This design comes from an exercise in tuning for small area and a short achievable clock period on the open sky130 flow, not from production work. RTL that was checked went through simulation tests only; none was proved equivalent to the original. The series may have gaps, and a smaller design here may also do less where the tests do not look. Function not checked in runs 5 to 9, 14 and 15: the RTL went through the layout flow alone.

==> run_1/final_congestion.png <==
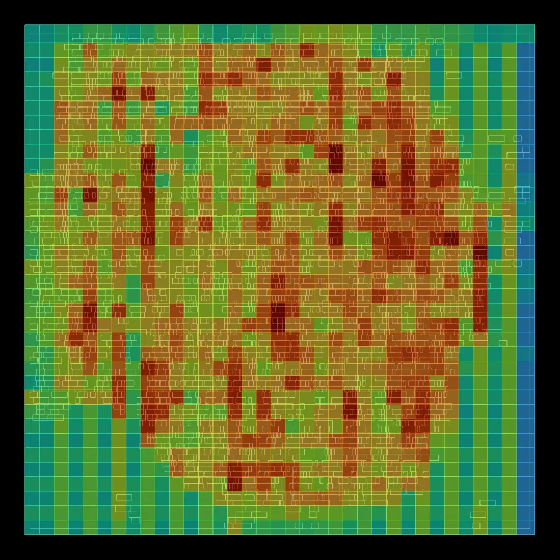
==> run_1/port_nets.png <==
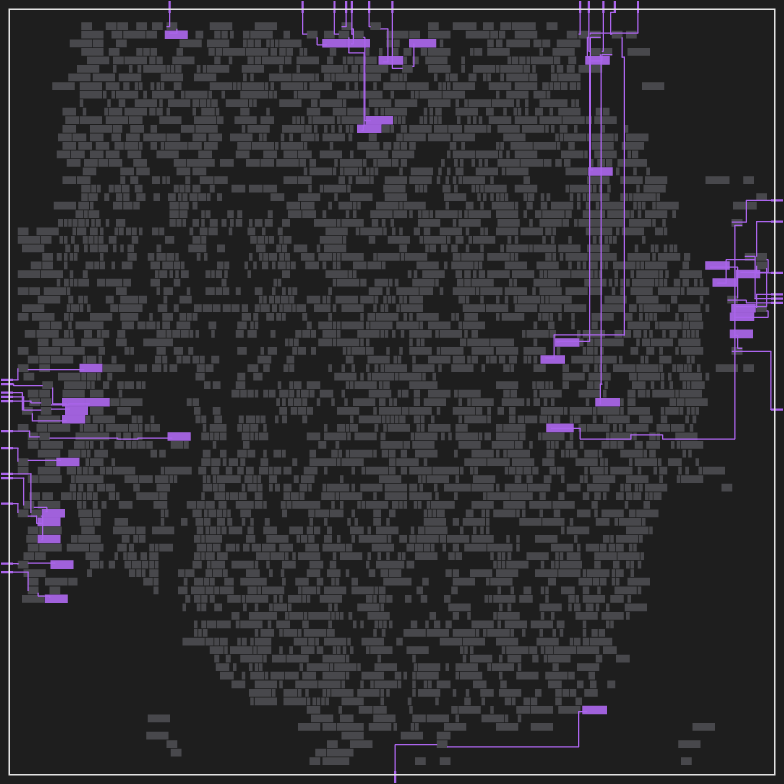
==> run_1/metal_stack.png <==
The bar under the picture is 50 um long.
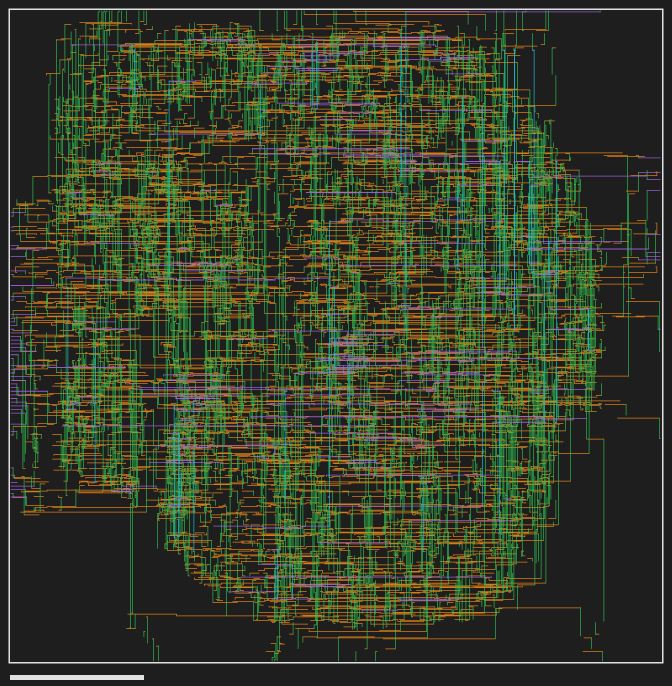
===== design/flow/design.v =====
module part2#(
    parameter E = 8,		   
    parameter M = 23, 		   
    parameter BITS = 1+M+E,	   
    parameter EB = 2**(E-1)-1  
)(
	input [BITS - 1:0] X,
	input [BITS - 1:0] Y,
	output logic [BITS - 1:0] result,
	output logic zero, underflow, overflow, nan
);
	logic [E-1:0] x_exp;
	logic [E-1:0] y_exp;
	logic [M:0] x_man;
	logic [M:0] y_man;
	logic [2*M+1 :0] man_prod;
	logic [M+1:0] man_trunc;
	logic [E:0] prod_exp;
	logic [E:0] orig_exp;
	logic [M:0] man;
	logic [E:0] exp_f;
	logic sign;
	assign x_exp = X[BITS-2:M];
	assign y_exp = Y[BITS-2:M];
	assign x_man = {1'b1, X[M-1:0]};  
	assign y_man = {1'b1, Y[M-1:0]};  
	assign man_prod = x_man * y_man;
	assign man_trunc = man_prod[2*M+1:M];
	assign orig_exp = x_exp + y_exp;
	assign prod_exp = x_exp + y_exp - EB;
	assign sign = X[BITS - 1] ^ Y[BITS - 1];
	assign man = (man_trunc[M+1] == 1'b1) ? man_trunc[M:1] : man_trunc[M-1:0];
	assign exp_f = (man_trunc[M+1] == 1'b1) ? (prod_exp + 1) : (prod_exp);
	always_comb begin
		if(X[BITS-2:0] == 0 || Y[BITS-2:0] == 0 || man_prod == 0 && prod_exp == 0) 
		begin
			result[BITS-1:0] = 'b0;
			zero = 1'b1;
			underflow = 1'b0;
			overflow = 1'b0;
			nan = 1'b0;
		end
		else if(orig_exp < EB) 
		begin
			result[BITS-1:M] = 'b0;  
			result[M-1:0] = 'b1;     
			zero = 1'b0;
			underflow = 1'b1;
			overflow = 1'b0;
			nan = 1'b0;
		end
		else if(prod_exp == 2*EB+1 && man_trunc != 0) 
		begin
			result[BITS-1] = sign;
			result[BITS-2:M] = {E{1'b1}};
			result[M-1:0] = 'b0;
			zero = 1'b0;
			underflow = 1'b0;
			overflow = 1'b0;
			nan = 1'b1;
		end
		else if(prod_exp >= 2*EB+1) 
		begin
			result[BITS-1] = sign;
			result[BITS-2:M] = {E{1'b1}};
			result[M-1:0] = 'b0;
			zero = 1'b0;
			underflow = 1'b0;
			overflow = 1'b1;
			nan = 1'b0;
		end
		else begin
			result[M-1:0] = man;
			result[BITS-2:M] = exp_f;
			result[BITS-1] = sign;
			zero = 1'b0;
			underflow = 1'b0;
			overflow = 1'b0;
			nan = 1'b0;
		end
	end
endmodule
module fpmul (
	input             clk,
	input      [31:0] X,
	input      [31:0] Y,
	output reg [31:0] result,
	output reg        zero,
	output reg        underflow,
	output reg        overflow,
	output reg        nan
);
	reg  [31:0] x_q, y_q;
	wire [31:0] r;
	wire        z, u, o, n;
	part2 #(.E(8), .M(23)) mult (
		.X(x_q), .Y(y_q), .result(r),
		.zero(z), .underflow(u), .overflow(o), .nan(n)
	);
	always @(posedge clk) begin
		x_q       <= X;
		y_q       <= Y;
		result    <= r;
		zero      <= z;
		underflow <= u;
		overflow  <= o;
		nan       <= n;
	end
endmodule

===== design/flow/constraint.sdc =====
create_clock -name core_clock -period 8.0 [get_ports {clk}]
set_input_delay 1.6000 -clock core_clock [delete_from_list [all_inputs] [get_ports {clk}]]
set_output_delay 1.6000 -clock core_clock [all_outputs]
set_load 0.01 [all_outputs]

===== design/flow/config.mk =====
export PLATFORM = sky130hd
export DESIGN_NAME = fpmul
export DESIGN_NICKNAME = fpmul
export VERILOG_FILES = /design/flow/design.v
export SDC_FILE = /design/flow/constraint.sdc
export NUM_CORES = 4
export LEC_CHECK = 0
export CAP_MARGIN = 20
export CORE_MARGIN = 2
export CORE_UTILIZATION = 40
export SLEW_MARGIN = 20

===== design/flow/run.sh =====
#!/bin/bash
# synth_recipe.tcl (not shown) runs the flow's synth.tcl, then flattens the netlist and writes it again
# the make line also repeats each setting of config.mk as NAME=value (left out here)
make -C /OpenROAD-flow-scripts/flow DESIGN_CONFIG=/design/flow/config.mk WORK_HOME=/design/flow/orfs CLKGATE_MAP_FILE= SYNTH_SCRIPT=/design/flow/synth_recipe.tcl finish

==> out/qor.csv, run 1 <==
stage;metric;value;unit
cts;cts.sinks;100;
route;first_pass_iters;5;
timing;setup_tns;0;ps
timing;max_slew_margin;42.2;%
route;avgViaCountPerCell;5.02;
placed_design;numPortBuffers;100;
placed_design;dpl_cell_area;25500;um2
synth;synth_edf_count;0;
route;drt_first_iter_violations;1067;
setup_path;cp-endpoint;result[24]$_SDFF_PP0_;
cts;clockBufferDepth;2;
cells_and_area;fillers;5484;
cells_and_area;clock_buffers;9;
floorplanning;tapCellCount;756;
setup_path;r2r_end;result[24]$_SDFF_PP0_;
floorplanning;io_pins;101;
setup_path;reg2regPathDepth;25;
setup_path;path_depth;25;
floorplanning;rows;87;
synth;synthFlopType;dfxtp_1;
floorplanning;core;56500;um2
timing;min_period;7790;ps
synth;yosysWarningCount;2;
route;antenna_left;0;
cells_and_area;seq_share;7.92;%
cells_and_area;multi_input_cells;1773;
setup_path;worst-path-buf-inv;7;
cells_and_area;inverters;604;
synth;ys_seq_elements;100;
cts;clk_pin_slew_worst_paths;90;ps
global_routing;grt_max_degree;30;
outcome;status;timing/DRC/antenna clean;
synth;syn_area;22900;um2
floorplanning;die_w;243;um
setup_path;critPathLaunch;x_q[6]$_DFF_P_;
synth;yosysSeqAreaShare;8.75;%
floorplanning;die_area;59100;um2
floorplanning;start_util;40.5;%
worst_hold_path;hold_end;result[31]$_SDFF_PP0_;
route;drc;0;
Notes on final_congestion.png above:
GRT met2 Usage: 38.2%
met3 GRT Util: 4.16%
routed len/inst: 19.5 um
GRT Total Usage: 24.3%

Notes on port_nets.png above:
| color | port | bits | direction | edge | end cells | buffers | wire |
|---|---|---|---|---|---|---|---|
| purple | X | 32 | input | 12 west, 12 north, 7 east, 1 south | 32 | 32 | 1,320 um |

Notes on metal_stack.png above:
| color | layer | wire length |
|---|---|---|
| purple | met3 | 4,290 um |
| green | met2 | 31.4 mm |
| orange | met1 | 31.0 mm |
| cyan | met4 | 1,710 um |
DRT Wirelength: 68,400 um
via count: 17,600

run 1: sequential cells by signal, summed over array words and instances (netlist names):
signal and count:
result 32, x_q 32, y_q 32, nan 1
overflow 1, underflow 1, zero 1
run 1: metrics by stage:
step / worst slack [ps] / utilization [%] / cells / hold WS (ps)
after floorplan: 554 / - / 2592 / 490
after global placement: -122 / 45.2 / 3477 / 603
after detailed placement: -81.9 / 45.2 / 3477 / 613
after CTS: 1.37 / 45.9 / 3495 / 661
after global routing: -14.4 / 46.4 / 3505 / 663
final: 215 / 46.4 / 3505 / 635
run 1: synthesized netlist by cell type (5+ instances only):
cell type    n  share of area, %
a211oi_1     6              0.20
nand2_1    344               5.6
mux2i_1      6              0.26
and3_1      10              0.27
and2_1     244               6.7
o21bai_1     5              0.16
clkbuf_1   101               1.7
fa_1       490                43
inv_1      601               9.9
nor2_1      96               1.6
nand3_1     12              0.26
a31oi_1     11              0.30
nor2b_1      6              0.16
nand4_1     23              0.63
nor4_1      21              0.57
a21o_1      15              0.49
o21a_1       8              0.26
a21oi_1     78               1.7
a311oi_1     7              0.27
xnor2_1     28               1.1
o21ai_1      5              0.11
o21ai_0     38              0.83
xor2_1      21              0.80
dfxtp_1    100               8.8
o211ai_1     9              0.30
ha_1       191                10
and4_1       6              0.23
nand2b_1     5              0.14
buf_2       12              0.26
nor3_1      27              0.59
run 1: cell families after synthesis:
group | synth area share (%)
AO/OA/AOI/OAI | 6.32
adder cells (fa/ha/maj) | 53.3
multiplexers | 0.312
AND/OR/NAND/NOR | 17.4
flip-flops | 8.75
XOR/XNOR | 1.95
buffers and inverters | 11.9
run 1: what timing repair did:
action                     4_1_cts  5_1_grt
cloned                           0        2
buffers inserted                 2        8
pin swaps                        1       12
gates resized for setup         19       68
hold buffers                     0        0
setup endpoints to repair        8        8
run 1: per-layer routing:
layer	routed length, um	global-route usage (%)
met5	0	0
met3	4290	4.16
met2	31400	38.2
met1	31000	34.3
met4	1710	7.04
--- run 2: outline of the changes from run 1 ---
design/flow/design.v: 109 -> 1008 lines; modules unchanged: 0
  part2: edited, 82 -> 932 lines
  fpmul: edited, 27 -> 76 lines
==> module fpmul as of run 2 <==
module fpmul (
	input             clk,
	input      [31:0] X,
	input      [31:0] Y,
	output     [31:0] result,
	output reg        zero,
	output reg        underflow,
	output reg        overflow,
	output reg        nan
);
	wire [24:0] yb = {1'b1, Y[22:0], 1'b0};   
	wire [11:0] one_d, two_d, neg_d;
	genvar i;
	generate for (i = 0; i < 12; i = i + 1) begin : enc
		assign one_d[i] = yb[2*i+1] ^ yb[2*i];
		assign two_d[i] = (yb[2*i+2] & ~yb[2*i+1] & ~yb[2*i]) | (~yb[2*i+2] & yb[2*i+1] & yb[2*i]);
		assign neg_d[i] = yb[2*i+2] & ~(yb[2*i+1] & yb[2*i]);
	end endgenerate
	wire [8:0] esum_d = {1'b0, X[30:23]} + {1'b0, Y[30:23]};
	wire       zero_d = (X[30:0] == 31'd0) | (Y[30:0] == 31'd0);
	reg  [22:0] xm_q;
	reg  [11:0] one_q, two_q, neg_q;
	reg  [8:0]  esum_q;
	reg         zero_q, sign_q;
	always @(posedge clk) begin
		xm_q   <= X[22:0];
		one_q  <= one_d;
		two_q  <= two_d;
		neg_q  <= neg_d;
		esum_q <= esum_d;
		zero_q <= zero_d;
		sign_q <= X[31] ^ Y[31];
	end
	wire        c23_d;
	wire [24:0] s0_d;
	wire [3:0]  g_d;
	part2 core (.xm(xm_q), .one(one_q), .two(two_q), .neg(neg_q), .c23(c23_d), .s0(s0_d), .g(g_d));
	wire       uf_d  = ~zero_q & (esum_q < 9'd127);
	wire       nan_d = ~zero_q & (esum_q == 9'd382);
	wire       of_d  = ~zero_q & (esum_q > 9'd382);
	wire [8:0] e0_d  = esum_q - 9'd127;
	reg  [24:0] s0_q;
	reg  [3:0]  g_q;
	reg         c23_q;
	reg  [7:0]  e0_q;
	reg         sign_r;
	always @(posedge clk) begin
		s0_q      <= s0_d;
		g_q       <= g_d;
		c23_q     <= c23_d;
		e0_q      <= e0_d[7:0];
		sign_r    <= sign_q & ~zero_q & ~(esum_q < 9'd127);
		zero      <= zero_q;
		underflow <= uf_d;
		overflow  <= of_d;
		nan       <= nan_d;
	end
	wire [4:0] cb;   
	assign cb[0] = c23_q;
	assign cb[1] = g_q[0] | ((&s0_q[4:0]) & cb[0]);
	assign cb[2] = g_q[1] | ((&s0_q[10:5]) & cb[1]);
	assign cb[3] = g_q[2] | ((&s0_q[17:11]) & cb[2]);
	assign cb[4] = g_q[3] | ((&s0_q[24:18]) & cb[3]);
	wire [24:0] t;   
	assign t[4:0] = s0_q[4:0] + {4'd0, cb[0]};
	assign t[10:5] = s0_q[10:5] + {5'd0, cb[1]};
	assign t[17:11] = s0_q[17:11] + {6'd0, cb[2]};
	assign t[24:18] = s0_q[24:18] + {6'd0, cb[3]};
	wire        kill = zero | underflow | overflow | nan;
	wire [22:0] mant = t[24] ? t[23:1] : t[22:0];
	wire [7:0]  ex   = t[24] ? e0_q + 8'd1 : e0_q;
	assign result[31]    = sign_r;
	assign result[30:23] = (overflow | nan) ? 8'hFF : kill ? 8'h00 : ex;
	assign result[22:1]  = kill ? 22'd0 : mant[22:1];
	assign result[0]     = underflow | (~kill & mant[0]);
endmodule
--- a/design/flow/config.mk
+++ b/design/flow/config.mk
@@ -9,3 +9,4 @@
 export CORE_MARGIN = 2
 export CORE_UTILIZATION = 40
+export SETUP_SLACK_MARGIN = 5
 export SLEW_MARGIN = 20
==> run_2/cell_classes.png <==
Fill, decap, tap and diode cells in gray.
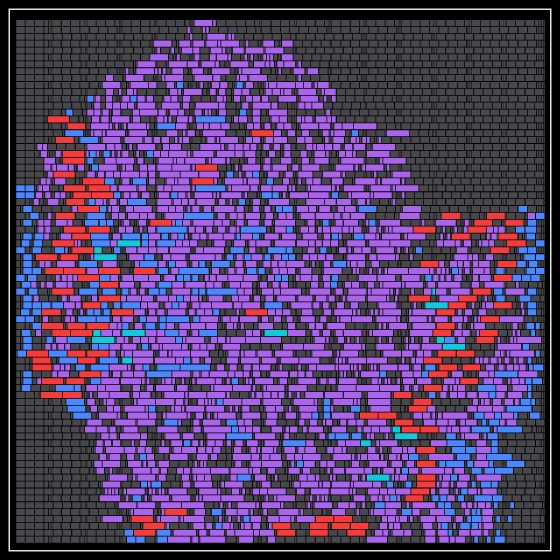
| color | class | cells | share of their area |
|---|---|---|---|
| cyan | clock drivers and dummy loads | 16 | 1.3% |
| red | flops | 112 | 10% |
| purple | all other logic | 1,625 | 73% |
| blue | other buffers and delay cells | 322 | 16% |
sequential cell area share: 10.2%
Final Instance Area: 23,700 um2
Layout Utilization: 54.8%
CORE AREA: 43,200 um2

==> run_2/port_nets.png <==
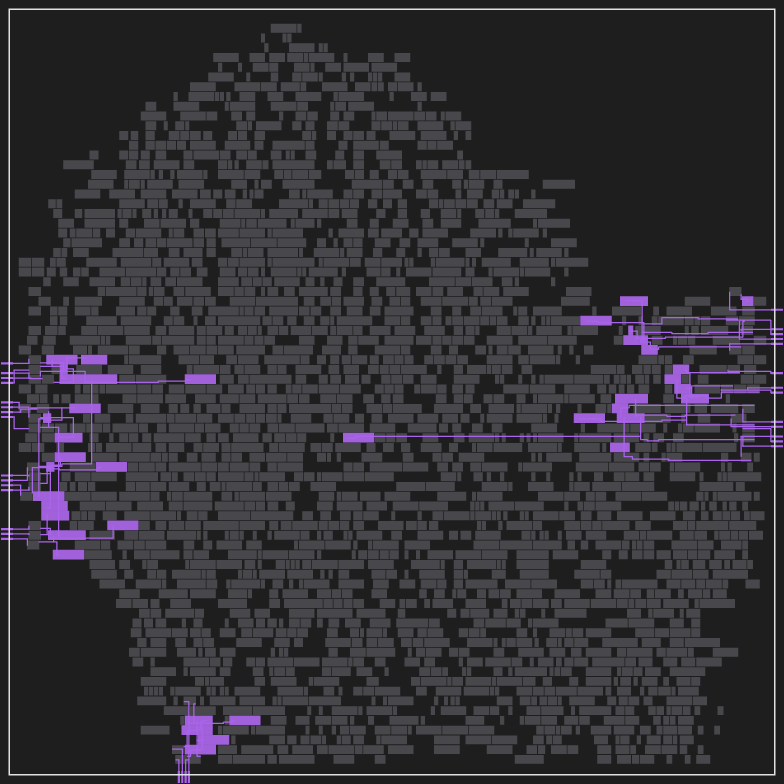
| color | port | bits | direction | edge | end cells | buffers | wire |
|---|---|---|---|---|---|---|---|
| purple | X | 32 | input | 15 west, 13 east, 4 south | 41 | 32 | 1,240 um |

==> out/qor.csv, run 2 <==
stage;metric;value;unit;change
cts;clockBufferDepth;2;;unchanged
global_routing;track_usage;27.4;%;+3.2 points
route;antenna_left;0;;unchanged
cells_and_area;fillers;3740;;-32%
synth;synth_most_common_cell;xnor2_1;;
timing;min_period;4790;ps;-2990 ps
synth;synthFlopType;dfxtp_1;;
cells_and_area;largest_reg_flops;25;;
synth;yosysWarningCount;1;;-1
synth;synth_edf_count;0;;unchanged
synth;yosys-top-cells-count;xnor2_1 (311), inv_1 (308), a22oi_1 (263);;
placed_design;numPortBuffers;100;;unchanged
floorplanning;die_w;213;um;-12%
route;vias;15300;;-13%
timing;setup_ws;3210;ps;+2990 ps
synth;netlist_top_cells_area;fa_1 (29%), xnor2_1 (16%), dfxtp_1 (13%);;
cells_and_area;largest_register;s0_q;;
synth;ys_seq_elements;112;;+12%
timing;max_slew_margin;27.6;%;-15 points
floorplanning;io_pins;101;;unchanged
placed_design;dpl_cell_area;19700;um2;-23%
route;drt_first_iter_violations;1853;;+74%
cts;ctsHoldBuffers;0;;unchanged
route;first_pass_iters;8;;+3
synth;synth_top_area_share;29.2;%;-14 points
floorplanning;die_area;45500;um2;-23%
route;routed_wl;63200;um;-7.6%
cts;cts.sinks;112;;+12%
floorplanning;rows;76;;-13%
outcome;status;timing/DRC/antenna clean;;
route;avgViaCountPerCell;5.75;;+14%
run 2: cells by family after synthesis:
kind of cell	after synthesis	synth area share, %
xor+xnor	348	17.6
flops	112	12.8
fa+ha+maj	376	37.8
mux	1	0.0572
buf+inv	464	10.3
compound gates	365	15.0
simple gates	218	6.51
run 2: area by class of cell:
type	instances	share of cell area, %
multi-input combinational	1309	65.0
timing repair buffer	322	15.2
inverter	316	5.31
tap	585	3.09
sequential	112	10.2
clock buffer	10	0.968
clock inverter	6	0.243
run 2: metrics by stage:
stage / hold slack [ps] / cells
floorplan: 376 / 1884
global placement: 418 / 2465
detailed placement: 416 / 2465
CTS: 427 / 2610
global route: 437 / 2660
finish: 428 / 2660
run 2: what timing repair did:
action                     4_1_cts  5_1_grt
pin swaps                      105      104
gates cloned                    14        4
setup buffers                  115       46
setup endpoints to repair       65       67
resized for setup              397      194
run 2: routing by layer:
metal | share of wire [%] | track usage (%) | routed length [um] | up-vias
li1 | - | - | - | 6523
met1 | 40 | 35.4 | 25000 | 7489
met2 | 43 | 42.1 | 26900 | 987
met3 | 12 | 8.96 | 7700 | 286
met4 | 5.7 | 11.7 | 3610 | 0
met5 | 0 | 0.334 | 0 | -
run 2: critical path, stage by stage, from the launching register on:
cell and delay [ps]:
dfxtp_4 420, buf_12 160, a22oi_2 230, xnor2_2 120
fa_2 410, fa_2 380, fa_1 470, fa_2 380
fa_1 490, fa_1 540, inv_2 60, ha_4 200
a21o_1 190, a21oi_4 170, o21bai_1 90, a21oi_1 160
xnor2_1 190
run 2: worst paths after layout:
path | to | slack (ps) | cells after the start
setup / recovery | s0_q[10]$_DFF_P_ | 3210 | 16
hold / removal | zero$_DFF_P_ | 430 | 0
setup reg to reg | s0_q[10]$_DFF_P_ | 3210 | 16
hold reg to reg | zero$_DFF_P_ | 430 | 0
==> run_2/final_congestion.png <==
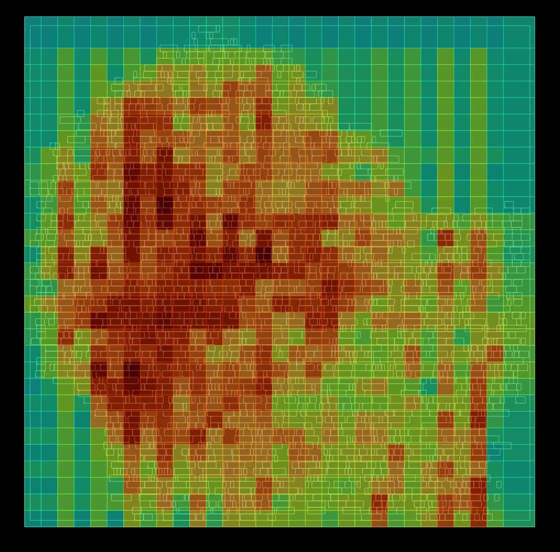

## Run 3: what changed since run 2
--- a/design/flow/config.mk
+++ b/design/flow/config.mk
@@ -10,3 +10,3 @@
 export CORE_UTILIZATION = 40
-export SETUP_SLACK_MARGIN = 5
+export SETUP_SLACK_MARGIN = 4
 export SLEW_MARGIN = 20
==> run_3/final_congestion.png <==
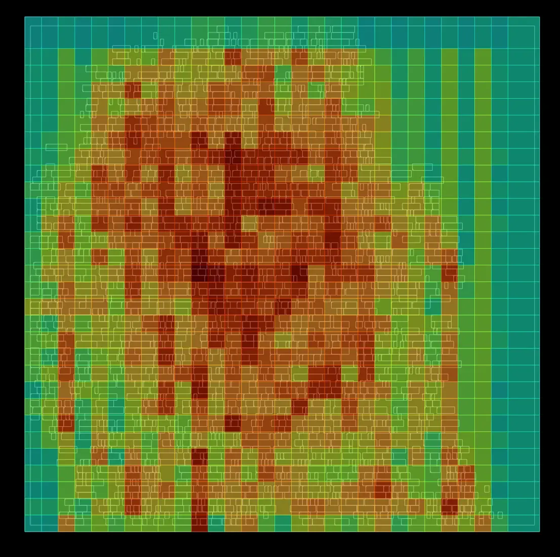
GRT busiest layer: met2
met3 GRT Util: 6.10%

==> run_3/wire_density.png <==
The bar under the picture is 50 um long. 21 x 21 tiles, from dark purple (low) to yellow (high), scaled to the fullest tile. Values are wire area over tile area, all layers added.
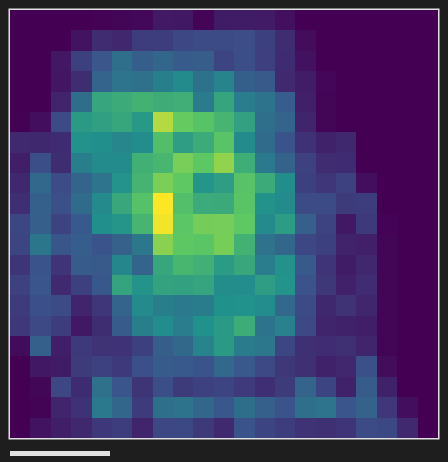
emptiest ninth of the die: north-east
densest ninth of the die: center
fullest tile: 0.90
mean over tiles: 0.22
tiles over half the peak: 16%
nearly empty tiles: 23%

==> out/qor.csv, run 3 <==
stage;metric;value;unit;change
synth;async_flop_share;0;%;
floorplanning;die_height;213;um;
synth;synth-simple-area-share;6.51;%;unchanged
synth;synth.largest_area_cell;fa_1;;
timing;max_slew_margin;44.1;%;+16 points
synth;yosysWarningCount;1;;unchanged
setup_path;critPathLaunchType;flip-flop;;
synth;synth_top_area_share;29.2;%;unchanged
floorplanning;rows;76;;unchanged
timing;tightestPinTransition;838;ps;
route;antenna_left;0;;unchanged
synth;yosys-top-cells-count;xnor2_1 (311), inv_1 (308), a22oi_1 (263);;
timing;min_period;4910;ps;+116 ps
setup_path;path_common_cell;buf_6;;
global_routing;track_usage;26.3;%;-1.1 points
cells_and_area;fillers;3827;;+2.3%
outcome;status;timing/DRC/antenna clean;;
synth;synth_most_common_cell;xnor2_1;;
cts;cts.sinks;112;;unchanged
synth;syn_area;17500;um2;
synth;ys_seq_elements;112;;unchanged
cells_and_area;largest_register;s0_q;;
worst_hold_path;hp-start;zero_q$_DFF_P_;;
cts;insertion_delay;370;ps;
setup_path;crit_fanout;7;;
route;vias;15000;;-1.8%
route;routed_wl;60400;um;-4.4%
floorplanning;die_area;45500;um2;unchanged
synth;synth_compound_area_share;15.0;%;unchanged
floorplanning;core;43200;um2;unchanged
floorplanning;die_w;213;um;unchanged
synth;synth_mux_area_share;0.0572;%;unchanged
synth;synth_top_family_by_area;adder cells;;
setup_path;crit_required;6400;ps;
route;first_pass_iters;6;;-2
synth;synth_edf_count;0;;unchanged
synth;synthFlopType;dfxtp_1;;
placed_design;hpwl;39900;um;
global_routing;grt_pass1_wl;90500;um;
floorplanning;io_pins;101;;unchanged
setup_path;crit_slowest_cell;dfxtp_4;;
cts;clockBufferDepth;2;;unchanged
timing;post-route-period-util;61.4;%;
synth;netlist_top_cells_area;fa_1 (29%), xnor2_1 (16%), dfxtp_1 (13%);;
route;avgViaCountPerCell;5.67;;-1.4%
cells_and_area;largest_reg_flops;25;;unchanged
cells_and_area;final_cells;2649;;-0.41%
route;drt_first_iter_violations;1597;;-14%
placed_design;numPortBuffers;100;;unchanged
setup_path;max_stage_delay;390;ps;-150 ps
worst_hold_path;hold_path.class;reg -> reg;;
setup_path;r2r_start;xm_q[10]$_DFF_P_;;
synth;synthAdderAreaFrac;37.8;%;unchanged
placed_design;dp_cells;2467;;+0.081%
cells_and_area;regArea;2400;um2;
setup_path;path_cells;nand4_1, o21bai_4, a41o_1, a31o_4, ha_4, ha_4, and3_4, nand3_4, buf_6, buf_12, xnor2_4, buf_6, nand2_2, and3_4, buf_6;;
synth;synth_xor_area_share;17.6;%;unchanged
==> run 3: kinds of logic after synthesis <==
group	Yosys count
AOI/OAI and AO/OA	365
xor gates and xnor gates	348
adders and majority gates	376
buffers and inverters	464
DFF	112
muxes	1
and+or+nand+nor	218
==> run 3: layout make-up <==
| class | instances | area share (%) |
|---|---|---|
| clock buffers | 9 | 0.992 |
| clock inverters | 7 | 0.430 |
| well taps | 585 | 3.22 |
| flip-flops and latches | 112 | 10.6 |
| repair buffers | 310 | 14.7 |
| inverters | 316 | 5.50 |
| multi-input cells | 1310 | 64.6 |
==> run 3: worst max-delay path: cells and delay by family (launching register included) <==
family | cells | cell delay (ps)
simple gates | 5 | 690
compound gates | 3 | 630
buf+inv | 4 | 580
flops | 1 | 390
xor+xnor | 1 | 350
fa+ha+maj | 2 | 280
==> run 3: per-stage QoR <==
step | hold slack, ps | area [um2] | util [%] | setup WS, ps
finish | 422 | 22700 | 52.6 | 3090
global route | 432 | 22700 | 52.6 | 2940
CTS | 419 | 21700 | 50.3 | 3000
detailed placement | 407 | 19300 | 44.8 | 1640
global placement | 404 | 19300 | 44.8 | 1630
floorplan | 376 | 18400 | - | 3420
==> run 3: path summary, 6_finish.rpt <==
path                            cells past startpoint  slack, ps             to
worst max-delay path                               15       3090      result[3]
worst min-delay path                                0        420   zero$_DFF_P_
worst max register to register                     17       3120  c23_q$_DFF_P_
worst min register to register                      0        420   zero$_DFF_P_
==> run 3: routing by layer <==
layer	GRT usage [%]	vias to the layer above	wire length [um]
met2	41.8	861	27300
met1	35.7	7472	24500
met5	0	-	0
met3	6.10	166	6610
li1	-	6509	-
met4	7.73	0	1920
==> run 3: what timing repair did <==
action,CTS,global route
hold endpoints to repair,0,0
gates cloned,11,2
pin swaps,110,85
hold buffers,0,0
gates resized for setup,388,165
setup buffers,105,47
endpoints found under the setup margin,59,54
==> run_3/cell_classes.png <==
Fill, decap, tap and diode cells in gray.
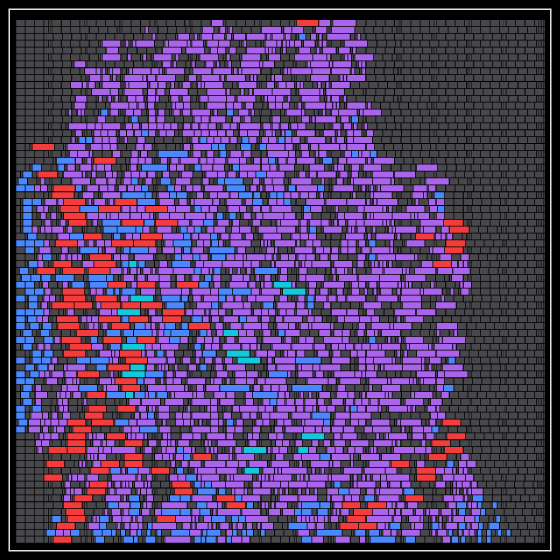

## Run 4: what changed since run 3
--- a/design/flow/config.mk
+++ b/design/flow/config.mk
@@ -10,3 +10,2 @@
 export CORE_UTILIZATION = 40
-export SETUP_SLACK_MARGIN = 4
 export SLEW_MARGIN = 20
==> run_4/cell_classes.png <==
Fill, decap, tap and diode cells in gray.
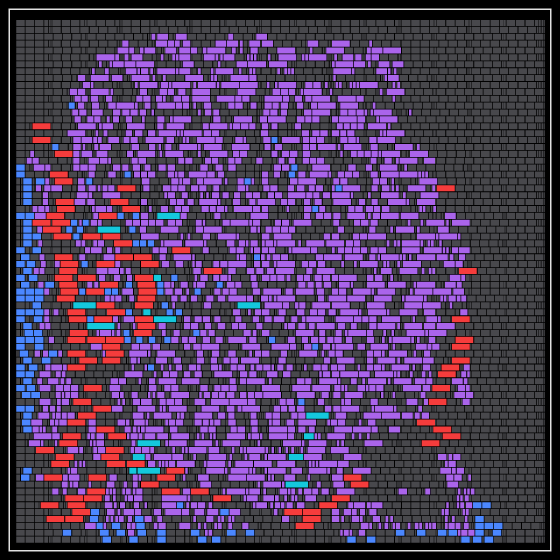
| color | class | cells | share of their area |
|---|---|---|---|
| purple | all other logic | 1,624 | 79% |
| blue | other buffers and delay cells | 149 | 7.4% |
| red | flops | 112 | 12% |
| cyan | clock drivers and dummy loads | 16 | 1.7% |

==> run_4/final_congestion.png <==
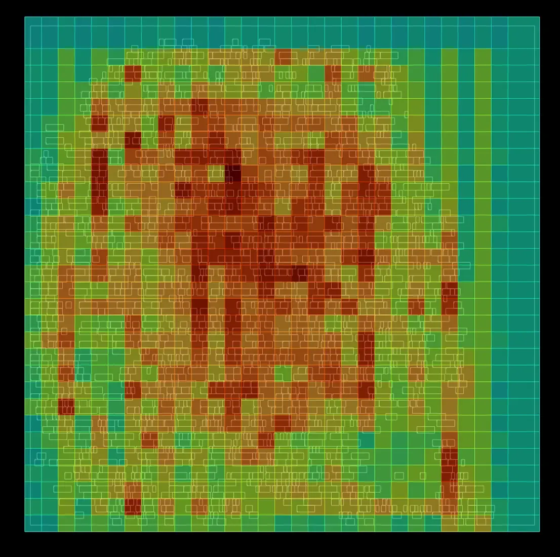
GRT Total Usage: 23.9%
GR Util met1: 31.8%
routed len/inst: 21.2 um
Layout Utilization: 44.7%

==> out/qor.csv, run 4 <==
stage;metric;value;unit;change
outcome;status;timing/DRC/antenna clean;;
setup_path;crit_fanout;14;;+7
cells_and_area;final_cells;2486;;-6.2%
setup_path;crit_required;8280;ps;+1880 ps
cts;clockBufferDepth;2;;unchanged
floorplanning;rows;76;;unchanged
synth;ys_seq_elements;112;;unchanged
synth;synthFlopType;dfxtp_1;;
cells_and_area;largest_reg_flops;25;;unchanged
floorplanning;core;43200;um2;unchanged
synth;synth_top_area_share;29.2;%;unchanged
cts;post_cts_resized;0;;-100%
setup_path;path_depth;15;;unchanged
timing;min_period;6300;ps;+1390 ps
setup_path;crit_slowest_cell;clkinv_1;;
synth;yosysWarningCount;1;;unchanged
route;avgViaCountPerCell;5.57;;-1.7%
setup_path;reg2regPathDepth;15;;-2
synth;netlist_top_cells_area;fa_1 (29%), xnor2_1 (16%), dfxtp_1 (13%);;
placed_design;dp_cells;2470;;+0.12%
worst_hold_path;hold_path.class;reg -> reg;;
global_routing;grt_pass1_wl;81700;um;-9.7%
setup_path;worst-path-buf-inv;4;;unchanged
cts;insertion_delay;390;ps;+20 ps
setup_path;path_cells;clkinv_1, xnor2_1, fa_1, inv_1, fa_1, inv_1, fa_1, inv_1, fa_1, ha_1, ha_1, nand4_1, nor4_1, o21ai_0, o211ai_1;;
cells_and_area;final_area;19300;um2;-15%
route;met2WireLength;24000;um;-12%
route;antenna_left;0;;unchanged
placed_design;hpwl;38900;um;-2.6%
route;top_layer;met4;;
floorplanning;die_area;45500;um2;unchanged
setup_path;path_common_cell;fa_1;;
synth;async_flop_share;0;%;unchanged
route;met1_length;21600;um;-12%
synth;yosys-top-cells-count;xnor2_1 (311), inv_1 (308), a22oi_1 (263);;
timing;fin_hold_ws;413;ps;-8.14 ps
synth;synth_most_common_cell;xnor2_1;;
cts;postCtsSetupRepairBufs;0;;-100%
timing;tightestPinTransition;1150;ps;+308 ps
route;first_pass_iters;6;;unchanged
placed_design;preCtsSetupSlack;1670;ps;+27.9 ps
timing;max_slew_margin;23.5;%;-21 points
route;drt_first_iter_violations;1361;;-15%
placed_design;numPortBuffers;100;;unchanged
-- run 4: cell count changes in the layout (fill, tap and decap cells not counted), sizes merged --
| cell | delta |
|---|---|
| bufinv | +1 |
| bufbuf | -3 |
| clkinvlp | -2 |
| clkbuf | -2 |
| xnor2 | -2 |
| buf | -186 |
| clkdlybuf4s50 | +31 |
-- run 4: layout make-up --
cell class | instances | area [um2] | area share [%]
multi-input cells | 1308 | 13500 | 69.7
flip-flops and latches | 112 | 2240 | 11.6
repair buffers | 149 | 1370 | 7.09
inverters | 316 | 1190 | 6.14
well taps | 585 | 732 | 3.79
clock buffers | 10 | 239 | 1.24
clock inverters | 6 | 83.8 | 0.434
-- run 4: final timing paths --
path / from / to / slack [ps]
max: neg_q[10]$_DFF_P_ / c23_q$_DFF_P_ / 1700
min: zero_q$_DFF_P_ / zero$_DFF_P_ / 410
max reg2reg: neg_q[10]$_DFF_P_ / c23_q$_DFF_P_ / 1700
min reg2reg: zero_q$_DFF_P_ / zero$_DFF_P_ / 410
-- run 4: layer usage --
| layer | track usage (%) | vias up |
|---|---|---|
| li1 | - | 6160 |
| met1 | 31.8 | 6836 |
| met2 | 38.1 | 725 |
| met3 | 5.79 | 123 |
| met4 | 7.81 | 0 |
| met5 | 0 | - |
-- run 4: logic make-up (layout without fill, tap and decap cells) --
kind of cell	Yosys count	in the layout	share of synthesized area [%]
DFF	112	112	12.8
and+or+nand+nor	218	218	6.51
buffers and inverters	464	481	10.3
xor gates and xnor gates	348	348	17.6
muxes	1	1	0.0572
adders and majority gates	376	376	37.8
AOI/OAI and AO/OA	365	365	15.0
==> run 5: too many edits to list; what changed since run 4 <==
design/flow/design.v: 1008 -> 1048 lines; modules unchanged: 0
  part2: edited, 932 -> 957 lines
  fa: new, 4 lines
  ha: new, 4 lines
  fpmul: edited, 76 -> 83 lines
==> module fa as of run 5 <==
module fa (input a, b, c, output s, k);
	assign s = a ^ b ^ c;
	assign k = (a & b) | (a & c) | (b & c);
endmodule
==> module ha as of run 5 <==
module ha (input a, b, output s, k);
	assign s = a ^ b;
	assign k = a & b;
endmodule
==> module fpmul as of run 5 <==
module fpmul (
	input             clk,
	input      [31:0] X,
	input      [31:0] Y,
	output     [31:0] result,
	output reg        zero,
	output reg        underflow,
	output reg        overflow,
	output reg        nan
);
	wire [24:0] yb = {1'b1, Y[22:0], 1'b0};   
	wire [11:0] one_d, two_d, neg_d;
	genvar i;
	generate for (i = 0; i < 12; i = i + 1) begin : enc
		assign one_d[i] = yb[2*i+1] ^ yb[2*i];
		assign two_d[i] = (yb[2*i+2] & ~yb[2*i+1] & ~yb[2*i]) | (~yb[2*i+2] & yb[2*i+1] & yb[2*i]);
		assign neg_d[i] = yb[2*i+2] & ~(yb[2*i+1] & yb[2*i]);
	end endgenerate
	wire [8:0] esum_d = {1'b0, X[30:23]} + {1'b0, Y[30:23]};
	wire       zero_d = (X[30:0] == 31'd0) | (Y[30:0] == 31'd0);
	reg  [22:0] xm_q;
	reg  [11:0] one_q, two_q, neg_q;
	reg  [8:0]  esum_q;
	reg         zero_q, sign_q;
	always @(posedge clk) begin
		xm_q   <= X[22:0];
		one_q  <= one_d;
		two_q  <= two_d;
		neg_q  <= neg_d;
		esum_q <= esum_d;
		zero_q <= zero_d;
		sign_q <= X[31] ^ Y[31];
	end
	wire [2:0]  lg_d, lp_d;
	wire [24:0] s0_d, s1_d;
	wire [4:0]  ug_d, up_d;
	part2 core (.xm(xm_q), .one(one_q), .two(two_q), .neg(neg_q),
		.lg(lg_d), .lp(lp_d), .s0(s0_d), .s1(s1_d), .ug(ug_d), .up(up_d));
	wire       uf_d  = ~zero_q & (esum_q < 9'd127);
	wire       nan_d = ~zero_q & (esum_q == 9'd382);
	wire       of_d  = ~zero_q & (esum_q > 9'd382);
	wire [8:0] e0_d  = esum_q - 9'd127;
	wire [8:0] e1_d  = esum_q - 9'd126;
	reg  [2:0]  lg_q, lp_q;
	reg  [24:0] s0_q, s1_q;
	reg  [4:0]  ug_q, up_q;
	reg  [7:0]  e0_q, e1_q;
	reg         sign_r;
	always @(posedge clk) begin
		lg_q      <= lg_d;
		lp_q      <= lp_d;
		s0_q      <= s0_d;
		s1_q      <= s1_d;
		ug_q      <= ug_d;
		up_q      <= up_d;
		e0_q      <= e0_d[7:0];
		e1_q      <= e1_d[7:0];
		sign_r    <= sign_q & ~zero_q & ~(esum_q < 9'd127);
		zero      <= zero_q;
		underflow <= uf_d;
		overflow  <= of_d;
		nan       <= nan_d;
	end
	wire [4:0] cb;   
	assign cb[0] = lg_q[2] | (lp_q[2] & (lg_q[1] | (lp_q[1] & (lg_q[0]))));
	assign cb[1] = ug_q[0] | (up_q[0] & (lg_q[2] | (lp_q[2] & (lg_q[1] | (lp_q[1] & (lg_q[0]))))));
	assign cb[2] = ug_q[1] | (up_q[1] & (ug_q[0] | (up_q[0] & (lg_q[2] | (lp_q[2] & (lg_q[1] | (lp_q[1] & (lg_q[0]))))))));
	assign cb[3] = ug_q[2] | (up_q[2] & (ug_q[1] | (up_q[1] & (ug_q[0] | (up_q[0] & (lg_q[2] | (lp_q[2] & (lg_q[1] | (lp_q[1] & (lg_q[0]))))))))));
	assign cb[4] = ug_q[3] | (up_q[3] & (ug_q[2] | (up_q[2] & (ug_q[1] | (up_q[1] & (ug_q[0] | (up_q[0] & (lg_q[2] | (lp_q[2] & (lg_q[1] | (lp_q[1] & (lg_q[0]))))))))))));
	wire [24:0] t;   
	assign t[3:0] = cb[0] ? s1_q[3:0] : s0_q[3:0];
	assign t[8:4] = cb[1] ? s1_q[8:4] : s0_q[8:4];
	assign t[13:9] = cb[2] ? s1_q[13:9] : s0_q[13:9];
	assign t[18:14] = cb[3] ? s1_q[18:14] : s0_q[18:14];
	assign t[24:19] = cb[4] ? s1_q[24:19] : s0_q[24:19];
	wire        kill = zero | underflow | overflow | nan;
	wire [22:0] mant = t[24] ? t[23:1] : t[22:0];
	wire [7:0]  ex   = t[24] ? e1_q : e0_q;
	assign result[31]    = sign_r;
	assign result[30:23] = (overflow | nan) ? 8'hFF : kill ? 8'h00 : ex;
	assign result[22:1]  = kill ? 22'd0 : mant[22:1];
	assign result[0]     = underflow | (~kill & mant[0]);
endmodule
--- a/design/flow/config.mk
+++ b/design/flow/config.mk
@@ -9,3 +9,6 @@
 export CORE_MARGIN = 2
 export CORE_UTILIZATION = 40
+export SETUP_SLACK_MARGIN = 4
 export SLEW_MARGIN = 20
+export SYNTH_HIERARCHICAL = 1
+export SYNTH_MINIMUM_KEEP_SIZE = 0
==> out/qor.csv, run 5 <==
stage;metric;value;unit;change
outcome;status;timing/DRC/antenna clean;;
timing;max_slew_margin;53.4;%;+30 points
global_routing;grt_pass1_vias;15200;;
route;avgViaCountPerCell;5.90;;+5.9%
route;drt_first_iter_violations;1447;;+6.3%
synth;yosysWarningCount;7;;+6
placed_design;dp_cells;2343;;-5.1%
cells_and_area;final_cells;2560;;+3.0%
global_routing;grt_pass1_wl;92000;um;+13%
global_routing;track_usage;25.7;%;+1.9 points
cts;clockBufferDepth;2;;unchanged
setup_path;crit_fanout;17;;+3
timing;tightestPinTransition;693;ps;-452 ps
setup_path;path_common_cell;fa_2;;
setup_path;path_cells;buf_12, a22oi_2, xnor2_2, fa_1, fa_2, fa_2, fa_2, fa_2, fa_2, ha_4, inv_2, fa_2, inv_2, a21o_1, a21oi_2, xnor2_1;;
cts;insertion_delay;470;ps;+80 ps
timing;fmax;0.216;GHz;
setup_path;crit_required;8340;ps;+60 ps
timing;min_period;4640;ps;-1660 ps
placed_design;hpwl;38900;um;about the same
placed_design;preCtsSetupSlack;2650;ps;+974 ps
setup_path;crit_slowest_cell;fa_2;;
timing;setup_tns;0;ps;
floorplanning;die_area;48000;um2;+5.6%
cells_and_area;final_area;24300;um2;+26%
setup_path;worst-path-buf-inv;3;;-1
cells_and_area;final_common_cell;xnor2_1;;
timing;setup_viol;0;;
synth;syn_area_per_cell;10.5;um2;
timing;slew_violations;0;;
floorplanning;core;45500;um2;+5.3%
cts;clk_pin_slew_worst_paths;80;ps;
cts;cts-htree-levels;4;;
floorplanning;rows;78;;+2.6%
worst_hold_path;hold_path.class;reg -> reg;;
route;first_pass_iters;6;;unchanged
route;antenna_left;0;;unchanged
-- run 5: final timing paths --
path	from	endpoint	slack, ps	cells after the start
max	two_q[8]$_DFF_P_	s0_q[8]$_DFF_P_	3360	16
min	zero_q$_DFF_P_	zero$_DFF_P_	430	0
max reg2reg	two_q[8]$_DFF_P_	s0_q[8]$_DFF_P_	3360	16
min reg2reg	zero_q$_DFF_P_	zero$_DFF_P_	430	0
-- run 5: worst reg2reg max path: cells and delay by family, from the launching register on --
kind,cells,cell delay [ps]
compound gates,3,400
fa+ha+maj,8,3230
buf+inv,3,260
flops,1,370
xor+xnor,2,270
-- run 5: stage by stage --
step	hold slack (ps)	utilization, %
after floorplan	373	-
after CTS	434	50.3
after detailed placement	424	43.7
after global routing	462	53.5
final	428	53.5
after global placement	432	43.7
-- run 5: area by class of cell --
cell class,count,area [um2],area share [%]
sequential,154,3260,13.4
inverter,93,359,1.48
tap,600,751,3.09
clock inverter,10,109,0.447
clock buffer,22,474,1.95
multi-input combinational,1355,15700,64.5
timing repair buffer,326,3680,15.1
-- run 5: metal layers --
metal | global-route usage, % | up-vias | wire length [um]
met1 | 33.7 | 7532 | 25300
met3 | 6.18 | 215 | 6280
met4 | 12.6 | 4 | 3430
met2 | 39.7 | 877 | 28400
li1 | - | 6467 | -
met5 | 1.15 | - | 74
-- run 5: timing repair --
item,CTS,global route
gates resized for setup,394,217
pin swaps,92,126
cloned,15,4
setup buffers,104,62
setup endpoints to repair,92,77
==> run_5/port_nets.png <==
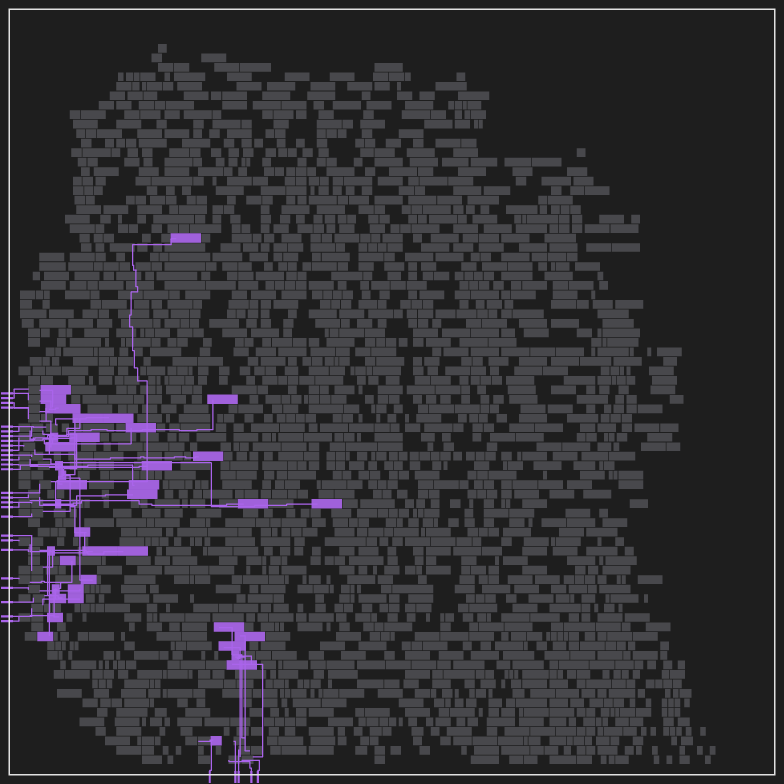
Port Buffers: 100
IO Pins: 101

==> run_5/wire_density.png <==
The bar under the picture is 50 um long. 22 x 22 tiles, from dark purple (low) to yellow (high), scaled to the fullest tile. Values are wire area over tile area, all layers added.
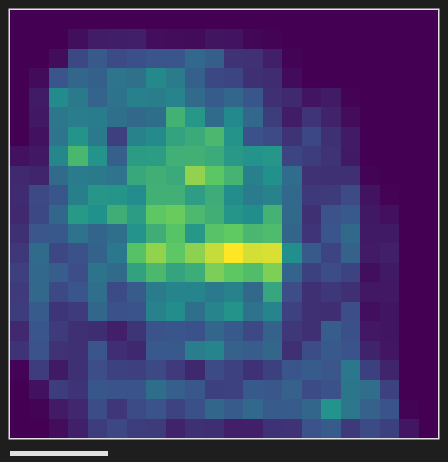
via count: 15,100
DRT Wirelength: 63,500 um
routed len/inst: 24.8 um

## Run 6: what changed since run 5
--- a/design/flow/config.mk
+++ b/design/flow/config.mk
@@ -10,3 +10,3 @@
 export CORE_UTILIZATION = 40
-export SETUP_SLACK_MARGIN = 4
+export SETUP_SLACK_MARGIN = 3
 export SLEW_MARGIN = 20
==> run_6/registers.png <==
Other sequential cells in the stronger gray, the rest of the logic in the fainter gray.
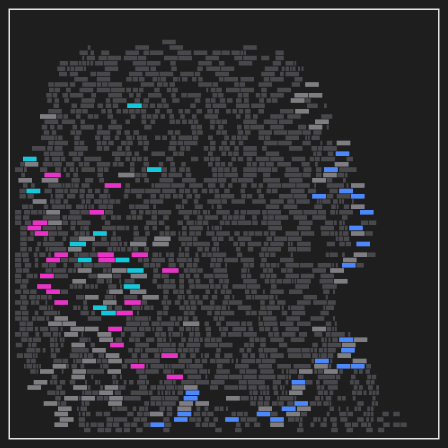
| color | netlist name | placed flops |
|---|---|---|
| cyan | neg_q | 12 |
| blue | s1_q | 25 |
| magenta | xm_q | 23 |
not colored: 94

==> out/qor.csv, run 6 <==
stage;metric;value;unit;change
floorplanning;rows;78;;unchanged
cells_and_area;regArea;3180;um2;-2.3%
global_routing;track_usage;23.0;%;-2.7 points
placed_design;preCtsSetupSlack;2500;ps;-145 ps
setup_path;rrSetupSlack;3120;ps;-240 ps
cts;clk_pin_slew_worst_paths;70;ps;about the same
cells_and_area;final_cells;2417;;-5.6%
placed_design;numPortBuffers;100;;unchanged
outcome;status;timing/DRC/antenna clean;;
setup_path;crit_required;8370;ps;+30 ps
route;drt_first_iter_violations;1354;;-6.4%
cts;insertion_delay;450;ps;-20 ps
global_routing;grt_pass1_vias;14400;;-5.2%
timing;max_slew_margin;52.5;%;-0.83 points
synth;syn_area_per_cell;10.5;um2;unchanged
timing;slew_violations;0;;unchanged
synth;yosysWarningCount;7;;unchanged
cells_and_area;final_common_cell;xnor2_1;;
cts;cts-htree-levels;4;;unchanged
floorplanning;die_area;48000;um2;unchanged
placed_design;hpwl;39900;um;+2.7%
global_routing;grtUsageMet3;6.28;%;+0.097 points
timing;tightestPinTransition;712;ps;+18.8 ps
global_routing;met2_usage;35.9;%;-3.7 points
timing;fmax;0.205;GHz;-5.0%
route;vias;13700;;-9.1%
worst_hold_path;hold_path.class;reg -> reg;;
cells_and_area;multiInputGateArea;14100;um2;-10%
floorplanning;core;45500;um2;unchanged
global_routing;use_met1;30.5;%;-3.3 points
global_routing;grt_pass1_wl;83900;um;-8.8%
route;antenna_left;0;;unchanged
route;routed_wl;54100;um;-15%
setup_path;crit_fanout;25;;+8
timing;min_period;4880;ps;+244 ps
floorplanning;io_pins;101;;unchanged
route;first_pass_iters;6;;unchanged
global_routing;busiest_layer;met2;;
timing;setup_tns;0;ps;unchanged
==> run_6/final_congestion.png <==
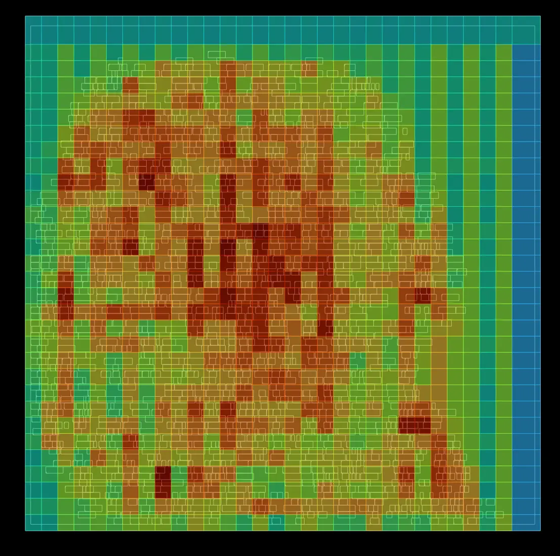
routed len/inst: 22.4 um
Layout Utilization: 46.0%

run 6: cell count changes in the layout (fill, tap and decap cells not counted), moves of 21 or more:
cell | previous run | this run
ha_4 | 24 | 0
a22oi_2 | 73 | 3
clkdlybuf4s50_1 | 69 | 100
a22oi_1 | 191 | 261
inv_1 | 71 | 92
dfxtp_1 | 99 | 123
fa_1 | 152 | 259
fa_2 | 110 | 3
xnor2_1 | 284 | 318
buf_4 | 120 | 42
buf_12 | 43 | 11
xnor2_2 | 35 | 1
ha_1 | 91 | 120
run 6: cell type report:
type / instances / area share [%]
antenna: 1 / 0.0120
clock buffer: 18 / 2.10
clock inverter: 14 / 0.838
inverter: 93 / 1.67
multi-input combinational: 1351 / 67.2
sequential: 154 / 15.2
tap: 600 / 3.59
timing repair buffer: 186 / 9.33
run 6: worst max-delay path: stages (launching register included):
cell,delay (ps)
dfxtp_1,340
buf_8,210
a22oi_1,130
xnor2_1,160
fa_1,470
fa_1,460
fa_1,490
fa_1,440
fa_1,520
fa_1,430
inv_1,70
ha_1,140
inv_1,60
fa_1,390
a21o_1,170
a21oi_1,180
xnor2_1,130
run 6: final timing paths:
check | startpoint | endpoint | cells past startpoint
worst max-delay path | two_q[11]$_DFF_P_ | s1_q[8]$_DFF_P_ | 16
worst min-delay path | zero_q$_DFF_P_ | zero$_DFF_P_ | 0
worst max register to register | two_q[11]$_DFF_P_ | s1_q[8]$_DFF_P_ | 16
worst min register to register | zero_q$_DFF_P_ | zero$_DFF_P_ | 0
run 6: routing by layer:
| layer | wire length [um] | vias up |
|---|---|---|
| met5 | 0 | - |
| met4 | 2040 | 0 |
| met3 | 4840 | 105 |
| met2 | 24500 | 627 |
| met1 | 22700 | 6835 |
| li1 | - | 6148 |
run 6: what timing repair did:
item / CTS / global route
hold buffers: 0 / 0
setup buffers: 0 / 26
gates cloned: 0 / 1
pin swaps: 0 / 4
gates resized for setup: 39 / 96
endpoints found under the setup margin: 51 / 25
run 6: per-stage QoR:
step / hold slack (ps) / utilization (%) / area, um2
floorplan: 373 / - / 18500
global placement: 428 / 43.2 / 19600
detailed placement: 427 / 43.2 / 19600
CTS: 439 / 44.7 / 20300
global route: 462 / 46.0 / 20900
finish: 434 / 46.0 / 20900
## Run 7: what changed since run 6
--- a/design/flow/design.v
+++ b/design/flow/design.v
@@ -3,5 +3,4 @@
 	input  [11:0] one, two, neg,   
-	output [2:0]  lg, lp,          
-	output [24:0] s0, s1,          
-	output [4:0]  ug, up           
+	output [1:0]  lg, lp,          
+	output [29:0] ha, hb           
 );
@@ -917,41 +916,10 @@
 	wire [47:0] rb = {wk594, wk590, ws589, wk580, ws579, wk566, ws565, wk548, ws547, wk526, ws525, wk500, ws499, wk470, ws469, wk436, ws435, wk398, ws397, wk356, ws355, ws333, wk286, ws285, ws263, ws241, ws219, ws199, ws179, ws161, ws143, ws127, ws111, ws97, ws83, ws71, ws59, ws49, ws39, ws31, ws23, ws17, ws11, ws7, ws3, ws1, 1'b0, pp0_0};
-	wire [11:0] l0 = {1'b0, ra[10:0]} + {1'b0, rb[10:0]};
-	assign lg[0] = l0[11];
-	assign lp[0] = &(ra[10:0] ^ rb[10:0]);
-	wire [6:0] l1 = {1'b0, ra[16:11]} + {1'b0, rb[16:11]};
+	wire [12:0] l0 = {1'b0, ra[11:0]} + {1'b0, rb[11:0]};
+	assign lg[0] = l0[12];
+	assign lp[0] = &(ra[11:0] ^ rb[11:0]);
+	wire [6:0] l1 = {1'b0, ra[17:12]} + {1'b0, rb[17:12]};
 	assign lg[1] = l1[6];
-	assign lp[1] = &(ra[16:11] ^ rb[16:11]);
-	wire [6:0] l2 = {1'b0, ra[22:17]} + {1'b0, rb[22:17]};
-	assign lg[2] = l2[6];
-	assign lp[2] = &(ra[22:17] ^ rb[22:17]);
-	wire [4:0] u0 = {1'b0, ra[26:23]} + {1'b0, rb[26:23]};
-	wire [3:0] v0 = ra[26:23] + rb[26:23] + 4'd1;
-	assign s0[3:0] = u0[3:0];
-	assign s1[3:0] = v0;
-	assign ug[0] = u0[4];
-	assign up[0] = &(ra[26:23] ^ rb[26:23]);
-	wire [5:0] u1 = {1'b0, ra[31:27]} + {1'b0, rb[31:27]};
-	wire [4:0] v1 = ra[31:27] + rb[31:27] + 5'd1;
-	assign s0[8:4] = u1[4:0];
-	assign s1[8:4] = v1;
-	assign ug[1] = u1[5];
-	assign up[1] = &(ra[31:27] ^ rb[31:27]);
-	wire [5:0] u2 = {1'b0, ra[36:32]} + {1'b0, rb[36:32]};
-	wire [4:0] v2 = ra[36:32] + rb[36:32] + 5'd1;
-	assign s0[13:9] = u2[4:0];
-	assign s1[13:9] = v2;
-	assign ug[2] = u2[5];
-	assign up[2] = &(ra[36:32] ^ rb[36:32]);
-	wire [5:0] u3 = {1'b0, ra[41:37]} + {1'b0, rb[41:37]};
-	wire [4:0] v3 = ra[41:37] + rb[41:37] + 5'd1;
-	assign s0[18:14] = u3[4:0];
-	assign s1[18:14] = v3;
-	assign ug[3] = u3[5];
-	assign up[3] = &(ra[41:37] ^ rb[41:37]);
-	wire [6:0] u4 = {1'b0, ra[47:42]} + {1'b0, rb[47:42]};
-	wire [5:0] v4 = ra[47:42] + rb[47:42] + 6'd1;
-	assign s0[24:19] = u4[5:0];
-	assign s1[24:19] = v4;
-	assign ug[4] = u4[6];
-	assign up[4] = &(ra[47:42] ^ rb[47:42]);
+	assign lp[1] = &(ra[17:12] ^ rb[17:12]);
+	assign ha = ra[47:18];
+	assign hb = rb[47:18];
 endmodule
@@ -998,7 +966,6 @@
 	end
-	wire [2:0]  lg_d, lp_d;
-	wire [24:0] s0_d, s1_d;
-	wire [4:0]  ug_d, up_d;
+	wire [1:0]  lg_d, lp_d;
+	wire [29:0] ha_d, hb_d;
 	part2 core (.xm(xm_q), .one(one_q), .two(two_q), .neg(neg_q),
-		.lg(lg_d), .lp(lp_d), .s0(s0_d), .s1(s1_d), .ug(ug_d), .up(up_d));
+		.lg(lg_d), .lp(lp_d), .ha(ha_d), .hb(hb_d));
 	wire       uf_d  = ~zero_q & (esum_q < 9'd127);
@@ -1008,5 +975,4 @@
 	wire [8:0] e1_d  = esum_q - 9'd126;
-	reg  [2:0]  lg_q, lp_q;
-	reg  [24:0] s0_q, s1_q;
-	reg  [4:0]  ug_q, up_q;
+	reg  [1:0]  lg_q, lp_q;
+	reg  [29:0] ha_q, hb_q;
 	reg  [7:0]  e0_q, e1_q;
@@ -1016,6 +982,4 @@
 		lp_q      <= lp_d;
-		s0_q      <= s0_d;
-		s1_q      <= s1_d;
-		ug_q      <= ug_d;
-		up_q      <= up_d;
+		ha_q      <= ha_d;
+		hb_q      <= hb_d;
 		e0_q      <= e0_d[7:0];
@@ -1028,14 +992,5 @@
 	end
-	wire [4:0] cb;   
-	assign cb[0] = lg_q[2] | (lp_q[2] & (lg_q[1] | (lp_q[1] & (lg_q[0]))));
-	assign cb[1] = ug_q[0] | (up_q[0] & (lg_q[2] | (lp_q[2] & (lg_q[1] | (lp_q[1] & (lg_q[0]))))));
-	assign cb[2] = ug_q[1] | (up_q[1] & (ug_q[0] | (up_q[0] & (lg_q[2] | (lp_q[2] & (lg_q[1] | (lp_q[1] & (lg_q[0]))))))));
-	assign cb[3] = ug_q[2] | (up_q[2] & (ug_q[1] | (up_q[1] & (ug_q[0] | (up_q[0] & (lg_q[2] | (lp_q[2] & (lg_q[1] | (lp_q[1] & (lg_q[0]))))))))));
-	assign cb[4] = ug_q[3] | (up_q[3] & (ug_q[2] | (up_q[2] & (ug_q[1] | (up_q[1] & (ug_q[0] | (up_q[0] & (lg_q[2] | (lp_q[2] & (lg_q[1] | (lp_q[1] & (lg_q[0]))))))))))));
-	wire [24:0] t;   
-	assign t[3:0] = cb[0] ? s1_q[3:0] : s0_q[3:0];
-	assign t[8:4] = cb[1] ? s1_q[8:4] : s0_q[8:4];
-	assign t[13:9] = cb[2] ? s1_q[13:9] : s0_q[13:9];
-	assign t[18:14] = cb[3] ? s1_q[18:14] : s0_q[18:14];
-	assign t[24:19] = cb[4] ? s1_q[24:19] : s0_q[24:19];
+	wire        cin = lg_q[1] | (lp_q[1] & (lg_q[0]));   
+	wire [29:0] sum = ha_q + hb_q + {29'd0, cin};
+	wire [24:0] t = sum[29:5];   
 	wire        kill = zero | underflow | overflow | nan;
==> design/flow/flow/run.sh (new file) <==
#!/bin/bash
export BUFFER_PORTS_ARGS="-buffer_cell sky130_fd_sc_hd__buf_1"
bash standard.sh > standard.log 2>&1
==> design/flow/standard.sh (new file) <==
#!/bin/bash
# synth_recipe.tcl (not shown) runs the flow's synth.tcl, then flattens the netlist and writes it again
# the make line also repeats each setting of config.mk as NAME=value (left out here)
make -C /OpenROAD-flow-scripts/flow DESIGN_CONFIG=/design/flow/config.mk WORK_HOME=/design/flow/orfs CLKGATE_MAP_FILE= SYNTH_SCRIPT=/design/flow/synth_recipe.tcl "${@:-finish}"
removed: design/flow/run.sh
==> run_7/wire_density.png <==
The bar under the picture is 50 um long. 22 x 22 tiles, from dark purple (low) to yellow (high), scaled to the fullest tile. Values are wire area over tile area, all layers added.
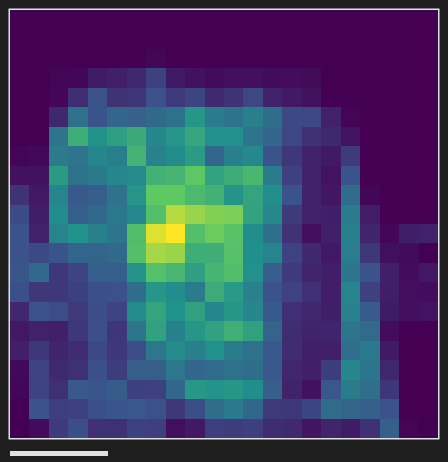
DRT Wirelength: 55,000 um
GRT Total Usage: 23.3%
routed len/inst: 23.2 um
via count: 13,800

==> out/qor.csv, run 7 <==
stage;metric;value;unit;change
outcome;status;timing/DRC/antenna clean;;
placed_design;dp_cells;2329;;
cts;insertion_delay;440;ps;about the same
timing;setup_tns;0;ps;unchanged
setup_path;cpLargestDelayFamily;compound AO/OA/AOI/OAI gates;;
setup_path;rrSetupSlack;3560;ps;+440 ps
setup_path;max_stage_delay;380;ps;-140 ps
route;antenna_left;0;;unchanged
cts;cts-htree-levels;4;;unchanged
cts;clk_pin_slew_worst_paths;70;ps;about the same
setup_path;crit_required;6400;ps;-1970 ps
setup_path;r2r_start;neg_q[4]$_DFF_P_;;
floorplanning;io_pins;101;;unchanged
setup_path;reg2regPathDepth;12;;-4
timing;slew_violations;0;;unchanged
cells_and_area;final_area;19500;um2;-6.7%
route;first_pass_iters;7;;+1
cts;cts_tree;built;;
setup_path;worst-path-buf-inv;1;;-2
timing;fmax;0.204;GHz;-0.40%
worst_hold_path;hold_path.class;reg -> reg;;
placed_design;gp_congestion;0.879;;
timing;grt_setup_unrepaired;yes;;
floorplanning;rows;78;;unchanged
timing;fin_hold_ws;420;ps;-14.1 ps
setup_path;crit_fanout;7;;-72%
synth;yosysWarningCount;7;;unchanged
setup_path;path_depth;10;;-6
cells_and_area;area_growth;6.50;%;
setup_path;path_cells;ha_1, a211o_1, a311oi_2, o2111ai_2, a31o_1, and2_1, or3_1, a21oi_1, a2111oi_2, buf_1;;
floorplanning;core;45300;um2;-0.43%
timing;min_period;4900;ps;+19.8 ps
cells_and_area;final_cells;2368;;-2.0%
cells_and_area;diodes;0;;-1
cells_and_area;final_common_cell;xnor2_1;;
route;drt_first_iter_violations;1428;;+5.5%
timing;max_slew_margin;35.0;%;-17 points
setup_path;r2r_end;lg_q[1]$_DFF_P_;;
floorplanning;die_area;47500;um2;-0.97%
setup_path;cp-endpoint;result[10];;
placed_design;numPortBuffers;100;;unchanged
placed_design;hpwl;36400;um;-8.8%
global_routing;grt_pass1_vias;14500;;+0.57%
placed_design;dpl_cell_area;18700;um2;-5.0%
synth;syn_area_per_cell;10.3;um2;-2.3%
cells_and_area;fillers;4378;;
timing;tightestPinTransition;973;ps;+261 ps
cts;clockBufferDepth;2;;
setup_path;crit_slowest_cell;ha_1;;
==> run_7/final_congestion.png <==
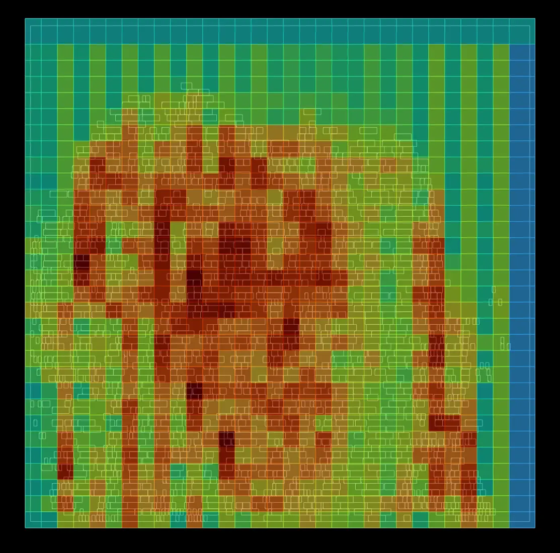
met3 GRT Util: 5.90%
GR Util met1: 31.6%
Layout Utilization: 43.1%
GRT met2 Usage: 35.6%

==> run 7: routing by layer <==
| metal | global-route usage [%] | vias to the layer above | part of all wire [%] |
|---|---|---|---|
| met5 | 0 | - | 0.024 |
| met4 | 9.09 | 2 | 3.8 |
| met3 | 5.90 | 182 | 12 |
| met2 | 35.6 | 854 | 44 |
| met1 | 31.6 | 6741 | 41 |
| li1 | - | 6044 | - |
==> run 7: final cells by class <==
type | instances | area [um2] | share of cell area (%)
Tap cell | 600 | 751 | 3.85
Inverter | 62 | 233 | 1.19
Multi-Input combinational cell | 1351 | 13900 | 71.2
Sequential cell | 154 | 3080 | 15.8
Timing Repair Buffer | 169 | 937 | 4.80
Clock buffer | 17 | 425 | 2.18
Clock inverter | 15 | 196 | 1.01
==> run 7: worst min-delay path by stage <==
stage,from,end,slack [ps],cells after the start
floorplan,zero_q$_DFF_P_,zero$_DFF_P_,380,0
global placement,zero_q$_DFF_P_,zero$_DFF_P_,410,0
detailed placement,zero_q$_DFF_P_,zero$_DFF_P_,400,0
CTS,zero_q$_DFF_P_,zero$_DFF_P_,420,0
global route,zero_q$_DFF_P_,zero$_DFF_P_,440,0
finish,zero_q$_DFF_P_,zero$_DFF_P_,420,0
==> run 7: repair_timing <==
| action | CTS | global route |
|---|---|---|
| hold buffers | 0 | 0 |
| gates cloned | 0 | 1 |
| resized for setup | 2 | 25 |
| pin swaps | 1 | 6 |
| setup endpoints to repair | 22 | 30 |
| buffers inserted | 2 | 4 |
==> run 7: through the flow <==
| step | worst slack, ps | utilization [%] |
|---|---|---|
| detailed placement | 3100 | 41.2 |
| CTS | 3000 | 42.6 |
| floorplan | 3930 | - |
| finish | 3100 | 43.1 |
| global placement | 3180 | 41.2 |
| global route | 2970 | 43.1 |
## Run 8: what changed since run 7
--- a/design/flow/config.mk
+++ b/design/flow/config.mk
@@ -10,3 +10,3 @@
 export CORE_UTILIZATION = 40
-export SETUP_SLACK_MARGIN = 3
+export SETUP_SLACK_MARGIN = 3.5
 export SLEW_MARGIN = 20
==> run_8/final_congestion.png <==
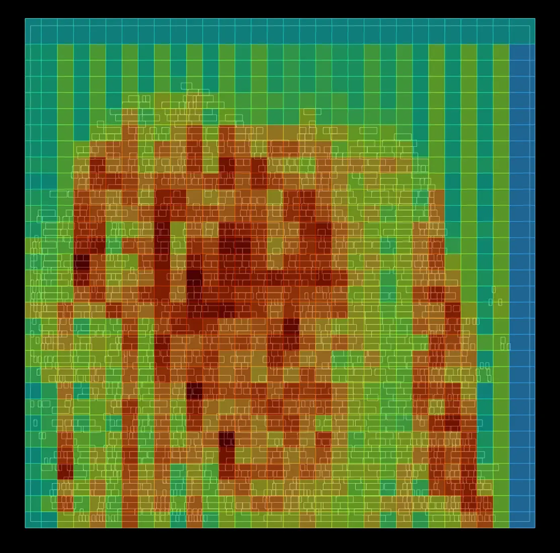
GR Util met1: 32.1%
routed len/inst: 23.3 um
Layout Utilization: 44.3%
GRT Total Usage: 23.7%

==> run_8/cell_classes.png <==
Fill, decap, tap and diode cells in gray.
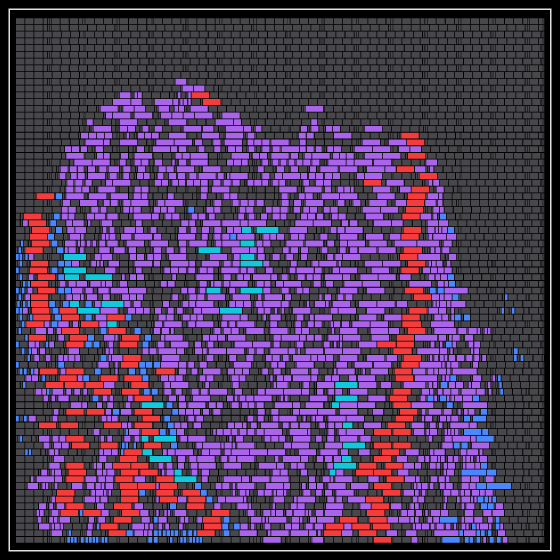
| color | class | cells | share of their area |
|---|---|---|---|
| blue | other buffers and delay cells | 195 | 6.3% |
| purple | all other logic | 1,413 | 74% |
| red | flops | 154 | 16% |
| cyan | clock drivers and dummy loads | 32 | 3.2% |
CORE AREA: 45,300 um2
cell row count: 78
sequential cell area share: 15.4%
Final Instance Area: 20,000 um2

==> out/qor.csv, run 8 <==
stage;metric;value;unit;change
placed_design;hpwl;36400;um;unchanged
floorplanning;io_pins;101;;unchanged
cells_and_area;area_growth;9.42;%;
route;top_layer;met5;;
placed_design;dpl_cell_area;18700;um2;unchanged
setup_path;worst-path-buf-inv;3;;+2
timing;min_period;4750;ps;-150 ps
floorplanning;die_area;47500;um2;unchanged
synth;syn_area_per_cell;10.3;um2;unchanged
route;drt_first_iter_violations;1382;;-3.2%
setup_path;cpLargestDelayFamily;compound AO/OA/AOI/OAI gates;;
cells_and_area;final_common_cell;xnor2_1;;
route;vias;14100;;+1.7%
timing;fmax;0.210;GHz;+3.2%
outcome;status;timing/DRC/antenna clean;;
timing;max_slew_margin;55.2;%;+20 points
cts;insertion_delay;440;ps;about the same
route;met1_length;22900;um;+1.2%
worst_hold_path;min_path_cells;0;;unchanged
setup_path;r2r_end;hb_q[9]$_DFF_P_;;
cts;cts_tree;built;;
timing;grt_setup_unrepaired;yes;;
route;met2WireLength;24200;um;+1.2%
placed_design;gp_congestion;0.879;;unchanged
route;antenna_left;0;;unchanged
setup_path;crit_required;6400;ps;about the same
synth;yosysWarningCount;7;;unchanged
worst_hold_path;hold_end;zero$_DFF_P_;;
==> run 8: how the worst max path moves through the flow <==
stage / end / cells after the start / slack, ps
after floorplan: result[21] / 10 / 3930
after global placement: result[22] / 11 / 3180
after detailed placement: result[22] / 11 / 3100
after CTS: result[21] / 11 / 3280
after global routing: result[22] / 12 / 3130
final: result[10] / 12 / 3250
==> run 8: through the flow <==
stage	hold WS [ps]	utilization, %	setup slack [ps]	instances
4_1_cts	417	43.6	3280	2379
3_5_place_dp	404	41.2	3100	2329
6_report	419	44.3	3250	2394
5_1_grt	438	44.3	3130	2394
3_3_place_gp	412	41.2	3180	2329
2_1_floorplan	376	-	3930	1787
==> run 8: worst reg2reg max path: cells and delay by family (launching register included) <==
kind / cells / cell delay [ps]
buf+inv: 1 / 380
flops: 1 / 750
fa+ha+maj: 6 / 2720
compound gates: 1 / 160
xor+xnor: 1 / 190
==> run 8: repair_timing <==
action,4_1_cts,5_1_grt
hold buffers,0,0
resized for setup,73,32
gates cloned,2,0
pin swaps,21,25
buffers inserted,16,15
setup endpoints to repair,31,33
==> run 8: layout make-up <==
| cell class | instances | area (um2) | area share (%) |
|---|---|---|---|
| clock inverters | 15 | 196 | 0.980 |
| repair buffers | 195 | 1220 | 6.10 |
| inverters | 62 | 233 | 1.16 |
| flip-flops and latches | 154 | 3090 | 15.4 |
| clock buffers | 17 | 425 | 2.12 |
| multi-input cells | 1351 | 14100 | 70.5 |
| well taps | 600 | 751 | 3.75 |
==> run 8: metal layers <==
| metal | up-vias | GRT usage, % |
|---|---|---|
| li1 | 6090 | - |
| met1 | 6931 | 32.1 |
| met2 | 863 | 36.3 |
| met3 | 171 | 5.87 |
| met4 | 2 | 9.18 |
| met5 | - | 0 |
==> run_8/wire_density.png <==
The bar under the picture is 50 um long. 22 x 22 tiles, from dark purple (low) to yellow (high), scaled to the fullest tile. Values are wire area over tile area, all layers added.
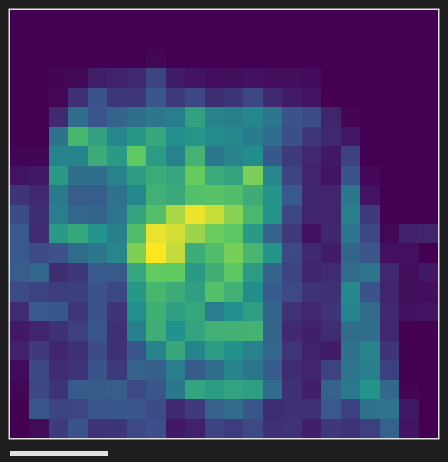

## Run 9: what changed since run 8
--- a/design/flow/config.mk
+++ b/design/flow/config.mk
@@ -10,3 +10,3 @@
 export CORE_UTILIZATION = 40
-export SETUP_SLACK_MARGIN = 3.5
+export SETUP_SLACK_MARGIN = 4
 export SLEW_MARGIN = 20
==> run_9/wire_density.png <==
The bar under the picture is 50 um long. 22 x 22 tiles, from dark purple (low) to yellow (high), scaled to the fullest tile. Values are wire area over tile area, all layers added.
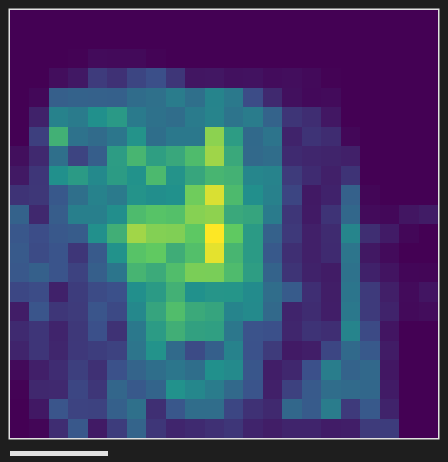
mean over tiles: 0.21
emptiest ninth of the die: north-east
tiles over half the peak: 14%
fullest tile: 0.91
nearly empty tiles: 25%
routed len/inst: 24.4 um
GRT Total Usage: 23.9%
DRT Wirelength: 58,900 um
via count: 14,500

==> out/qor.csv, run 9 <==
stage;metric;value;unit;change
cells_and_area;area_growth;14.5;%;
cts;cts.sinks;154;;
floorplanning;die_w;218;um;
cts;cts_tree;built;;
floorplanning;core;45300;um2;unchanged
placed_design;dpl_cell_area;18700;um2;+0.25%
worst_hold_path;min_path_cells;0;;unchanged
worst_hold_path;hp-start;zero_q$_DFF_P_;;
placed_design;hpwl;36700;um;+0.70%
outcome;status;timing/DRC/antenna clean;;
placed_design;numPortBuffers;100;;
timing;fmax;0.205;GHz;-2.5%
cts;insertion_delay;450;ps;about the same
placed_design;gp_congestion;0.896;;+1.9%
timing;hold_viol;0;;
cells_and_area;final_area;21000;um2;+4.6%
timing;min_period;4880;ps;+124 ps
timing;max_slew_margin;52.5;%;-2.7 points
route;drt_first_iter_violations;1508;;+9.1%
route;met1_length;23800;um;+3.9%
worst_hold_path;hold_path.class;reg -> reg;;
global_routing;grt_max_degree;31;;
route;met2WireLength;26000;um;+7.2%
cells_and_area;final_common_cell;xnor2_1;;
worst_hold_path;hold_end;zero$_DFF_P_;;
floorplanning;die_area;47500;um2;unchanged
route;top_layer;met4;;
floorplanning;rows;78;;unchanged
route;avgViaCountPerCell;6.01;;
route;antenna_left;0;;unchanged
setup_path;r2r_end;hb_q[11]$_DFF_P_;;
timing;grt_setup_unrepaired;yes;;
synth;syn_area_per_cell;10.3;um2;unchanged
setup_path;r2r_start;xm_q[18]$_DFF_P_;;
synth;yosysWarningCount;7;;unchanged
floorplanning;io_pins;101;;unchanged
setup_path;crit_required;6400;ps;about the same
==> run_9/final_congestion.png <==
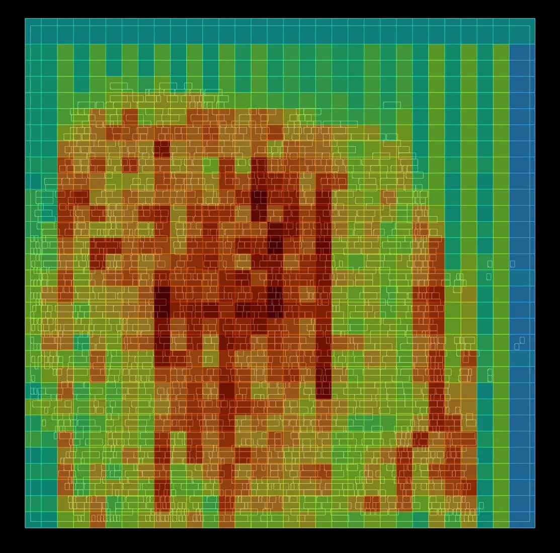
Layout Utilization: 46.3%
GR Util met1: 31.9%
GRT met2 Usage: 37.4%
met3 GRT Util: 6.65%

==> run 9: per-stage QoR <==
stage	worst slack (ps)	std cells	hold WS [ps]	utilization, %
global placement	3270	2327	409	41.3
detailed placement	3230	2327	414	41.3
floorplan	4010	1787	376	-
global route	3010	2409	441	46.3
CTS	3130	2379	424	44.1
finish	3120	2409	428	46.3
==> run 9: final cells by class <==
type / count / area [um2]
multi-input cells: 1351 / 14200
clock inverters: 13 / 151
inverters: 62 / 233
clock buffers: 19 / 453
well taps: 600 / 751
flip-flops and latches: 154 / 3150
repair buffers: 210 / 2070
fillers: 4250 / 24300
==> run 9: worst max-delay path by stage <==
stage | start | slack (ps) | end | cells after the start
after global placement | ha_q[0]$_DFF_P_ | 3270 | result[10] | 11
after floorplan | ha_q[17]$_DFF_P_ | 4010 | result[22] | 10
final | hb_q[8]$_DFF_P_ | 3120 | result[30] | 13
after detailed placement | ha_q[10]$_DFF_P_ | 3230 | result[10] | 11
after CTS | hb_q[8]$_DFF_P_ | 3130 | result[23] | 13
after global routing | ha_q[12]$_DFF_P_ | 3010 | result[21] | 12
==> run 9: what timing repair did <==
item / 4_1_cts / 5_1_grt
cloned: 4 / 13
buffers inserted: 16 / 17
endpoints found under the setup margin: 63 / 43
hold buffers: 0 / 0
resized for setup: 120 / 146
pin swaps: 20 / 15
endpoints found under the hold margin: 0 / 0
==> run 9: worst max-delay path, cell delays in order (launching register included) <==
cell and delay (ps):
dfxtp_2 340, ha_4 240, a21o_1 190, a21o_1 190
a221oi_4 340, a21oi_4 150, a211o_1 310, o211ai_4 160
buf_6 160, buf_12 130, buf_12 120, mux2i_4 230
o21ai_1 90, buf_2 170
==> run 9: layer usage <==
layer  track usage, %  up-vias
met2             37.4      936
met4             8.03        0
li1                 -     6122
met1             31.9     7237
met3             6.65      174
met5                0        -
## Run 10: what changed since run 9
--- a/design/flow/design.v
+++ b/design/flow/design.v
@@ -4,3 +4,3 @@
 	output [1:0]  lg, lp,          
-	output [29:0] ha, hb           
+	output [29:0] hp, hg           
 );
@@ -922,4 +922,4 @@
 	assign lp[1] = &(ra[17:12] ^ rb[17:12]);
-	assign ha = ra[47:18];
-	assign hb = rb[47:18];
+	assign hp = ra[47:18] ^ rb[47:18];
+	assign hg = ra[47:18] & rb[47:18];
 endmodule
@@ -967,5 +967,5 @@
 	wire [1:0]  lg_d, lp_d;
-	wire [29:0] ha_d, hb_d;
+	wire [29:0] hp_d, hg_d;
 	part2 core (.xm(xm_q), .one(one_q), .two(two_q), .neg(neg_q),
-		.lg(lg_d), .lp(lp_d), .ha(ha_d), .hb(hb_d));
+		.lg(lg_d), .lp(lp_d), .hp(hp_d), .hg(hg_d));
 	wire       uf_d  = ~zero_q & (esum_q < 9'd127);
@@ -976,3 +976,3 @@
 	reg  [1:0]  lg_q, lp_q;
-	reg  [29:0] ha_q, hb_q;
+	reg  [29:0] hp_q, hg_q;
 	reg  [7:0]  e0_q, e1_q;
@@ -982,4 +982,4 @@
 		lp_q      <= lp_d;
-		ha_q      <= ha_d;
-		hb_q      <= hb_d;
+		hp_q      <= hp_d;
+		hg_q      <= hg_d;
 		e0_q      <= e0_d[7:0];
@@ -993,3 +993,153 @@
 	wire        cin = lg_q[1] | (lp_q[1] & (lg_q[0]));   
-	wire [29:0] sum = ha_q + hb_q + {29'd0, cin};
+	wire g0_1 = hg_q[0] | (hp_q[0] & cin);
+	wire g0_3 = hg_q[2] | (hp_q[2] & hg_q[1]);
+	wire p0_3 = hp_q[2] & hp_q[1];
+	wire g0_5 = hg_q[4] | (hp_q[4] & hg_q[3]);
+	wire p0_5 = hp_q[4] & hp_q[3];
+	wire g0_7 = hg_q[6] | (hp_q[6] & hg_q[5]);
+	wire p0_7 = hp_q[6] & hp_q[5];
+	wire g0_9 = hg_q[8] | (hp_q[8] & hg_q[7]);
+	wire p0_9 = hp_q[8] & hp_q[7];
+	wire g0_11 = hg_q[10] | (hp_q[10] & hg_q[9]);
+	wire p0_11 = hp_q[10] & hp_q[9];
+	wire g0_13 = hg_q[12] | (hp_q[12] & hg_q[11]);
+	wire p0_13 = hp_q[12] & hp_q[11];
+	wire g0_15 = hg_q[14] | (hp_q[14] & hg_q[13]);
+	wire p0_15 = hp_q[14] & hp_q[13];
+	wire g0_17 = hg_q[16] | (hp_q[16] & hg_q[15]);
+	wire p0_17 = hp_q[16] & hp_q[15];
+	wire g0_19 = hg_q[18] | (hp_q[18] & hg_q[17]);
+	wire p0_19 = hp_q[18] & hp_q[17];
+	wire g0_21 = hg_q[20] | (hp_q[20] & hg_q[19]);
+	wire p0_21 = hp_q[20] & hp_q[19];
+	wire g0_23 = hg_q[22] | (hp_q[22] & hg_q[21]);
+	wire p0_23 = hp_q[22] & hp_q[21];
+	wire g0_25 = hg_q[24] | (hp_q[24] & hg_q[23]);
+	wire p0_25 = hp_q[24] & hp_q[23];
+	wire g0_27 = hg_q[26] | (hp_q[26] & hg_q[25]);
+	wire p0_27 = hp_q[26] & hp_q[25];
+	wire g0_29 = hg_q[28] | (hp_q[28] & hg_q[27]);
+	wire p0_29 = hp_q[28] & hp_q[27];
+	wire g1_2 = hg_q[1] | (hp_q[1] & g0_1);
+	wire p1_2 = hp_q[1] & 1'b0;
+	wire g1_3 = g0_3 | (p0_3 & g0_1);
+	wire p1_3 = p0_3 & 1'b0;
+	wire g1_6 = hg_q[5] | (hp_q[5] & g0_5);
+	wire p1_6 = hp_q[5] & p0_5;
+	wire g1_7 = g0_7 | (p0_7 & g0_5);
+	wire p1_7 = p0_7 & p0_5;
+	wire g1_10 = hg_q[9] | (hp_q[9] & g0_9);
+	wire p1_10 = hp_q[9] & p0_9;
+	wire g1_11 = g0_11 | (p0_11 & g0_9);
+	wire p1_11 = p0_11 & p0_9;
+	wire g1_14 = hg_q[13] | (hp_q[13] & g0_13);
+	wire p1_14 = hp_q[13] & p0_13;
+	wire g1_15 = g0_15 | (p0_15 & g0_13);
+	wire p1_15 = p0_15 & p0_13;
+	wire g1_18 = hg_q[17] | (hp_q[17] & g0_17);
+	wire p1_18 = hp_q[17] & p0_17;
+	wire g1_19 = g0_19 | (p0_19 & g0_17);
+	wire p1_19 = p0_19 & p0_17;
+	wire g1_22 = hg_q[21] | (hp_q[21] & g0_21);
+	wire p1_22 = hp_q[21] & p0_21;
+	wire g1_23 = g0_23 | (p0_23 & g0_21);
+	wire p1_23 = p0_23 & p0_21;
+	wire g1_26 = hg_q[25] | (hp_q[25] & g0_25);
+	wire p1_26 = hp_q[25] & p0_25;
+	wire g1_27 = g0_27 | (p0_27 & g0_25);
+	wire p1_27 = p0_27 & p0_25;
+	wire g1_30 = hg_q[29] | (hp_q[29] & g0_29);
+	wire p1_30 = hp_q[29] & p0_29;
+	wire g2_4 = hg_q[3] | (hp_q[3] & g1_3);
+	wire p2_4 = hp_q[3] & p1_3;
+	wire g2_5 = g0_5 | (p0_5 & g1_3);
+	wire p2_5 = p0_5 & p1_3;
+	wire g2_6 = g1_6 | (p1_6 & g1_3);
+	wire p2_6 = p1_6 & p1_3;
+	wire g2_7 = g1_7 | (p1_7 & g1_3);
+	wire p2_7 = p1_7 & p1_3;
+	wire g2_12 = hg_q[11] | (hp_q[11] & g1_11);
+	wire p2_12 = hp_q[11] & p1_11;
+	wire g2_13 = g0_13 | (p0_13 & g1_11);
+	wire p2_13 = p0_13 & p1_11;
+	wire g2_14 = g1_14 | (p1_14 & g1_11);
+	wire p2_14 = p1_14 & p1_11;
+	wire g2_15 = g1_15 | (p1_15 & g1_11);
+	wire p2_15 = p1_15 & p1_11;
+	wire g2_20 = hg_q[19] | (hp_q[19] & g1_19);
+	wire p2_20 = hp_q[19] & p1_19;
+	wire g2_21 = g0_21 | (p0_21 & g1_19);
+	wire p2_21 = p0_21 & p1_19;
+	wire g2_22 = g1_22 | (p1_22 & g1_19);
+	wire p2_22 = p1_22 & p1_19;
+	wire g2_23 = g1_23 | (p1_23 & g1_19);
+	wire p2_23 = p1_23 & p1_19;
+	wire g2_28 = hg_q[27] | (hp_q[27] & g1_27);
+	wire p2_28 = hp_q[27] & p1_27;
+	wire g2_29 = g0_29 | (p0_29 & g1_27);
+	wire p2_29 = p0_29 & p1_27;
+	wire g2_30 = g1_30 | (p1_30 & g1_27);
+	wire p2_30 = p1_30 & p1_27;
+	wire g3_8 = hg_q[7] | (hp_q[7] & g2_7);
+	wire p3_8 = hp_q[7] & p2_7;
+	wire g3_9 = g0_9 | (p0_9 & g2_7);
+	wire p3_9 = p0_9 & p2_7;
+	wire g3_10 = g1_10 | (p1_10 & g2_7);
+	wire p3_10 = p1_10 & p2_7;
+	wire g3_11 = g1_11 | (p1_11 & g2_7);
+	wire p3_11 = p1_11 & p2_7;
+	wire g3_12 = g2_12 | (p2_12 & g2_7);
+	wire p3_12 = p2_12 & p2_7;
+	wire g3_13 = g2_13 | (p2_13 & g2_7);
+	wire p3_13 = p2_13 & p2_7;
+	wire g3_14 = g2_14 | (p2_14 & g2_7);
+	wire p3_14 = p2_14 & p2_7;
+	wire g3_15 = g2_15 | (p2_15 & g2_7);
+	wire p3_15 = p2_15 & p2_7;
+	wire g3_24 = hg_q[23] | (hp_q[23] & g2_23);
+	wire p3_24 = hp_q[23] & p2_23;
+	wire g3_25 = g0_25 | (p0_25 & g2_23);
+	wire p3_25 = p0_25 & p2_23;
+	wire g3_26 = g1_26 | (p1_26 & g2_23);
+	wire p3_26 = p1_26 & p2_23;
+	wire g3_27 = g1_27 | (p1_27 & g2_23);
+	wire p3_27 = p1_27 & p2_23;
+	wire g3_28 = g2_28 | (p2_28 & g2_23);
+	wire p3_28 = p2_28 & p2_23;
+	wire g3_29 = g2_29 | (p2_29 & g2_23);
+	wire p3_29 = p2_29 & p2_23;
+	wire g3_30 = g2_30 | (p2_30 & g2_23);
+	wire p3_30 = p2_30 & p2_23;
+	wire g4_16 = hg_q[15] | (hp_q[15] & g3_15);
+	wire p4_16 = hp_q[15] & p3_15;
+	wire g4_17 = g0_17 | (p0_17 & g3_15);
+	wire p4_17 = p0_17 & p3_15;
+	wire g4_18 = g1_18 | (p1_18 & g3_15);
+	wire p4_18 = p1_18 & p3_15;
+	wire g4_19 = g1_19 | (p1_19 & g3_15);
+	wire p4_19 = p1_19 & p3_15;
+	wire g4_20 = g2_20 | (p2_20 & g3_15);
+	wire p4_20 = p2_20 & p3_15;
+	wire g4_21 = g2_21 | (p2_21 & g3_15);
+	wire p4_21 = p2_21 & p3_15;
+	wire g4_22 = g2_22 | (p2_22 & g3_15);
+	wire p4_22 = p2_22 & p3_15;
+	wire g4_23 = g2_23 | (p2_23 & g3_15);
+	wire p4_23 = p2_23 & p3_15;
+	wire g4_24 = g3_24 | (p3_24 & g3_15);
+	wire p4_24 = p3_24 & p3_15;
+	wire g4_25 = g3_25 | (p3_25 & g3_15);
+	wire p4_25 = p3_25 & p3_15;
+	wire g4_26 = g3_26 | (p3_26 & g3_15);
+	wire p4_26 = p3_26 & p3_15;
+	wire g4_27 = g3_27 | (p3_27 & g3_15);
+	wire p4_27 = p3_27 & p3_15;
+	wire g4_28 = g3_28 | (p3_28 & g3_15);
+	wire p4_28 = p3_28 & p3_15;
+	wire g4_29 = g3_29 | (p3_29 & g3_15);
+	wire p4_29 = p3_29 & p3_15;
+	wire g4_30 = g3_30 | (p3_30 & g3_15);
+	wire p4_30 = p3_30 & p3_15;
+	wire [29:0] cy = {g4_29, g4_28, g4_27, g4_26, g4_25, g4_24, g4_23, g4_22, g4_21, g4_20, g4_19, g4_18, g4_17, g4_16, g3_15, g3_14, g3_13, g3_12, g3_11, g3_10, g3_9, g3_8, g2_7, g2_6, g2_5, g2_4, g1_3, g1_2, g0_1, cin};   
+	wire [29:0] sum = hp_q ^ cy;
 	wire [24:0] t = sum[29:5];   
--- a/design/flow/config.mk
+++ b/design/flow/config.mk
@@ -7,2 +7,3 @@
 export LEC_CHECK = 0
+export ABC_CLOCK_PERIOD_IN_PS = 1500
 export CAP_MARGIN = 20
@@ -10,3 +11,3 @@
 export CORE_UTILIZATION = 40
-export SETUP_SLACK_MARGIN = 4
+export SETUP_SLACK_MARGIN = 3
 export SLEW_MARGIN = 20
==> run_10/registers.png <==
Other sequential cells in the stronger gray, the rest of the logic in the fainter gray.
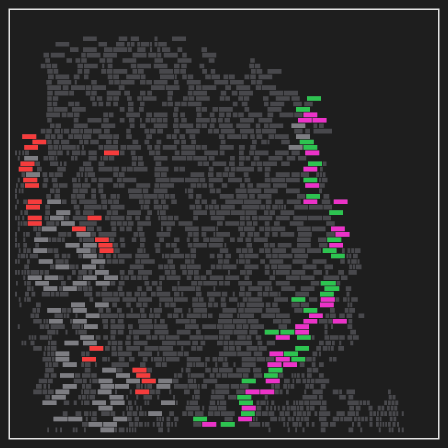
sequential cell area share: 16.0%
Layout Utilization: 43.7%

==> run_10/wire_density.png <==
The bar under the picture is 50 um long. 21 x 21 tiles, from dark purple (low) to yellow (high), scaled to the fullest tile. Values are wire area over tile area, all layers added.
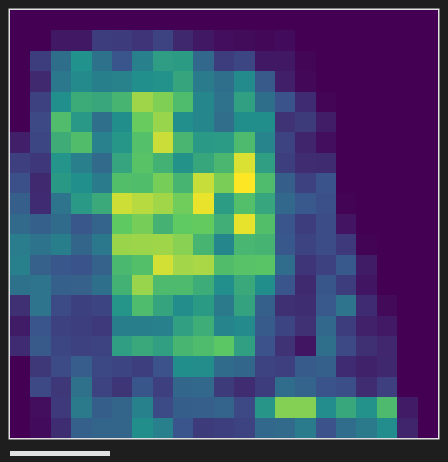
fullest tile: 0.68
nearly empty tiles: 25%
mean over tiles: 0.20
densest ninth of the die: center
tiles over half the peak: 23%
emptiest ninth of the die: north-east
DRT Wirelength: 55,300 um
routed len/inst: 23.8 um
GRT Total Usage: 23.9%
via count: 13,900

==> out/qor.csv, run 10 <==
stage;metric;value;unit;change
placed_design;numPortBuffers;100;;unchanged
floorplanning;io_pins;101;;unchanged
cells_and_area;multiInputGateArea;13700;um2;-3.5%
timing;fmax;0.206;GHz;+0.69%
cts;cts_tree;built;;
setup_path;max_stage_delay;1140;ps;+800 ps
setup_path;path_common_cell;fa_1;;
cts;insertion_delay;440;ps;about the same
cells_and_area;regArea;3070;um2;-2.5%
timing;hold_viol;0;;unchanged
setup_path;worst-path-buf-inv;1;;-3
cells_and_area;area_growth;8.44;%;
placed_design;gp_congestion;0.928;;+3.5%
timing;min_period;4840;ps;-33.6 ps
cts;ctsHoldBuffers;0;;unchanged
global_routing;grt_max_degree;28;;-9.7%
route;drt_first_iter_violations;1644;;+9.0%
cells_and_area;fillers;4242;;-0.19%
timing;grt_setup_unrepaired;no;;
outcome;status;timing/DRC/antenna clean;;
route;antenna_left;0;;unchanged
floorplanning;die_area;45900;um2;-3.3%
setup_path;crit_slowest_cell;dfxtp_1;;
cells_and_area;final_common_cell;xnor2_1;;
timing;max_slew_margin;18.3;%;-34 points
-- run 10: worst paths after layout --
check                                      start                to  depth (start not counted)
worst min register to register    zero_q$_DFF_P_      zero$_DFF_P_                          0
worst max register to register  neg_q[8]$_DFF_P_  hp_q[11]$_DFF_P_                          9
worst max-delay path            neg_q[8]$_DFF_P_  hp_q[11]$_DFF_P_                          9
worst min-delay path              zero_q$_DFF_P_      zero$_DFF_P_                          0
-- run 10: worst register-to-register path, stage by stage (launching register included) --
cell and delay [ps]:
dfxtp_1 1140, buf_4 460, xnor2_1 190, fa_1 460, fa_1 400, fa_1 450, fa_1 420, fa_1 510
fa_1 410, ha_1 280
-- run 10: what timing repair did --
item	CTS	global route
endpoints found under the hold margin	0	0
pin swaps	3	5
endpoints found under the setup margin	31	31
resized for setup	10	8
buffers inserted	0	6
cloned	3	0
-- run 10: metrics by stage --
| stage | area, um2 | hold slack, ps | util (%) | worst slack [ps] | std cells |
|---|---|---|---|---|---|
| floorplan | 17700 | 373 | - | 3830 | 1705 |
| global placement | 18400 | 427 | 41.9 | 2870 | 2288 |
| detailed placement | 18400 | 435 | 41.9 | 2710 | 2288 |
| CTS | 19100 | 439 | 43.5 | 3000 | 2323 |
| global route | 19200 | 454 | 43.7 | 3010 | 2329 |
| finish | 19200 | 428 | 43.7 | 3160 | 2329 |
-- run 10: cell type report --
cell class | count | area share, %
repair buffers | 162 | 4.38
inverters | 64 | 1.25
clock buffers | 17 | 2.22
flip-flops and latches | 153 | 16.0
clock inverters | 15 | 1.10
well taps | 592 | 3.86
multi-input cells | 1326 | 71.2
-- run 10: per-layer routing --
layer	global-route usage [%]	vias to the layer above	part of all wire (%)
met5	0	-	0
met4	7.36	0	2.7
met3	5.42	119	11
met2	37.4	864	45
met1	32.9	6940	41
li1	-	5990	-
## Run 11: what changed since run 10
--- a/design/flow/config.mk
+++ b/design/flow/config.mk
@@ -7,3 +7,2 @@
 export LEC_CHECK = 0
-export ABC_CLOCK_PERIOD_IN_PS = 1500
 export CAP_MARGIN = 20
==> run_11/port_nets.png <==
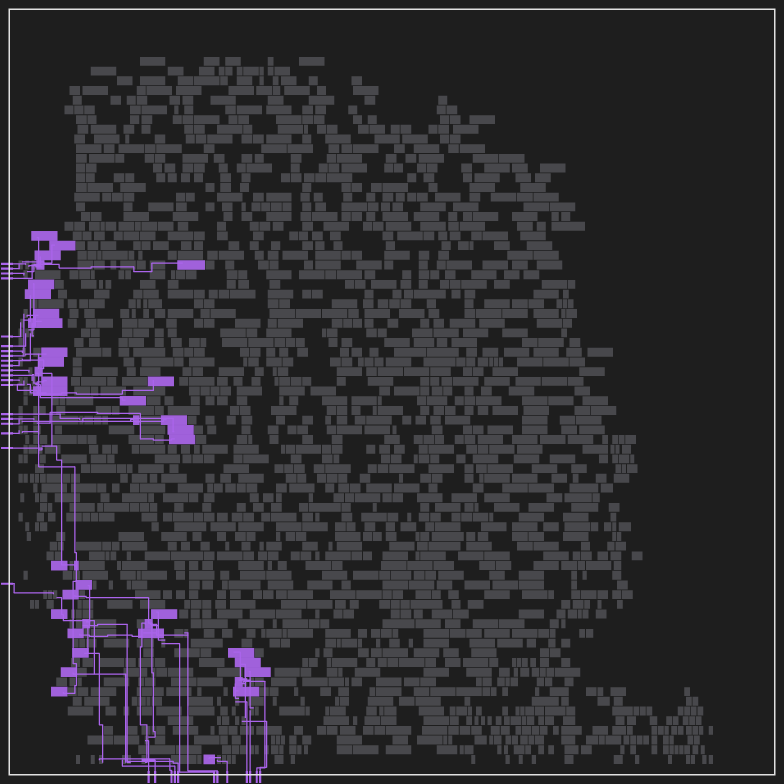
| color | port | bits | direction | edge | end cells | buffers | wire |
|---|---|---|---|---|---|---|---|
| purple | X | 32 | input | 20 west, 12 south | 41 | 32 | 1,350 um |

==> out/qor.csv, run 11 <==
stage;metric;value;unit;change
outcome;status;timing/DRC/antenna clean;;
placed_design;numPortBuffers;100;;unchanged
route;dr_wl_met3;6100;um;unchanged
cells_and_area;final_area;19200;um2;unchanged
route;met1_length;22900;um;unchanged
timing;grt_setup_unrepaired;no;;
timing;hold_viol;0;;unchanged
timing;setup_ws;3160;ps;unchanged
cells_and_area;final_cells;2329;;unchanged
cts;ctsHoldBuffers;0;;unchanged
floorplanning;io_pins;101;;unchanged
cells_and_area;final_common_cell;xnor2_1;;
cts;insertion_delay;440;ps;about the same
route;antenna_left;0;;unchanged
timing;fmax;0.206;GHz;unchanged
timing;min_period;4840;ps;unchanged
route;routed_wl;55300;um;unchanged
cells_and_area;fin_util;43.7;%;unchanged
cells_and_area;area_growth;8.44;%;unchanged
timing;max_slew_margin;18.3;%;unchanged
global_routing;track_usage;23.9;%;unchanged
floorplanning;die_area;45900;um2;unchanged
global_routing;grt_max_degree;28;;unchanged
placed_design;preCtsSetupSlack;2710;ps;unchanged
route;drt_first_iter_violations;1644;;unchanged
placed_design;gp_congestion;0.928;;unchanged
cells_and_area;diodes;0;;
route;vias;13900;;unchanged
cts;cts_tree;built;;
==> run_11/cell_classes.png <==
Fill, decap, tap and diode cells in gray.
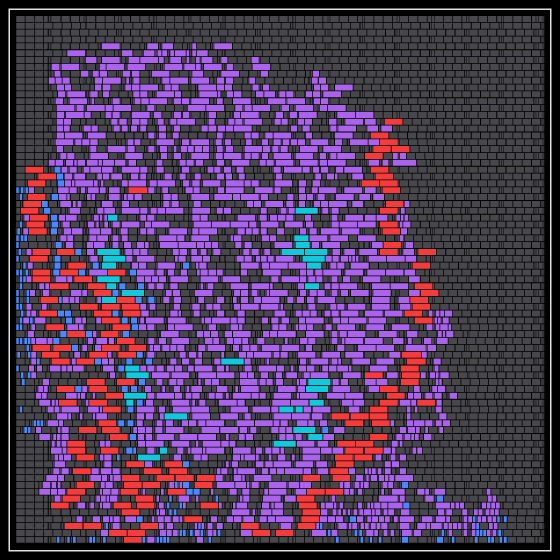
| color | class | cells | share of their area |
|---|---|---|---|
| cyan | clock drivers and dummy loads | 32 | 3.5% |
| red | flops | 153 | 17% |
| blue | other buffers and delay cells | 162 | 4.6% |
| purple | all other logic | 1,390 | 75% |

run 11: repair_timing:
action                                  CTS  global route
gates cloned                              3             0
buffers inserted                          0             6
gates resized for setup                  10             8
endpoints found under the setup margin   31            31
pin swaps                                 3             5
run 11: worst max-delay path: stages (launching register included):
cell     delay [ps]
dfxtp_1        1140
buf_4           460
xnor2_1         180
fa_1            460
fa_1            400
fa_1            450
fa_1            420
fa_1            510
fa_1            410
ha_1            280
run 11: layout make-up:
class	instances	area, um2
Fill cell	4242	24700
Multi-Input combinational cell	1326	13700
Sequential cell	153	3070
Timing Repair Buffer	162	841
Tap cell	592	741
Clock buffer	17	425
Inverter	64	240
Clock inverter	15	211
run 11: path summary, 6_finish.rpt:
kind,cells past startpoint,from,to
setup / recovery,9,neg_q[8]$_DFF_P_,hp_q[11]$_DFF_P_
hold / removal,0,zero_q$_DFF_P_,zero$_DFF_P_
setup reg to reg,9,neg_q[8]$_DFF_P_,hp_q[11]$_DFF_P_
hold reg to reg,0,zero_q$_DFF_P_,zero$_DFF_P_
run 11: per-layer routing:
layer	up-vias	track usage [%]
li1	5990	-
met1	6940	32.9
met2	864	37.4
met3	119	5.42
met4	0	7.36
met5	-	0
==> run_11/final_congestion.png <==
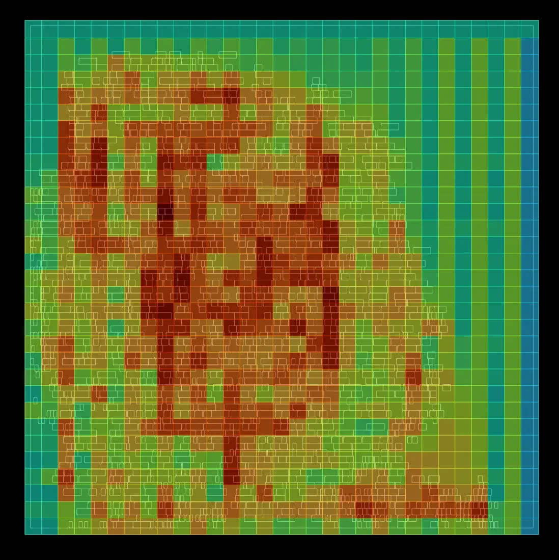

## Run 12: what changed since run 11
--- a/design/flow/config.mk
+++ b/design/flow/config.mk
@@ -10,3 +10,3 @@
 export CORE_UTILIZATION = 40
-export SETUP_SLACK_MARGIN = 3
+export SETUP_SLACK_MARGIN = 3.5
 export SLEW_MARGIN = 20
==> run_12/final_congestion.png <==
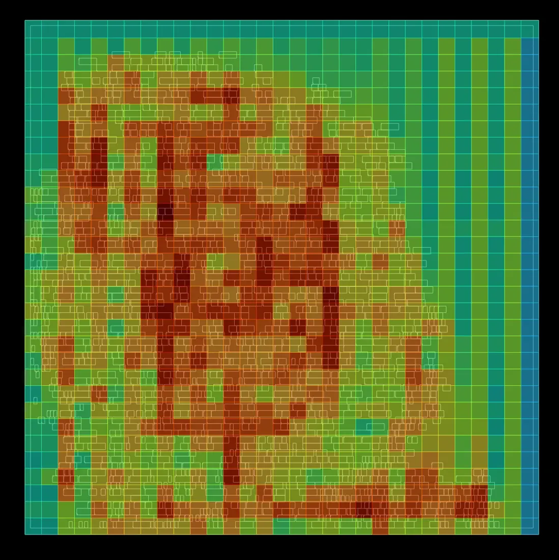
Layout Utilization: 44.9%
GRT Total Usage: 24.1%
routed len/inst: 24.0 um
GR Util met1: 33.2%
met3 GRT Util: 5.45%

==> run_12/wire_density.png <==
The bar under the picture is 50 um long. 21 x 21 tiles, from dark purple (low) to yellow (high), scaled to the fullest tile. Values are wire area over tile area, all layers added.
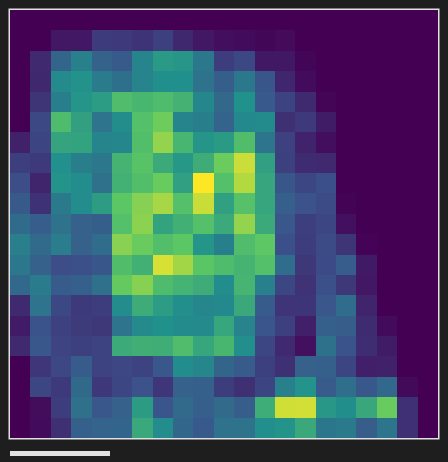
tiles over half the peak: 22%
emptiest ninth of the die: north-east
mean over tiles: 0.21
fullest tile: 0.71

==> out/qor.csv, run 12 <==
stage;metric;value;unit;change
outcome;status;timing/DRC/antenna clean;;
cells_and_area;area_growth;11.4;%;
setup_path;max_stage_delay;430;ps;-710 ps
timing;min_period;4690;ps;-153 ps
timing;post-route-period-util;58.6;%;
route;dr_wl_met3;6090;um;-0.18%
setup_path;reg2regPathDepth;9;;unchanged
timing;fmax;0.213;GHz;+3.3%
route;avgViaCountPerCell;6.03;;
setup_path;r2r_start;xm_q[12]$_DFF_P_;;
cells_and_area;diodes;0;;unchanged
route;drt_first_iter_violations;1793;;+9.1%
worst_hold_path;min_path_cells;0;;unchanged
floorplanning;io_pins;101;;unchanged
route;met1_length;23500;um;+2.8%
cts;root_buffer;clkbuf_16;;
floorplanning;die_area;45900;um2;unchanged
worst_hold_path;hold_end;zero$_DFF_P_;;
setup_path;r2r_end;hp_q[6]$_DFF_P_;;
route;routed_wl;56500;um;+2.1%
setup_path;crit_slowest_cell;o41a_4;;
setup_path;worst-path-buf-inv;1;;unchanged
floorplanning;die_height;214;um;
cts;ctsHoldBuffers;0;;unchanged
worst_hold_path;hp-start;zero_q$_DFF_P_;;
route;antenna_left;0;;unchanged
global_routing;grt_max_degree;28;;unchanged
placed_design;preCtsSetupSlack;2710;ps;unchanged
timing;max_slew_margin;46.4;%;+28 points
timing;setup_tns;0;ps;
timing;hold_viol;0;;unchanged
cts;cts_tree;built;;
placed_design;gp_congestion;0.928;;unchanged
timing;grt_setup_unrepaired;yes;;
setup_path;cpLargestDelayFamily;compound AO/OA/AOI/OAI gates;;
floorplanning;core;43900;um2;
timing;setup_ws;3310;ps;+153 ps
placed_design;numPortBuffers;100;;unchanged
cts;insertion_delay;440;ps;about the same
setup_path;path_cells;a211o_1, a21oi_2, o2111a_2, a211oi_4, o41a_4, o21a_4, o311a_1, nor4_2, buf_2;;
floorplanning;start_util;40.3;%;
cells_and_area;final_common_cell;xnor2_1;;
synth;syn_area_per_cell;10.4;um2;
route;vias;14200;;+1.8%
==> run 12: cell count changes in the layout (fill, tap and decap cells not counted), sizes merged <==
cell    change
buf        +14
nor2        +1
clkbuf      +5
o41a        +1
o21a        +1
==> run 12: layout make-up <==
class | instances | area (um2)
clock buffers | 17 | 425
clock inverters | 15 | 211
fillers | 4194 | 24200
inverters | 64 | 240
multi-input cells | 1329 | 13900
flip-flops and latches | 153 | 3090
well taps | 592 | 741
repair buffers | 181 | 1130
==> run 12: repair_timing <==
| item | in CTS | in global routing |
|---|---|---|
| gates resized for setup | 49 | 78 |
| pin swaps | 17 | 21 |
| buffers inserted | 16 | 7 |
| gates cloned | 6 | 2 |
| setup endpoints to repair | 53 | 32 |
==> run 12: through the flow <==
step | util [%] | hold WS, ps | cell area [um2] | cells
finish | 44.9 | 428 | 19700 | 2351
global route | 44.9 | 454 | 19700 | 2351
CTS | 44.1 | 439 | 19400 | 2342
detailed placement | 41.9 | 435 | 18400 | 2288
global placement | 41.9 | 427 | 18400 | 2288
floorplan | - | 373 | 17700 | 1705
==> run 12: worst max-delay path by stage <==
stage	start	end	slack (ps)	cells after the start
after detailed placement	hp_q[1]$_DFF_P_	result[13]	2710	9
after floorplan	hp_q[12]$_DFF_P_	result[14]	3830	10
after global routing	hp_q[12]$_DFF_P_	result[27]	3230	10
after global placement	hg_q[0]$_DFF_P_	result[21]	2870	9
final	hp_q[12]$_DFF_P_	result[14]	3310	9
after CTS	hp_q[1]$_DFF_P_	result[11]	3330	9
==> run 12: layer usage <==
metal  GRT usage (%)  up-vias
li1                -     6048
met1            33.2     7085
met2            37.8      899
met3            5.45      135
met4            7.34        0
met5               0        -
## Run 13: what changed since run 12
--- a/design/flow/config.mk
+++ b/design/flow/config.mk
@@ -9,3 +9,4 @@
 export CORE_MARGIN = 2
-export CORE_UTILIZATION = 40
+export CORE_UTILIZATION = 60
+export PLACE_DENSITY = 0.75
 export SETUP_SLACK_MARGIN = 3.5
==> run_13/port_nets.png <==
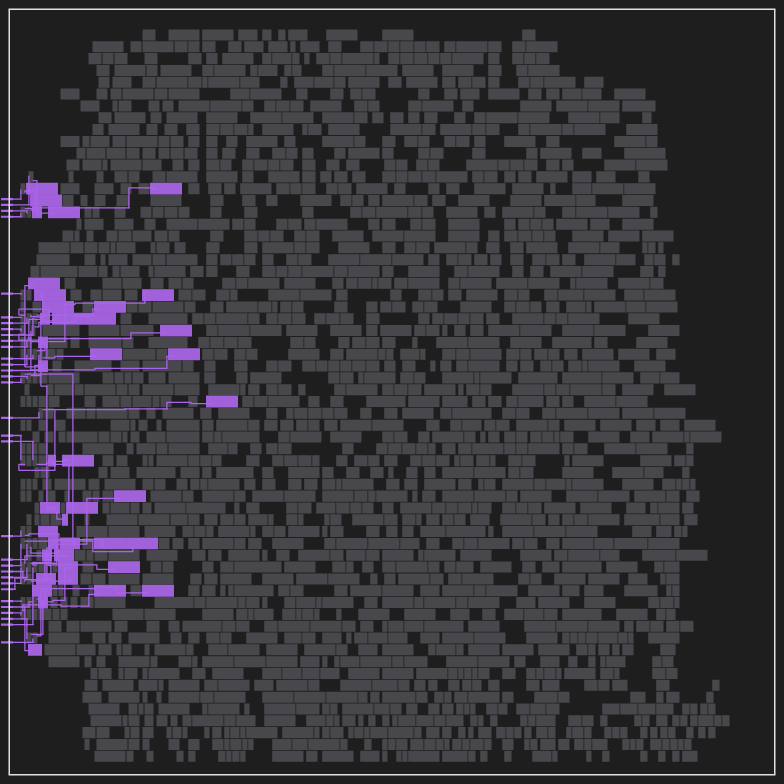

==> run_13/final_congestion.png <==
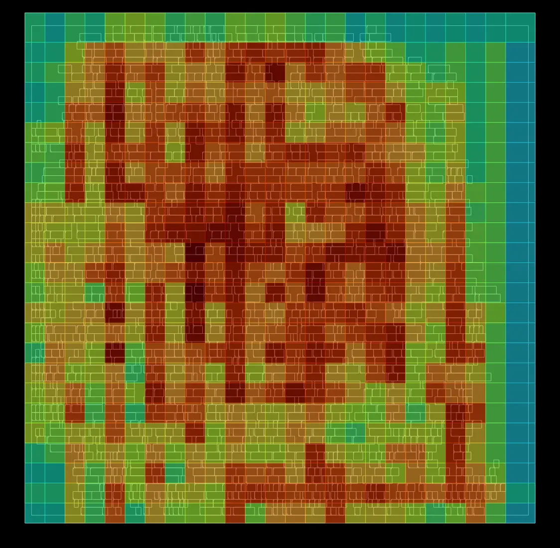
GRT met2 Usage: 52.4%
GRT Total Usage: 34.2%
routed len/inst: 24.6 um

==> out/qor.csv, run 13 <==
stage;metric;value;unit;change
outcome;status;timing/DRC/antenna clean;;
timing;grt_setup_unrepaired;yes;;
route;antenna_left;0;;unchanged
worst_hold_path;min_path_cells;0;;unchanged
setup_path;r2r_start;two_q[8]$_DFF_P_;;
floorplanning;die_area;30900;um2;-33%
timing;setup_ws;3230;ps;-83.9 ps
timing;setup_tns;0;ps;unchanged
floorplanning;core;28900;um2;-34%
route;routed_wl;52400;um;-7.2%
placed_design;numPortBuffers;100;;unchanged
timing;fin_hold_ws;428;ps;+0.266 ps
cells_and_area;final_common_cell;xnor2_1;;
synth;syn_area_per_cell;10.4;um2;unchanged
floorplanning;start_util;61.3;%;+21 points
cts;cts_tree;built;;
cts;ctsHoldBuffers;0;;unchanged
cts;insertion_delay;440;ps;about the same
cells_and_area;final_cells;2133;;-9.3%
setup_path;critPathLaunch;hp_q[1]$_DFF_P_;;
global_routing;grt_max_degree;28;;unchanged
timing;max_slew_margin;40.0;%;-6.5 points
placed_design;gp_congestion;0.881;;-5.0%
setup_path;reg2regPathDepth;10;;+1
timing;post-route-period-util;59.7;%;+1.0 points
worst_hold_path;hp-start;zero_q$_DFF_P_;;
cells_and_area;area_growth;8.41;%;
timing;fmax;0.209;GHz;-1.8%
timing;min_period;4770;ps;+83.9 ps
cts;root_buffer;clkbuf_16;;
[run 13: path summary, 6_finish.rpt]
kind,end,slack (ps)
hold reg to reg,zero$_DFF_P_,430
setup / recovery,result[27],3230
setup reg to reg,hp_q[7]$_DFF_P_,3600
hold / removal,zero$_DFF_P_,430
[run 13: layout make-up]
type | count | area, um2
clock buffers | 17 | 425
clock inverters | 15 | 203
well taps | 384 | 480
inverters | 64 | 240
multi-input cells | 1328 | 13700
repair buffers | 172 | 1010
fillers | 2191 | 9670
flip-flops and latches | 153 | 3090
[run 13: per-stage QoR]
| stage | utilization, % | cell area, um2 |
|---|---|---|
| final | 66.5 | 19200 |
| after floorplan | - | 17700 |
| after global routing | 66.5 | 19200 |
| after detailed placement | 62.7 | 18100 |
| after global placement | 62.7 | 18100 |
| after CTS | 66.1 | 19100 |
[run 13: metal layers]
layer | vias up | global-route usage (%) | wire length (um)
li1 | 6026 | - | -
met1 | 7058 | 44.3 | 19400
met2 | 1134 | 52.4 | 23500
met3 | 201 | 11.2 | 7250
met4 | 2 | 15.6 | 2250
met5 | - | 0 | 13
[run 13: what timing repair did]
action	in CTS	in global routing
setup endpoints to repair	56	37
pin swaps	16	22
resized for setup	55	31
cloned	4	2
setup buffers	12	7
[run 13: worst max-delay path: stages, from the launching register on]
cell and delay (ps):
dfxtp_2 320, a21o_1 190, a221oi_4 380, o32a_4 280, a211oi_4 90, o41a_4 490
o21a_4 260, nor2_4 290, buf_12 160, o211ai_1 90, buf_2 180
--- run 14: outline of the changes from run 13 ---
design/flow/design.v: 1153 -> 879 lines; modules unchanged: 2
  part2: edited, 925 -> 643 lines
  fpmul: edited, 220 -> 228 lines
--- a/design/flow/config.mk
+++ b/design/flow/config.mk
@@ -8,6 +8,5 @@
 export CAP_MARGIN = 20
 export CORE_MARGIN = 2
-export CORE_UTILIZATION = 60
-export PLACE_DENSITY = 0.75
+export CORE_UTILIZATION = 40
 export SETUP_SLACK_MARGIN = 3.5
 export SLEW_MARGIN = 20
==> out/qor.csv, run 14 <==
stage;metric;value;unit;change
outcome;status;timing/DRC/antenna clean;;
route;antenna_left;0;;unchanged
route;routed_wl;56900;um;+8.4%
setup_path;reg2regPathDepth;8;;-2
timing;setup_ws;3310;ps;+83.9 ps
placed_design;numPortBuffers;100;;unchanged
worst_hold_path;min_path_cells;0;;unchanged
timing;max_slew_margin;15.1;%;-25 points
cts;clk_pin_slew_worst_paths;70;ps;
timing;fmax;0.213;GHz;+1.8%
cells_and_area;area_growth;9.16;%;
floorplanning;core;45100;um2;+56%
cts;ctsHoldBuffers;0;;unchanged
cts;insertion_delay;470;ps;+30 ps
timing;post-route-period-util;58.6;%;-1.0 points
setup_path;crit_slowest_cell;or3b_4;;
timing;grt_setup_unrepaired;yes;;
floorplanning;start_util;40.3;%;-21 points
setup_path;r2r_start;s2_q[2]$_DFF_P_;;
timing;setup_tns;0;ps;unchanged
setup_path;rrSetupSlack;3580;ps;-20 ps
setup_path;crit_path_end_kind;output port;;
timing;min_period;4690;ps;-83.9 ps
placed_design;gp_congestion;0.895;;+1.6%
cells_and_area;final_cells;2480;;+16%
cts;cts_tree;built;;
setup_path;worst-path-buf-inv;4;;+2
cts;root_buffer;clkbuf_16;;
route;wl_per_cell;22.9;um;-6.7%
floorplanning;die_area;47100;um2;+53%
cells_and_area;fillers;4339;;+98%
worst_hold_path;hp-start;esum_q[0]$_DFF_P_;;
global_routing;track_usage;23.9;%;-10 points
setup_path;cpLargestDelayFamily;compound AO/OA/AOI/OAI gates;;
setup_path;critPathLaunch;hp_q[6]$_DFF_P_;;
worst_hold_path;hold_end;e1_q[0]$_DFF_P_;;
[run 14: worst max path at each step]
stage | depth (start not counted) | slack, ps | to
4_1_cts | 12 | 3290 | result[6]
2_1_floorplan | 10 | 4020 | result[18]
5_1_grt | 14 | 3190 | result[1]
3_3_place_gp | 11 | 3160 | result[14]
3_5_place_dp | 11 | 3110 | result[6]
6_report | 12 | 3310 | result[15]
[run 14: area by class of cell]
class	count	area [um2]	area share, %
Inverter	109	409	2.06
Clock buffer	19	453	2.28
Multi-Input combinational cell	1388	13300	67.2
Tap cell	600	751	3.78
Timing Repair Buffer	169	1070	5.40
Sequential cell	182	3670	18.5
Clock inverter	13	154	0.776
[run 14: layer usage]
metal,track usage [%],share of wire [%],vias to the layer above
met1,32.5,43,7296
met4,11.3,4.2,2
met2,34.9,42,837
met3,6.86,11,155
li1,-,-,6776
met5,0.729,0.083,-
[run 14: metrics by stage]
stage / utilization [%] / instance area (um2) / hold slack, ps
3_5_place_dp: 41.4 / 18700 / 444
6_report: 44.0 / 19800 / 447
4_1_cts: 43.6 / 19700 / 456
3_3_place_gp: 41.4 / 18700 / 445
5_1_grt: 44.0 / 19800 / 467
2_1_floorplan: - / 18200 / 376
[run 14: timing repair]
item	CTS	global route
cloned	2	1
pin swaps	20	16
setup endpoints to repair	31	37
endpoints found under the hold margin	0	0
gates resized for setup	47	49
buffers inserted	20	4
==> run_14/registers.png <==
Other sequential cells in the stronger gray, the rest of the logic in the fainter gray.
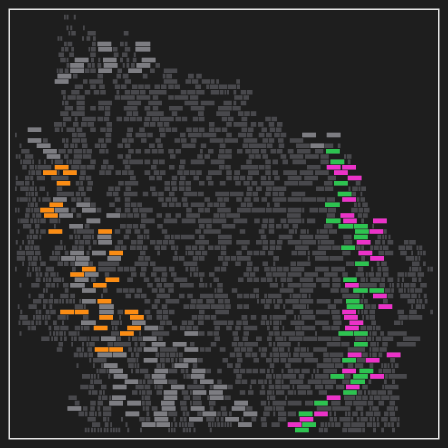
Layout Utilization: 44.0%
Register Area: 3670 um2

==> run_14/cell_classes.png <==
Fill, decap, tap and diode cells in gray.
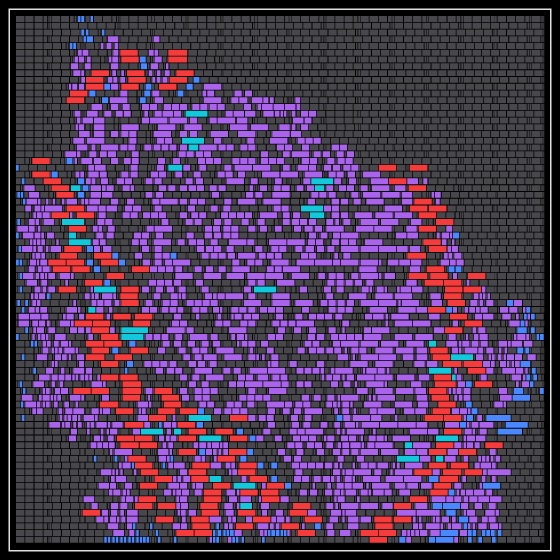
| color | class | cells | share of their area |
|---|---|---|---|
| cyan | clock drivers and dummy loads | 32 | 3.2% |
| red | flops | 182 | 19% |
| blue | other buffers and delay cells | 169 | 5.6% |
| purple | all other logic | 1,497 | 72% |

==> run_14/port_nets.png <==
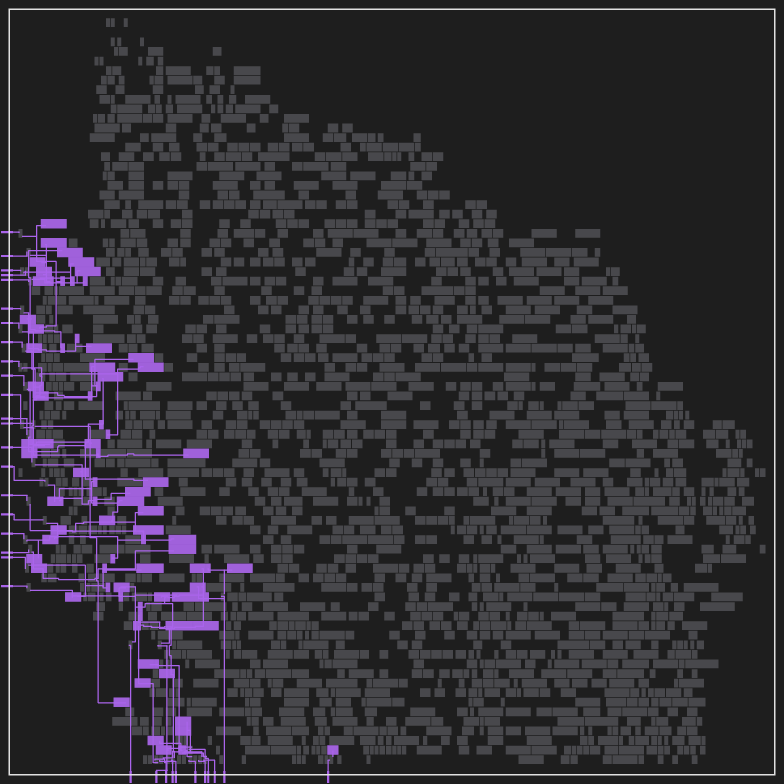

## Run 15: large edit since run 14, in outline
design/flow/design.v: 879 -> 846 lines; modules unchanged: 2
  part2: edited, 643 -> 646 lines
  fpmul: edited, 228 -> 192 lines
==> run_15/port_nets.png <==
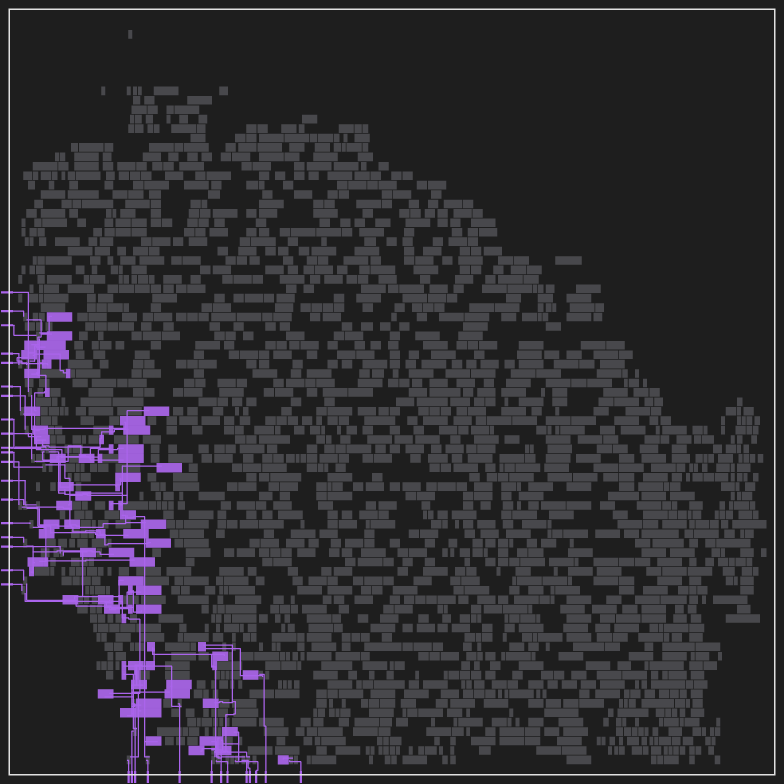

==> run_15/final_congestion.png <==
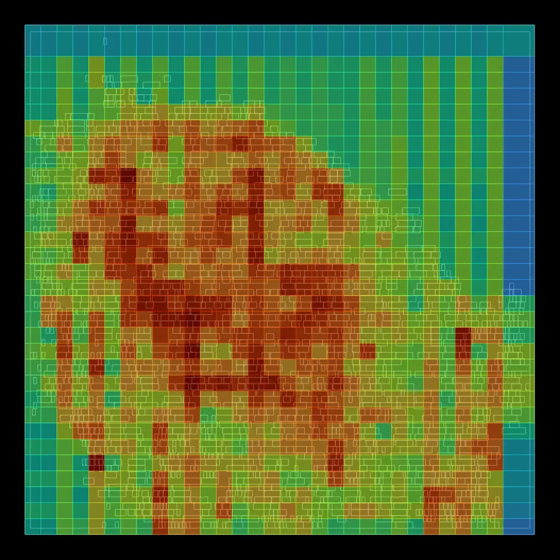
Layout Utilization: 44.0%
GR Util met1: 32.8%
GRT Total Usage: 24.2%
routed len/inst: 23.7 um
met3 GRT Util: 7.20%

==> out/qor.csv, run 15 <==
stage;metric;value;unit;change
outcome;status;timing/DRC/antenna clean;;
timing;min_period;5000;ps;+306 ps
cells_and_area;area_growth;9.08;%;about the same
cts;cts_tree;built;;
timing;grt_setup_unrepaired;yes;;
synth;yosysWarningCount;7;;
synth;syn_area;18800;um2;
placed_design;gp_congestion;0.871;;-2.7%
timing;setup_tns;0;ps;unchanged
timing;tightestPinTransition;1150;ps;
cells_and_area;mostFrequentLayoutCells;xnor2_1 (247), a22o_1 (167), dfxtp_1 (166), fa_1 (154), ha_1 (149);;
route;routed_wl;58500;um;+2.9%
setup_path;crit_path_end_kind;output port;;
global_routing;met2_usage;36.1;%;+1.2 points
timing;setup_viol;0;;
floorplanning;die_w;221;um;
synth;syn_area_per_cell;10.2;um2;
cells_and_area;fin_nets;2220;;
cts;insertion_delay;460;ps;about the same
floorplanning;start_util;40.4;%;+0.076 points
route;antenna_left;0;;unchanged
floorplanning;die_area;48600;um2;+3.2%
placed_design;numPortBuffers;100;;unchanged
global_routing;busiest_layer;met2;;
cts;cts-htree-levels;4;;
floorplanning;rows;79;;
setup_path;crit_required;6400;ps;
cts;root_buffer;clkbuf_16;;
cells_and_area;drive_gt1_share;17.3;%;
synth;syn_inst;1841;;
cts;clk_pin_slew_worst_paths;90;ps;+20 ps
floorplanning;core;46500;um2;+3.0%
timing;fmax;0.200;GHz;-6.1%
timing;max_slew_margin;23.1;%;+8.1 points
global_routing;grt_overflow;0;;
timing;slew_violations;0;;
timing;post-route-period-util;62.5;%;+3.8 points
## run 15: final timing paths
check        slack [ps]              end            start  cells after the start
min reg2reg         460     zero$_DFF_P_   zero_q$_DFF_P_                      0
min                 460     zero$_DFF_P_   zero_q$_DFF_P_                      0
max reg2reg        3730  hp_q[6]$_DFF_P_  s3_q[6]$_DFF_P_                      9
max                3000       result[17]  lg_q[1]$_DFF_P_                     18
## run 15: worst max-delay path, cell delays in order, from the launching register on
cell and delay (ps):
dfxtp_1 310, a21o_1 140, a21o_1 160, ha_2 180, nor2_4 90, o21ai_2 70, a311oi_2 230, buf_4 170
o221ai_4 110, a311oi_4 290, buf_6 170, buf_12 110, xor2_4 70, buf_6 160, buf_12 130, o21ai_2 120
o21ai_1 70, a211oi_1 160, buf_2 170
## run 15: final cells by class
cell class,instances,area [um2]
inverters,99,372
fillers,4343,26000
clock buffers,17,425
clock inverters,14,198
well taps,607,759
flip-flops and latches,174,3490
repair buffers,188,1230
multi-input cells,1371,14000
## run 15: what timing repair did
| action | in CTS | in global routing |
|---|---|---|
| cloned | 5 | 0 |
| gates resized for setup | 58 | 26 |
| hold buffers | 0 | 0 |
| pin swaps | 27 | 13 |
| buffers inserted | 24 | 4 |
| endpoints found under the setup margin | 31 | 33 |
## run 15: routing by layer
layer  up-vias  routed length (um)
li1       6711                   -
met1      7378               25400
met5         -                  28
met3       144                6110
met4         4                2250
met2       746               24800
## run 15: metrics by stage
step / setup slack (ps) / hold WS (ps) / instances / utilization, % / instance area (um2)
after floorplan: 3480 / 374 / 1841 / - / 18800
after global placement: 2680 / 447 / 2406 / 41.4 / 19200
after detailed placement: 2550 / 451 / 2406 / 41.4 / 19200
after CTS: 2930 / 460 / 2466 / 43.8 / 20300
after global routing: 2830 / 461 / 2470 / 44.0 / 20500
final: 3000 / 455 / 2470 / 44.0 / 20500

re-timing with driven ports:
The flow's constraints put no driver on any port. The routed layouts listed below were extracted and timed again, unchanged, in two steps. Step 1 sets driving cells, clkbuf_16 on the clock port and buf_2 on the other inputs (assumed; they add their load-dependent delay and slew). Step 2 moves the port delays by t, midway between the first and last clock arrival at a register: inputs arrive t later, outputs are due t later. That takes back most of the time a late clock gives input paths. Three values: no drivers, after step 1, after step 2; two values: the first two.
run	shift t [ns]	setup WS [ns]	clock arrival spread, ns	worst slew at a driven data input, ns
run 1	0.477	0.215 / 0.215 / 0.215	0.035 / 0.035	0.06
run 2	0.425	3.206 / 3.192 / 3.206	0.024 / 0.024	0.04
run 3	0.412	3.090 / 3.042 / 3.117	0.017 / 0.017	0.04
run 4	0.425	1.699 / 1.699 / 1.699	0.024 / 0.023	0.03
run 5	0.504	3.360 / 3.360 / 3.360	0.020 / 0.021	0.04
run 6	0.495	3.116 / 3.116 / 3.116	0.018 / 0.019	0.06
run 7	0.488	3.096 / 3.044 / 3.532	0.021 / 0.020	0.05
run 8	0.487	3.246 / 3.194 / 3.682	0.017 / 0.017	0.06
run 9	0.488	3.122 / 3.074 / 3.563	0.025 / 0.025	0.04
run 10	0.473	3.156 / 3.121 / 3.156	0.020 / 0.020	0.06
run 11	0.473	3.156 / 3.121 / 3.156	0.020 / 0.020	0.06
run 12	0.476	3.309 / 3.262 / 3.624	0.022 / 0.022	0.06
run 13	0.484	3.225 / 3.172 / 3.597	0.016 / 0.016	0.04
run 14	0.516	3.309 / 3.255 / 3.361	0.018 / 0.018	0.06
run 15	0.506	3.003 / 2.946 / 3.453	0.024 / 0.023	0.06
After both steps setup and hold are still met in every run listed.
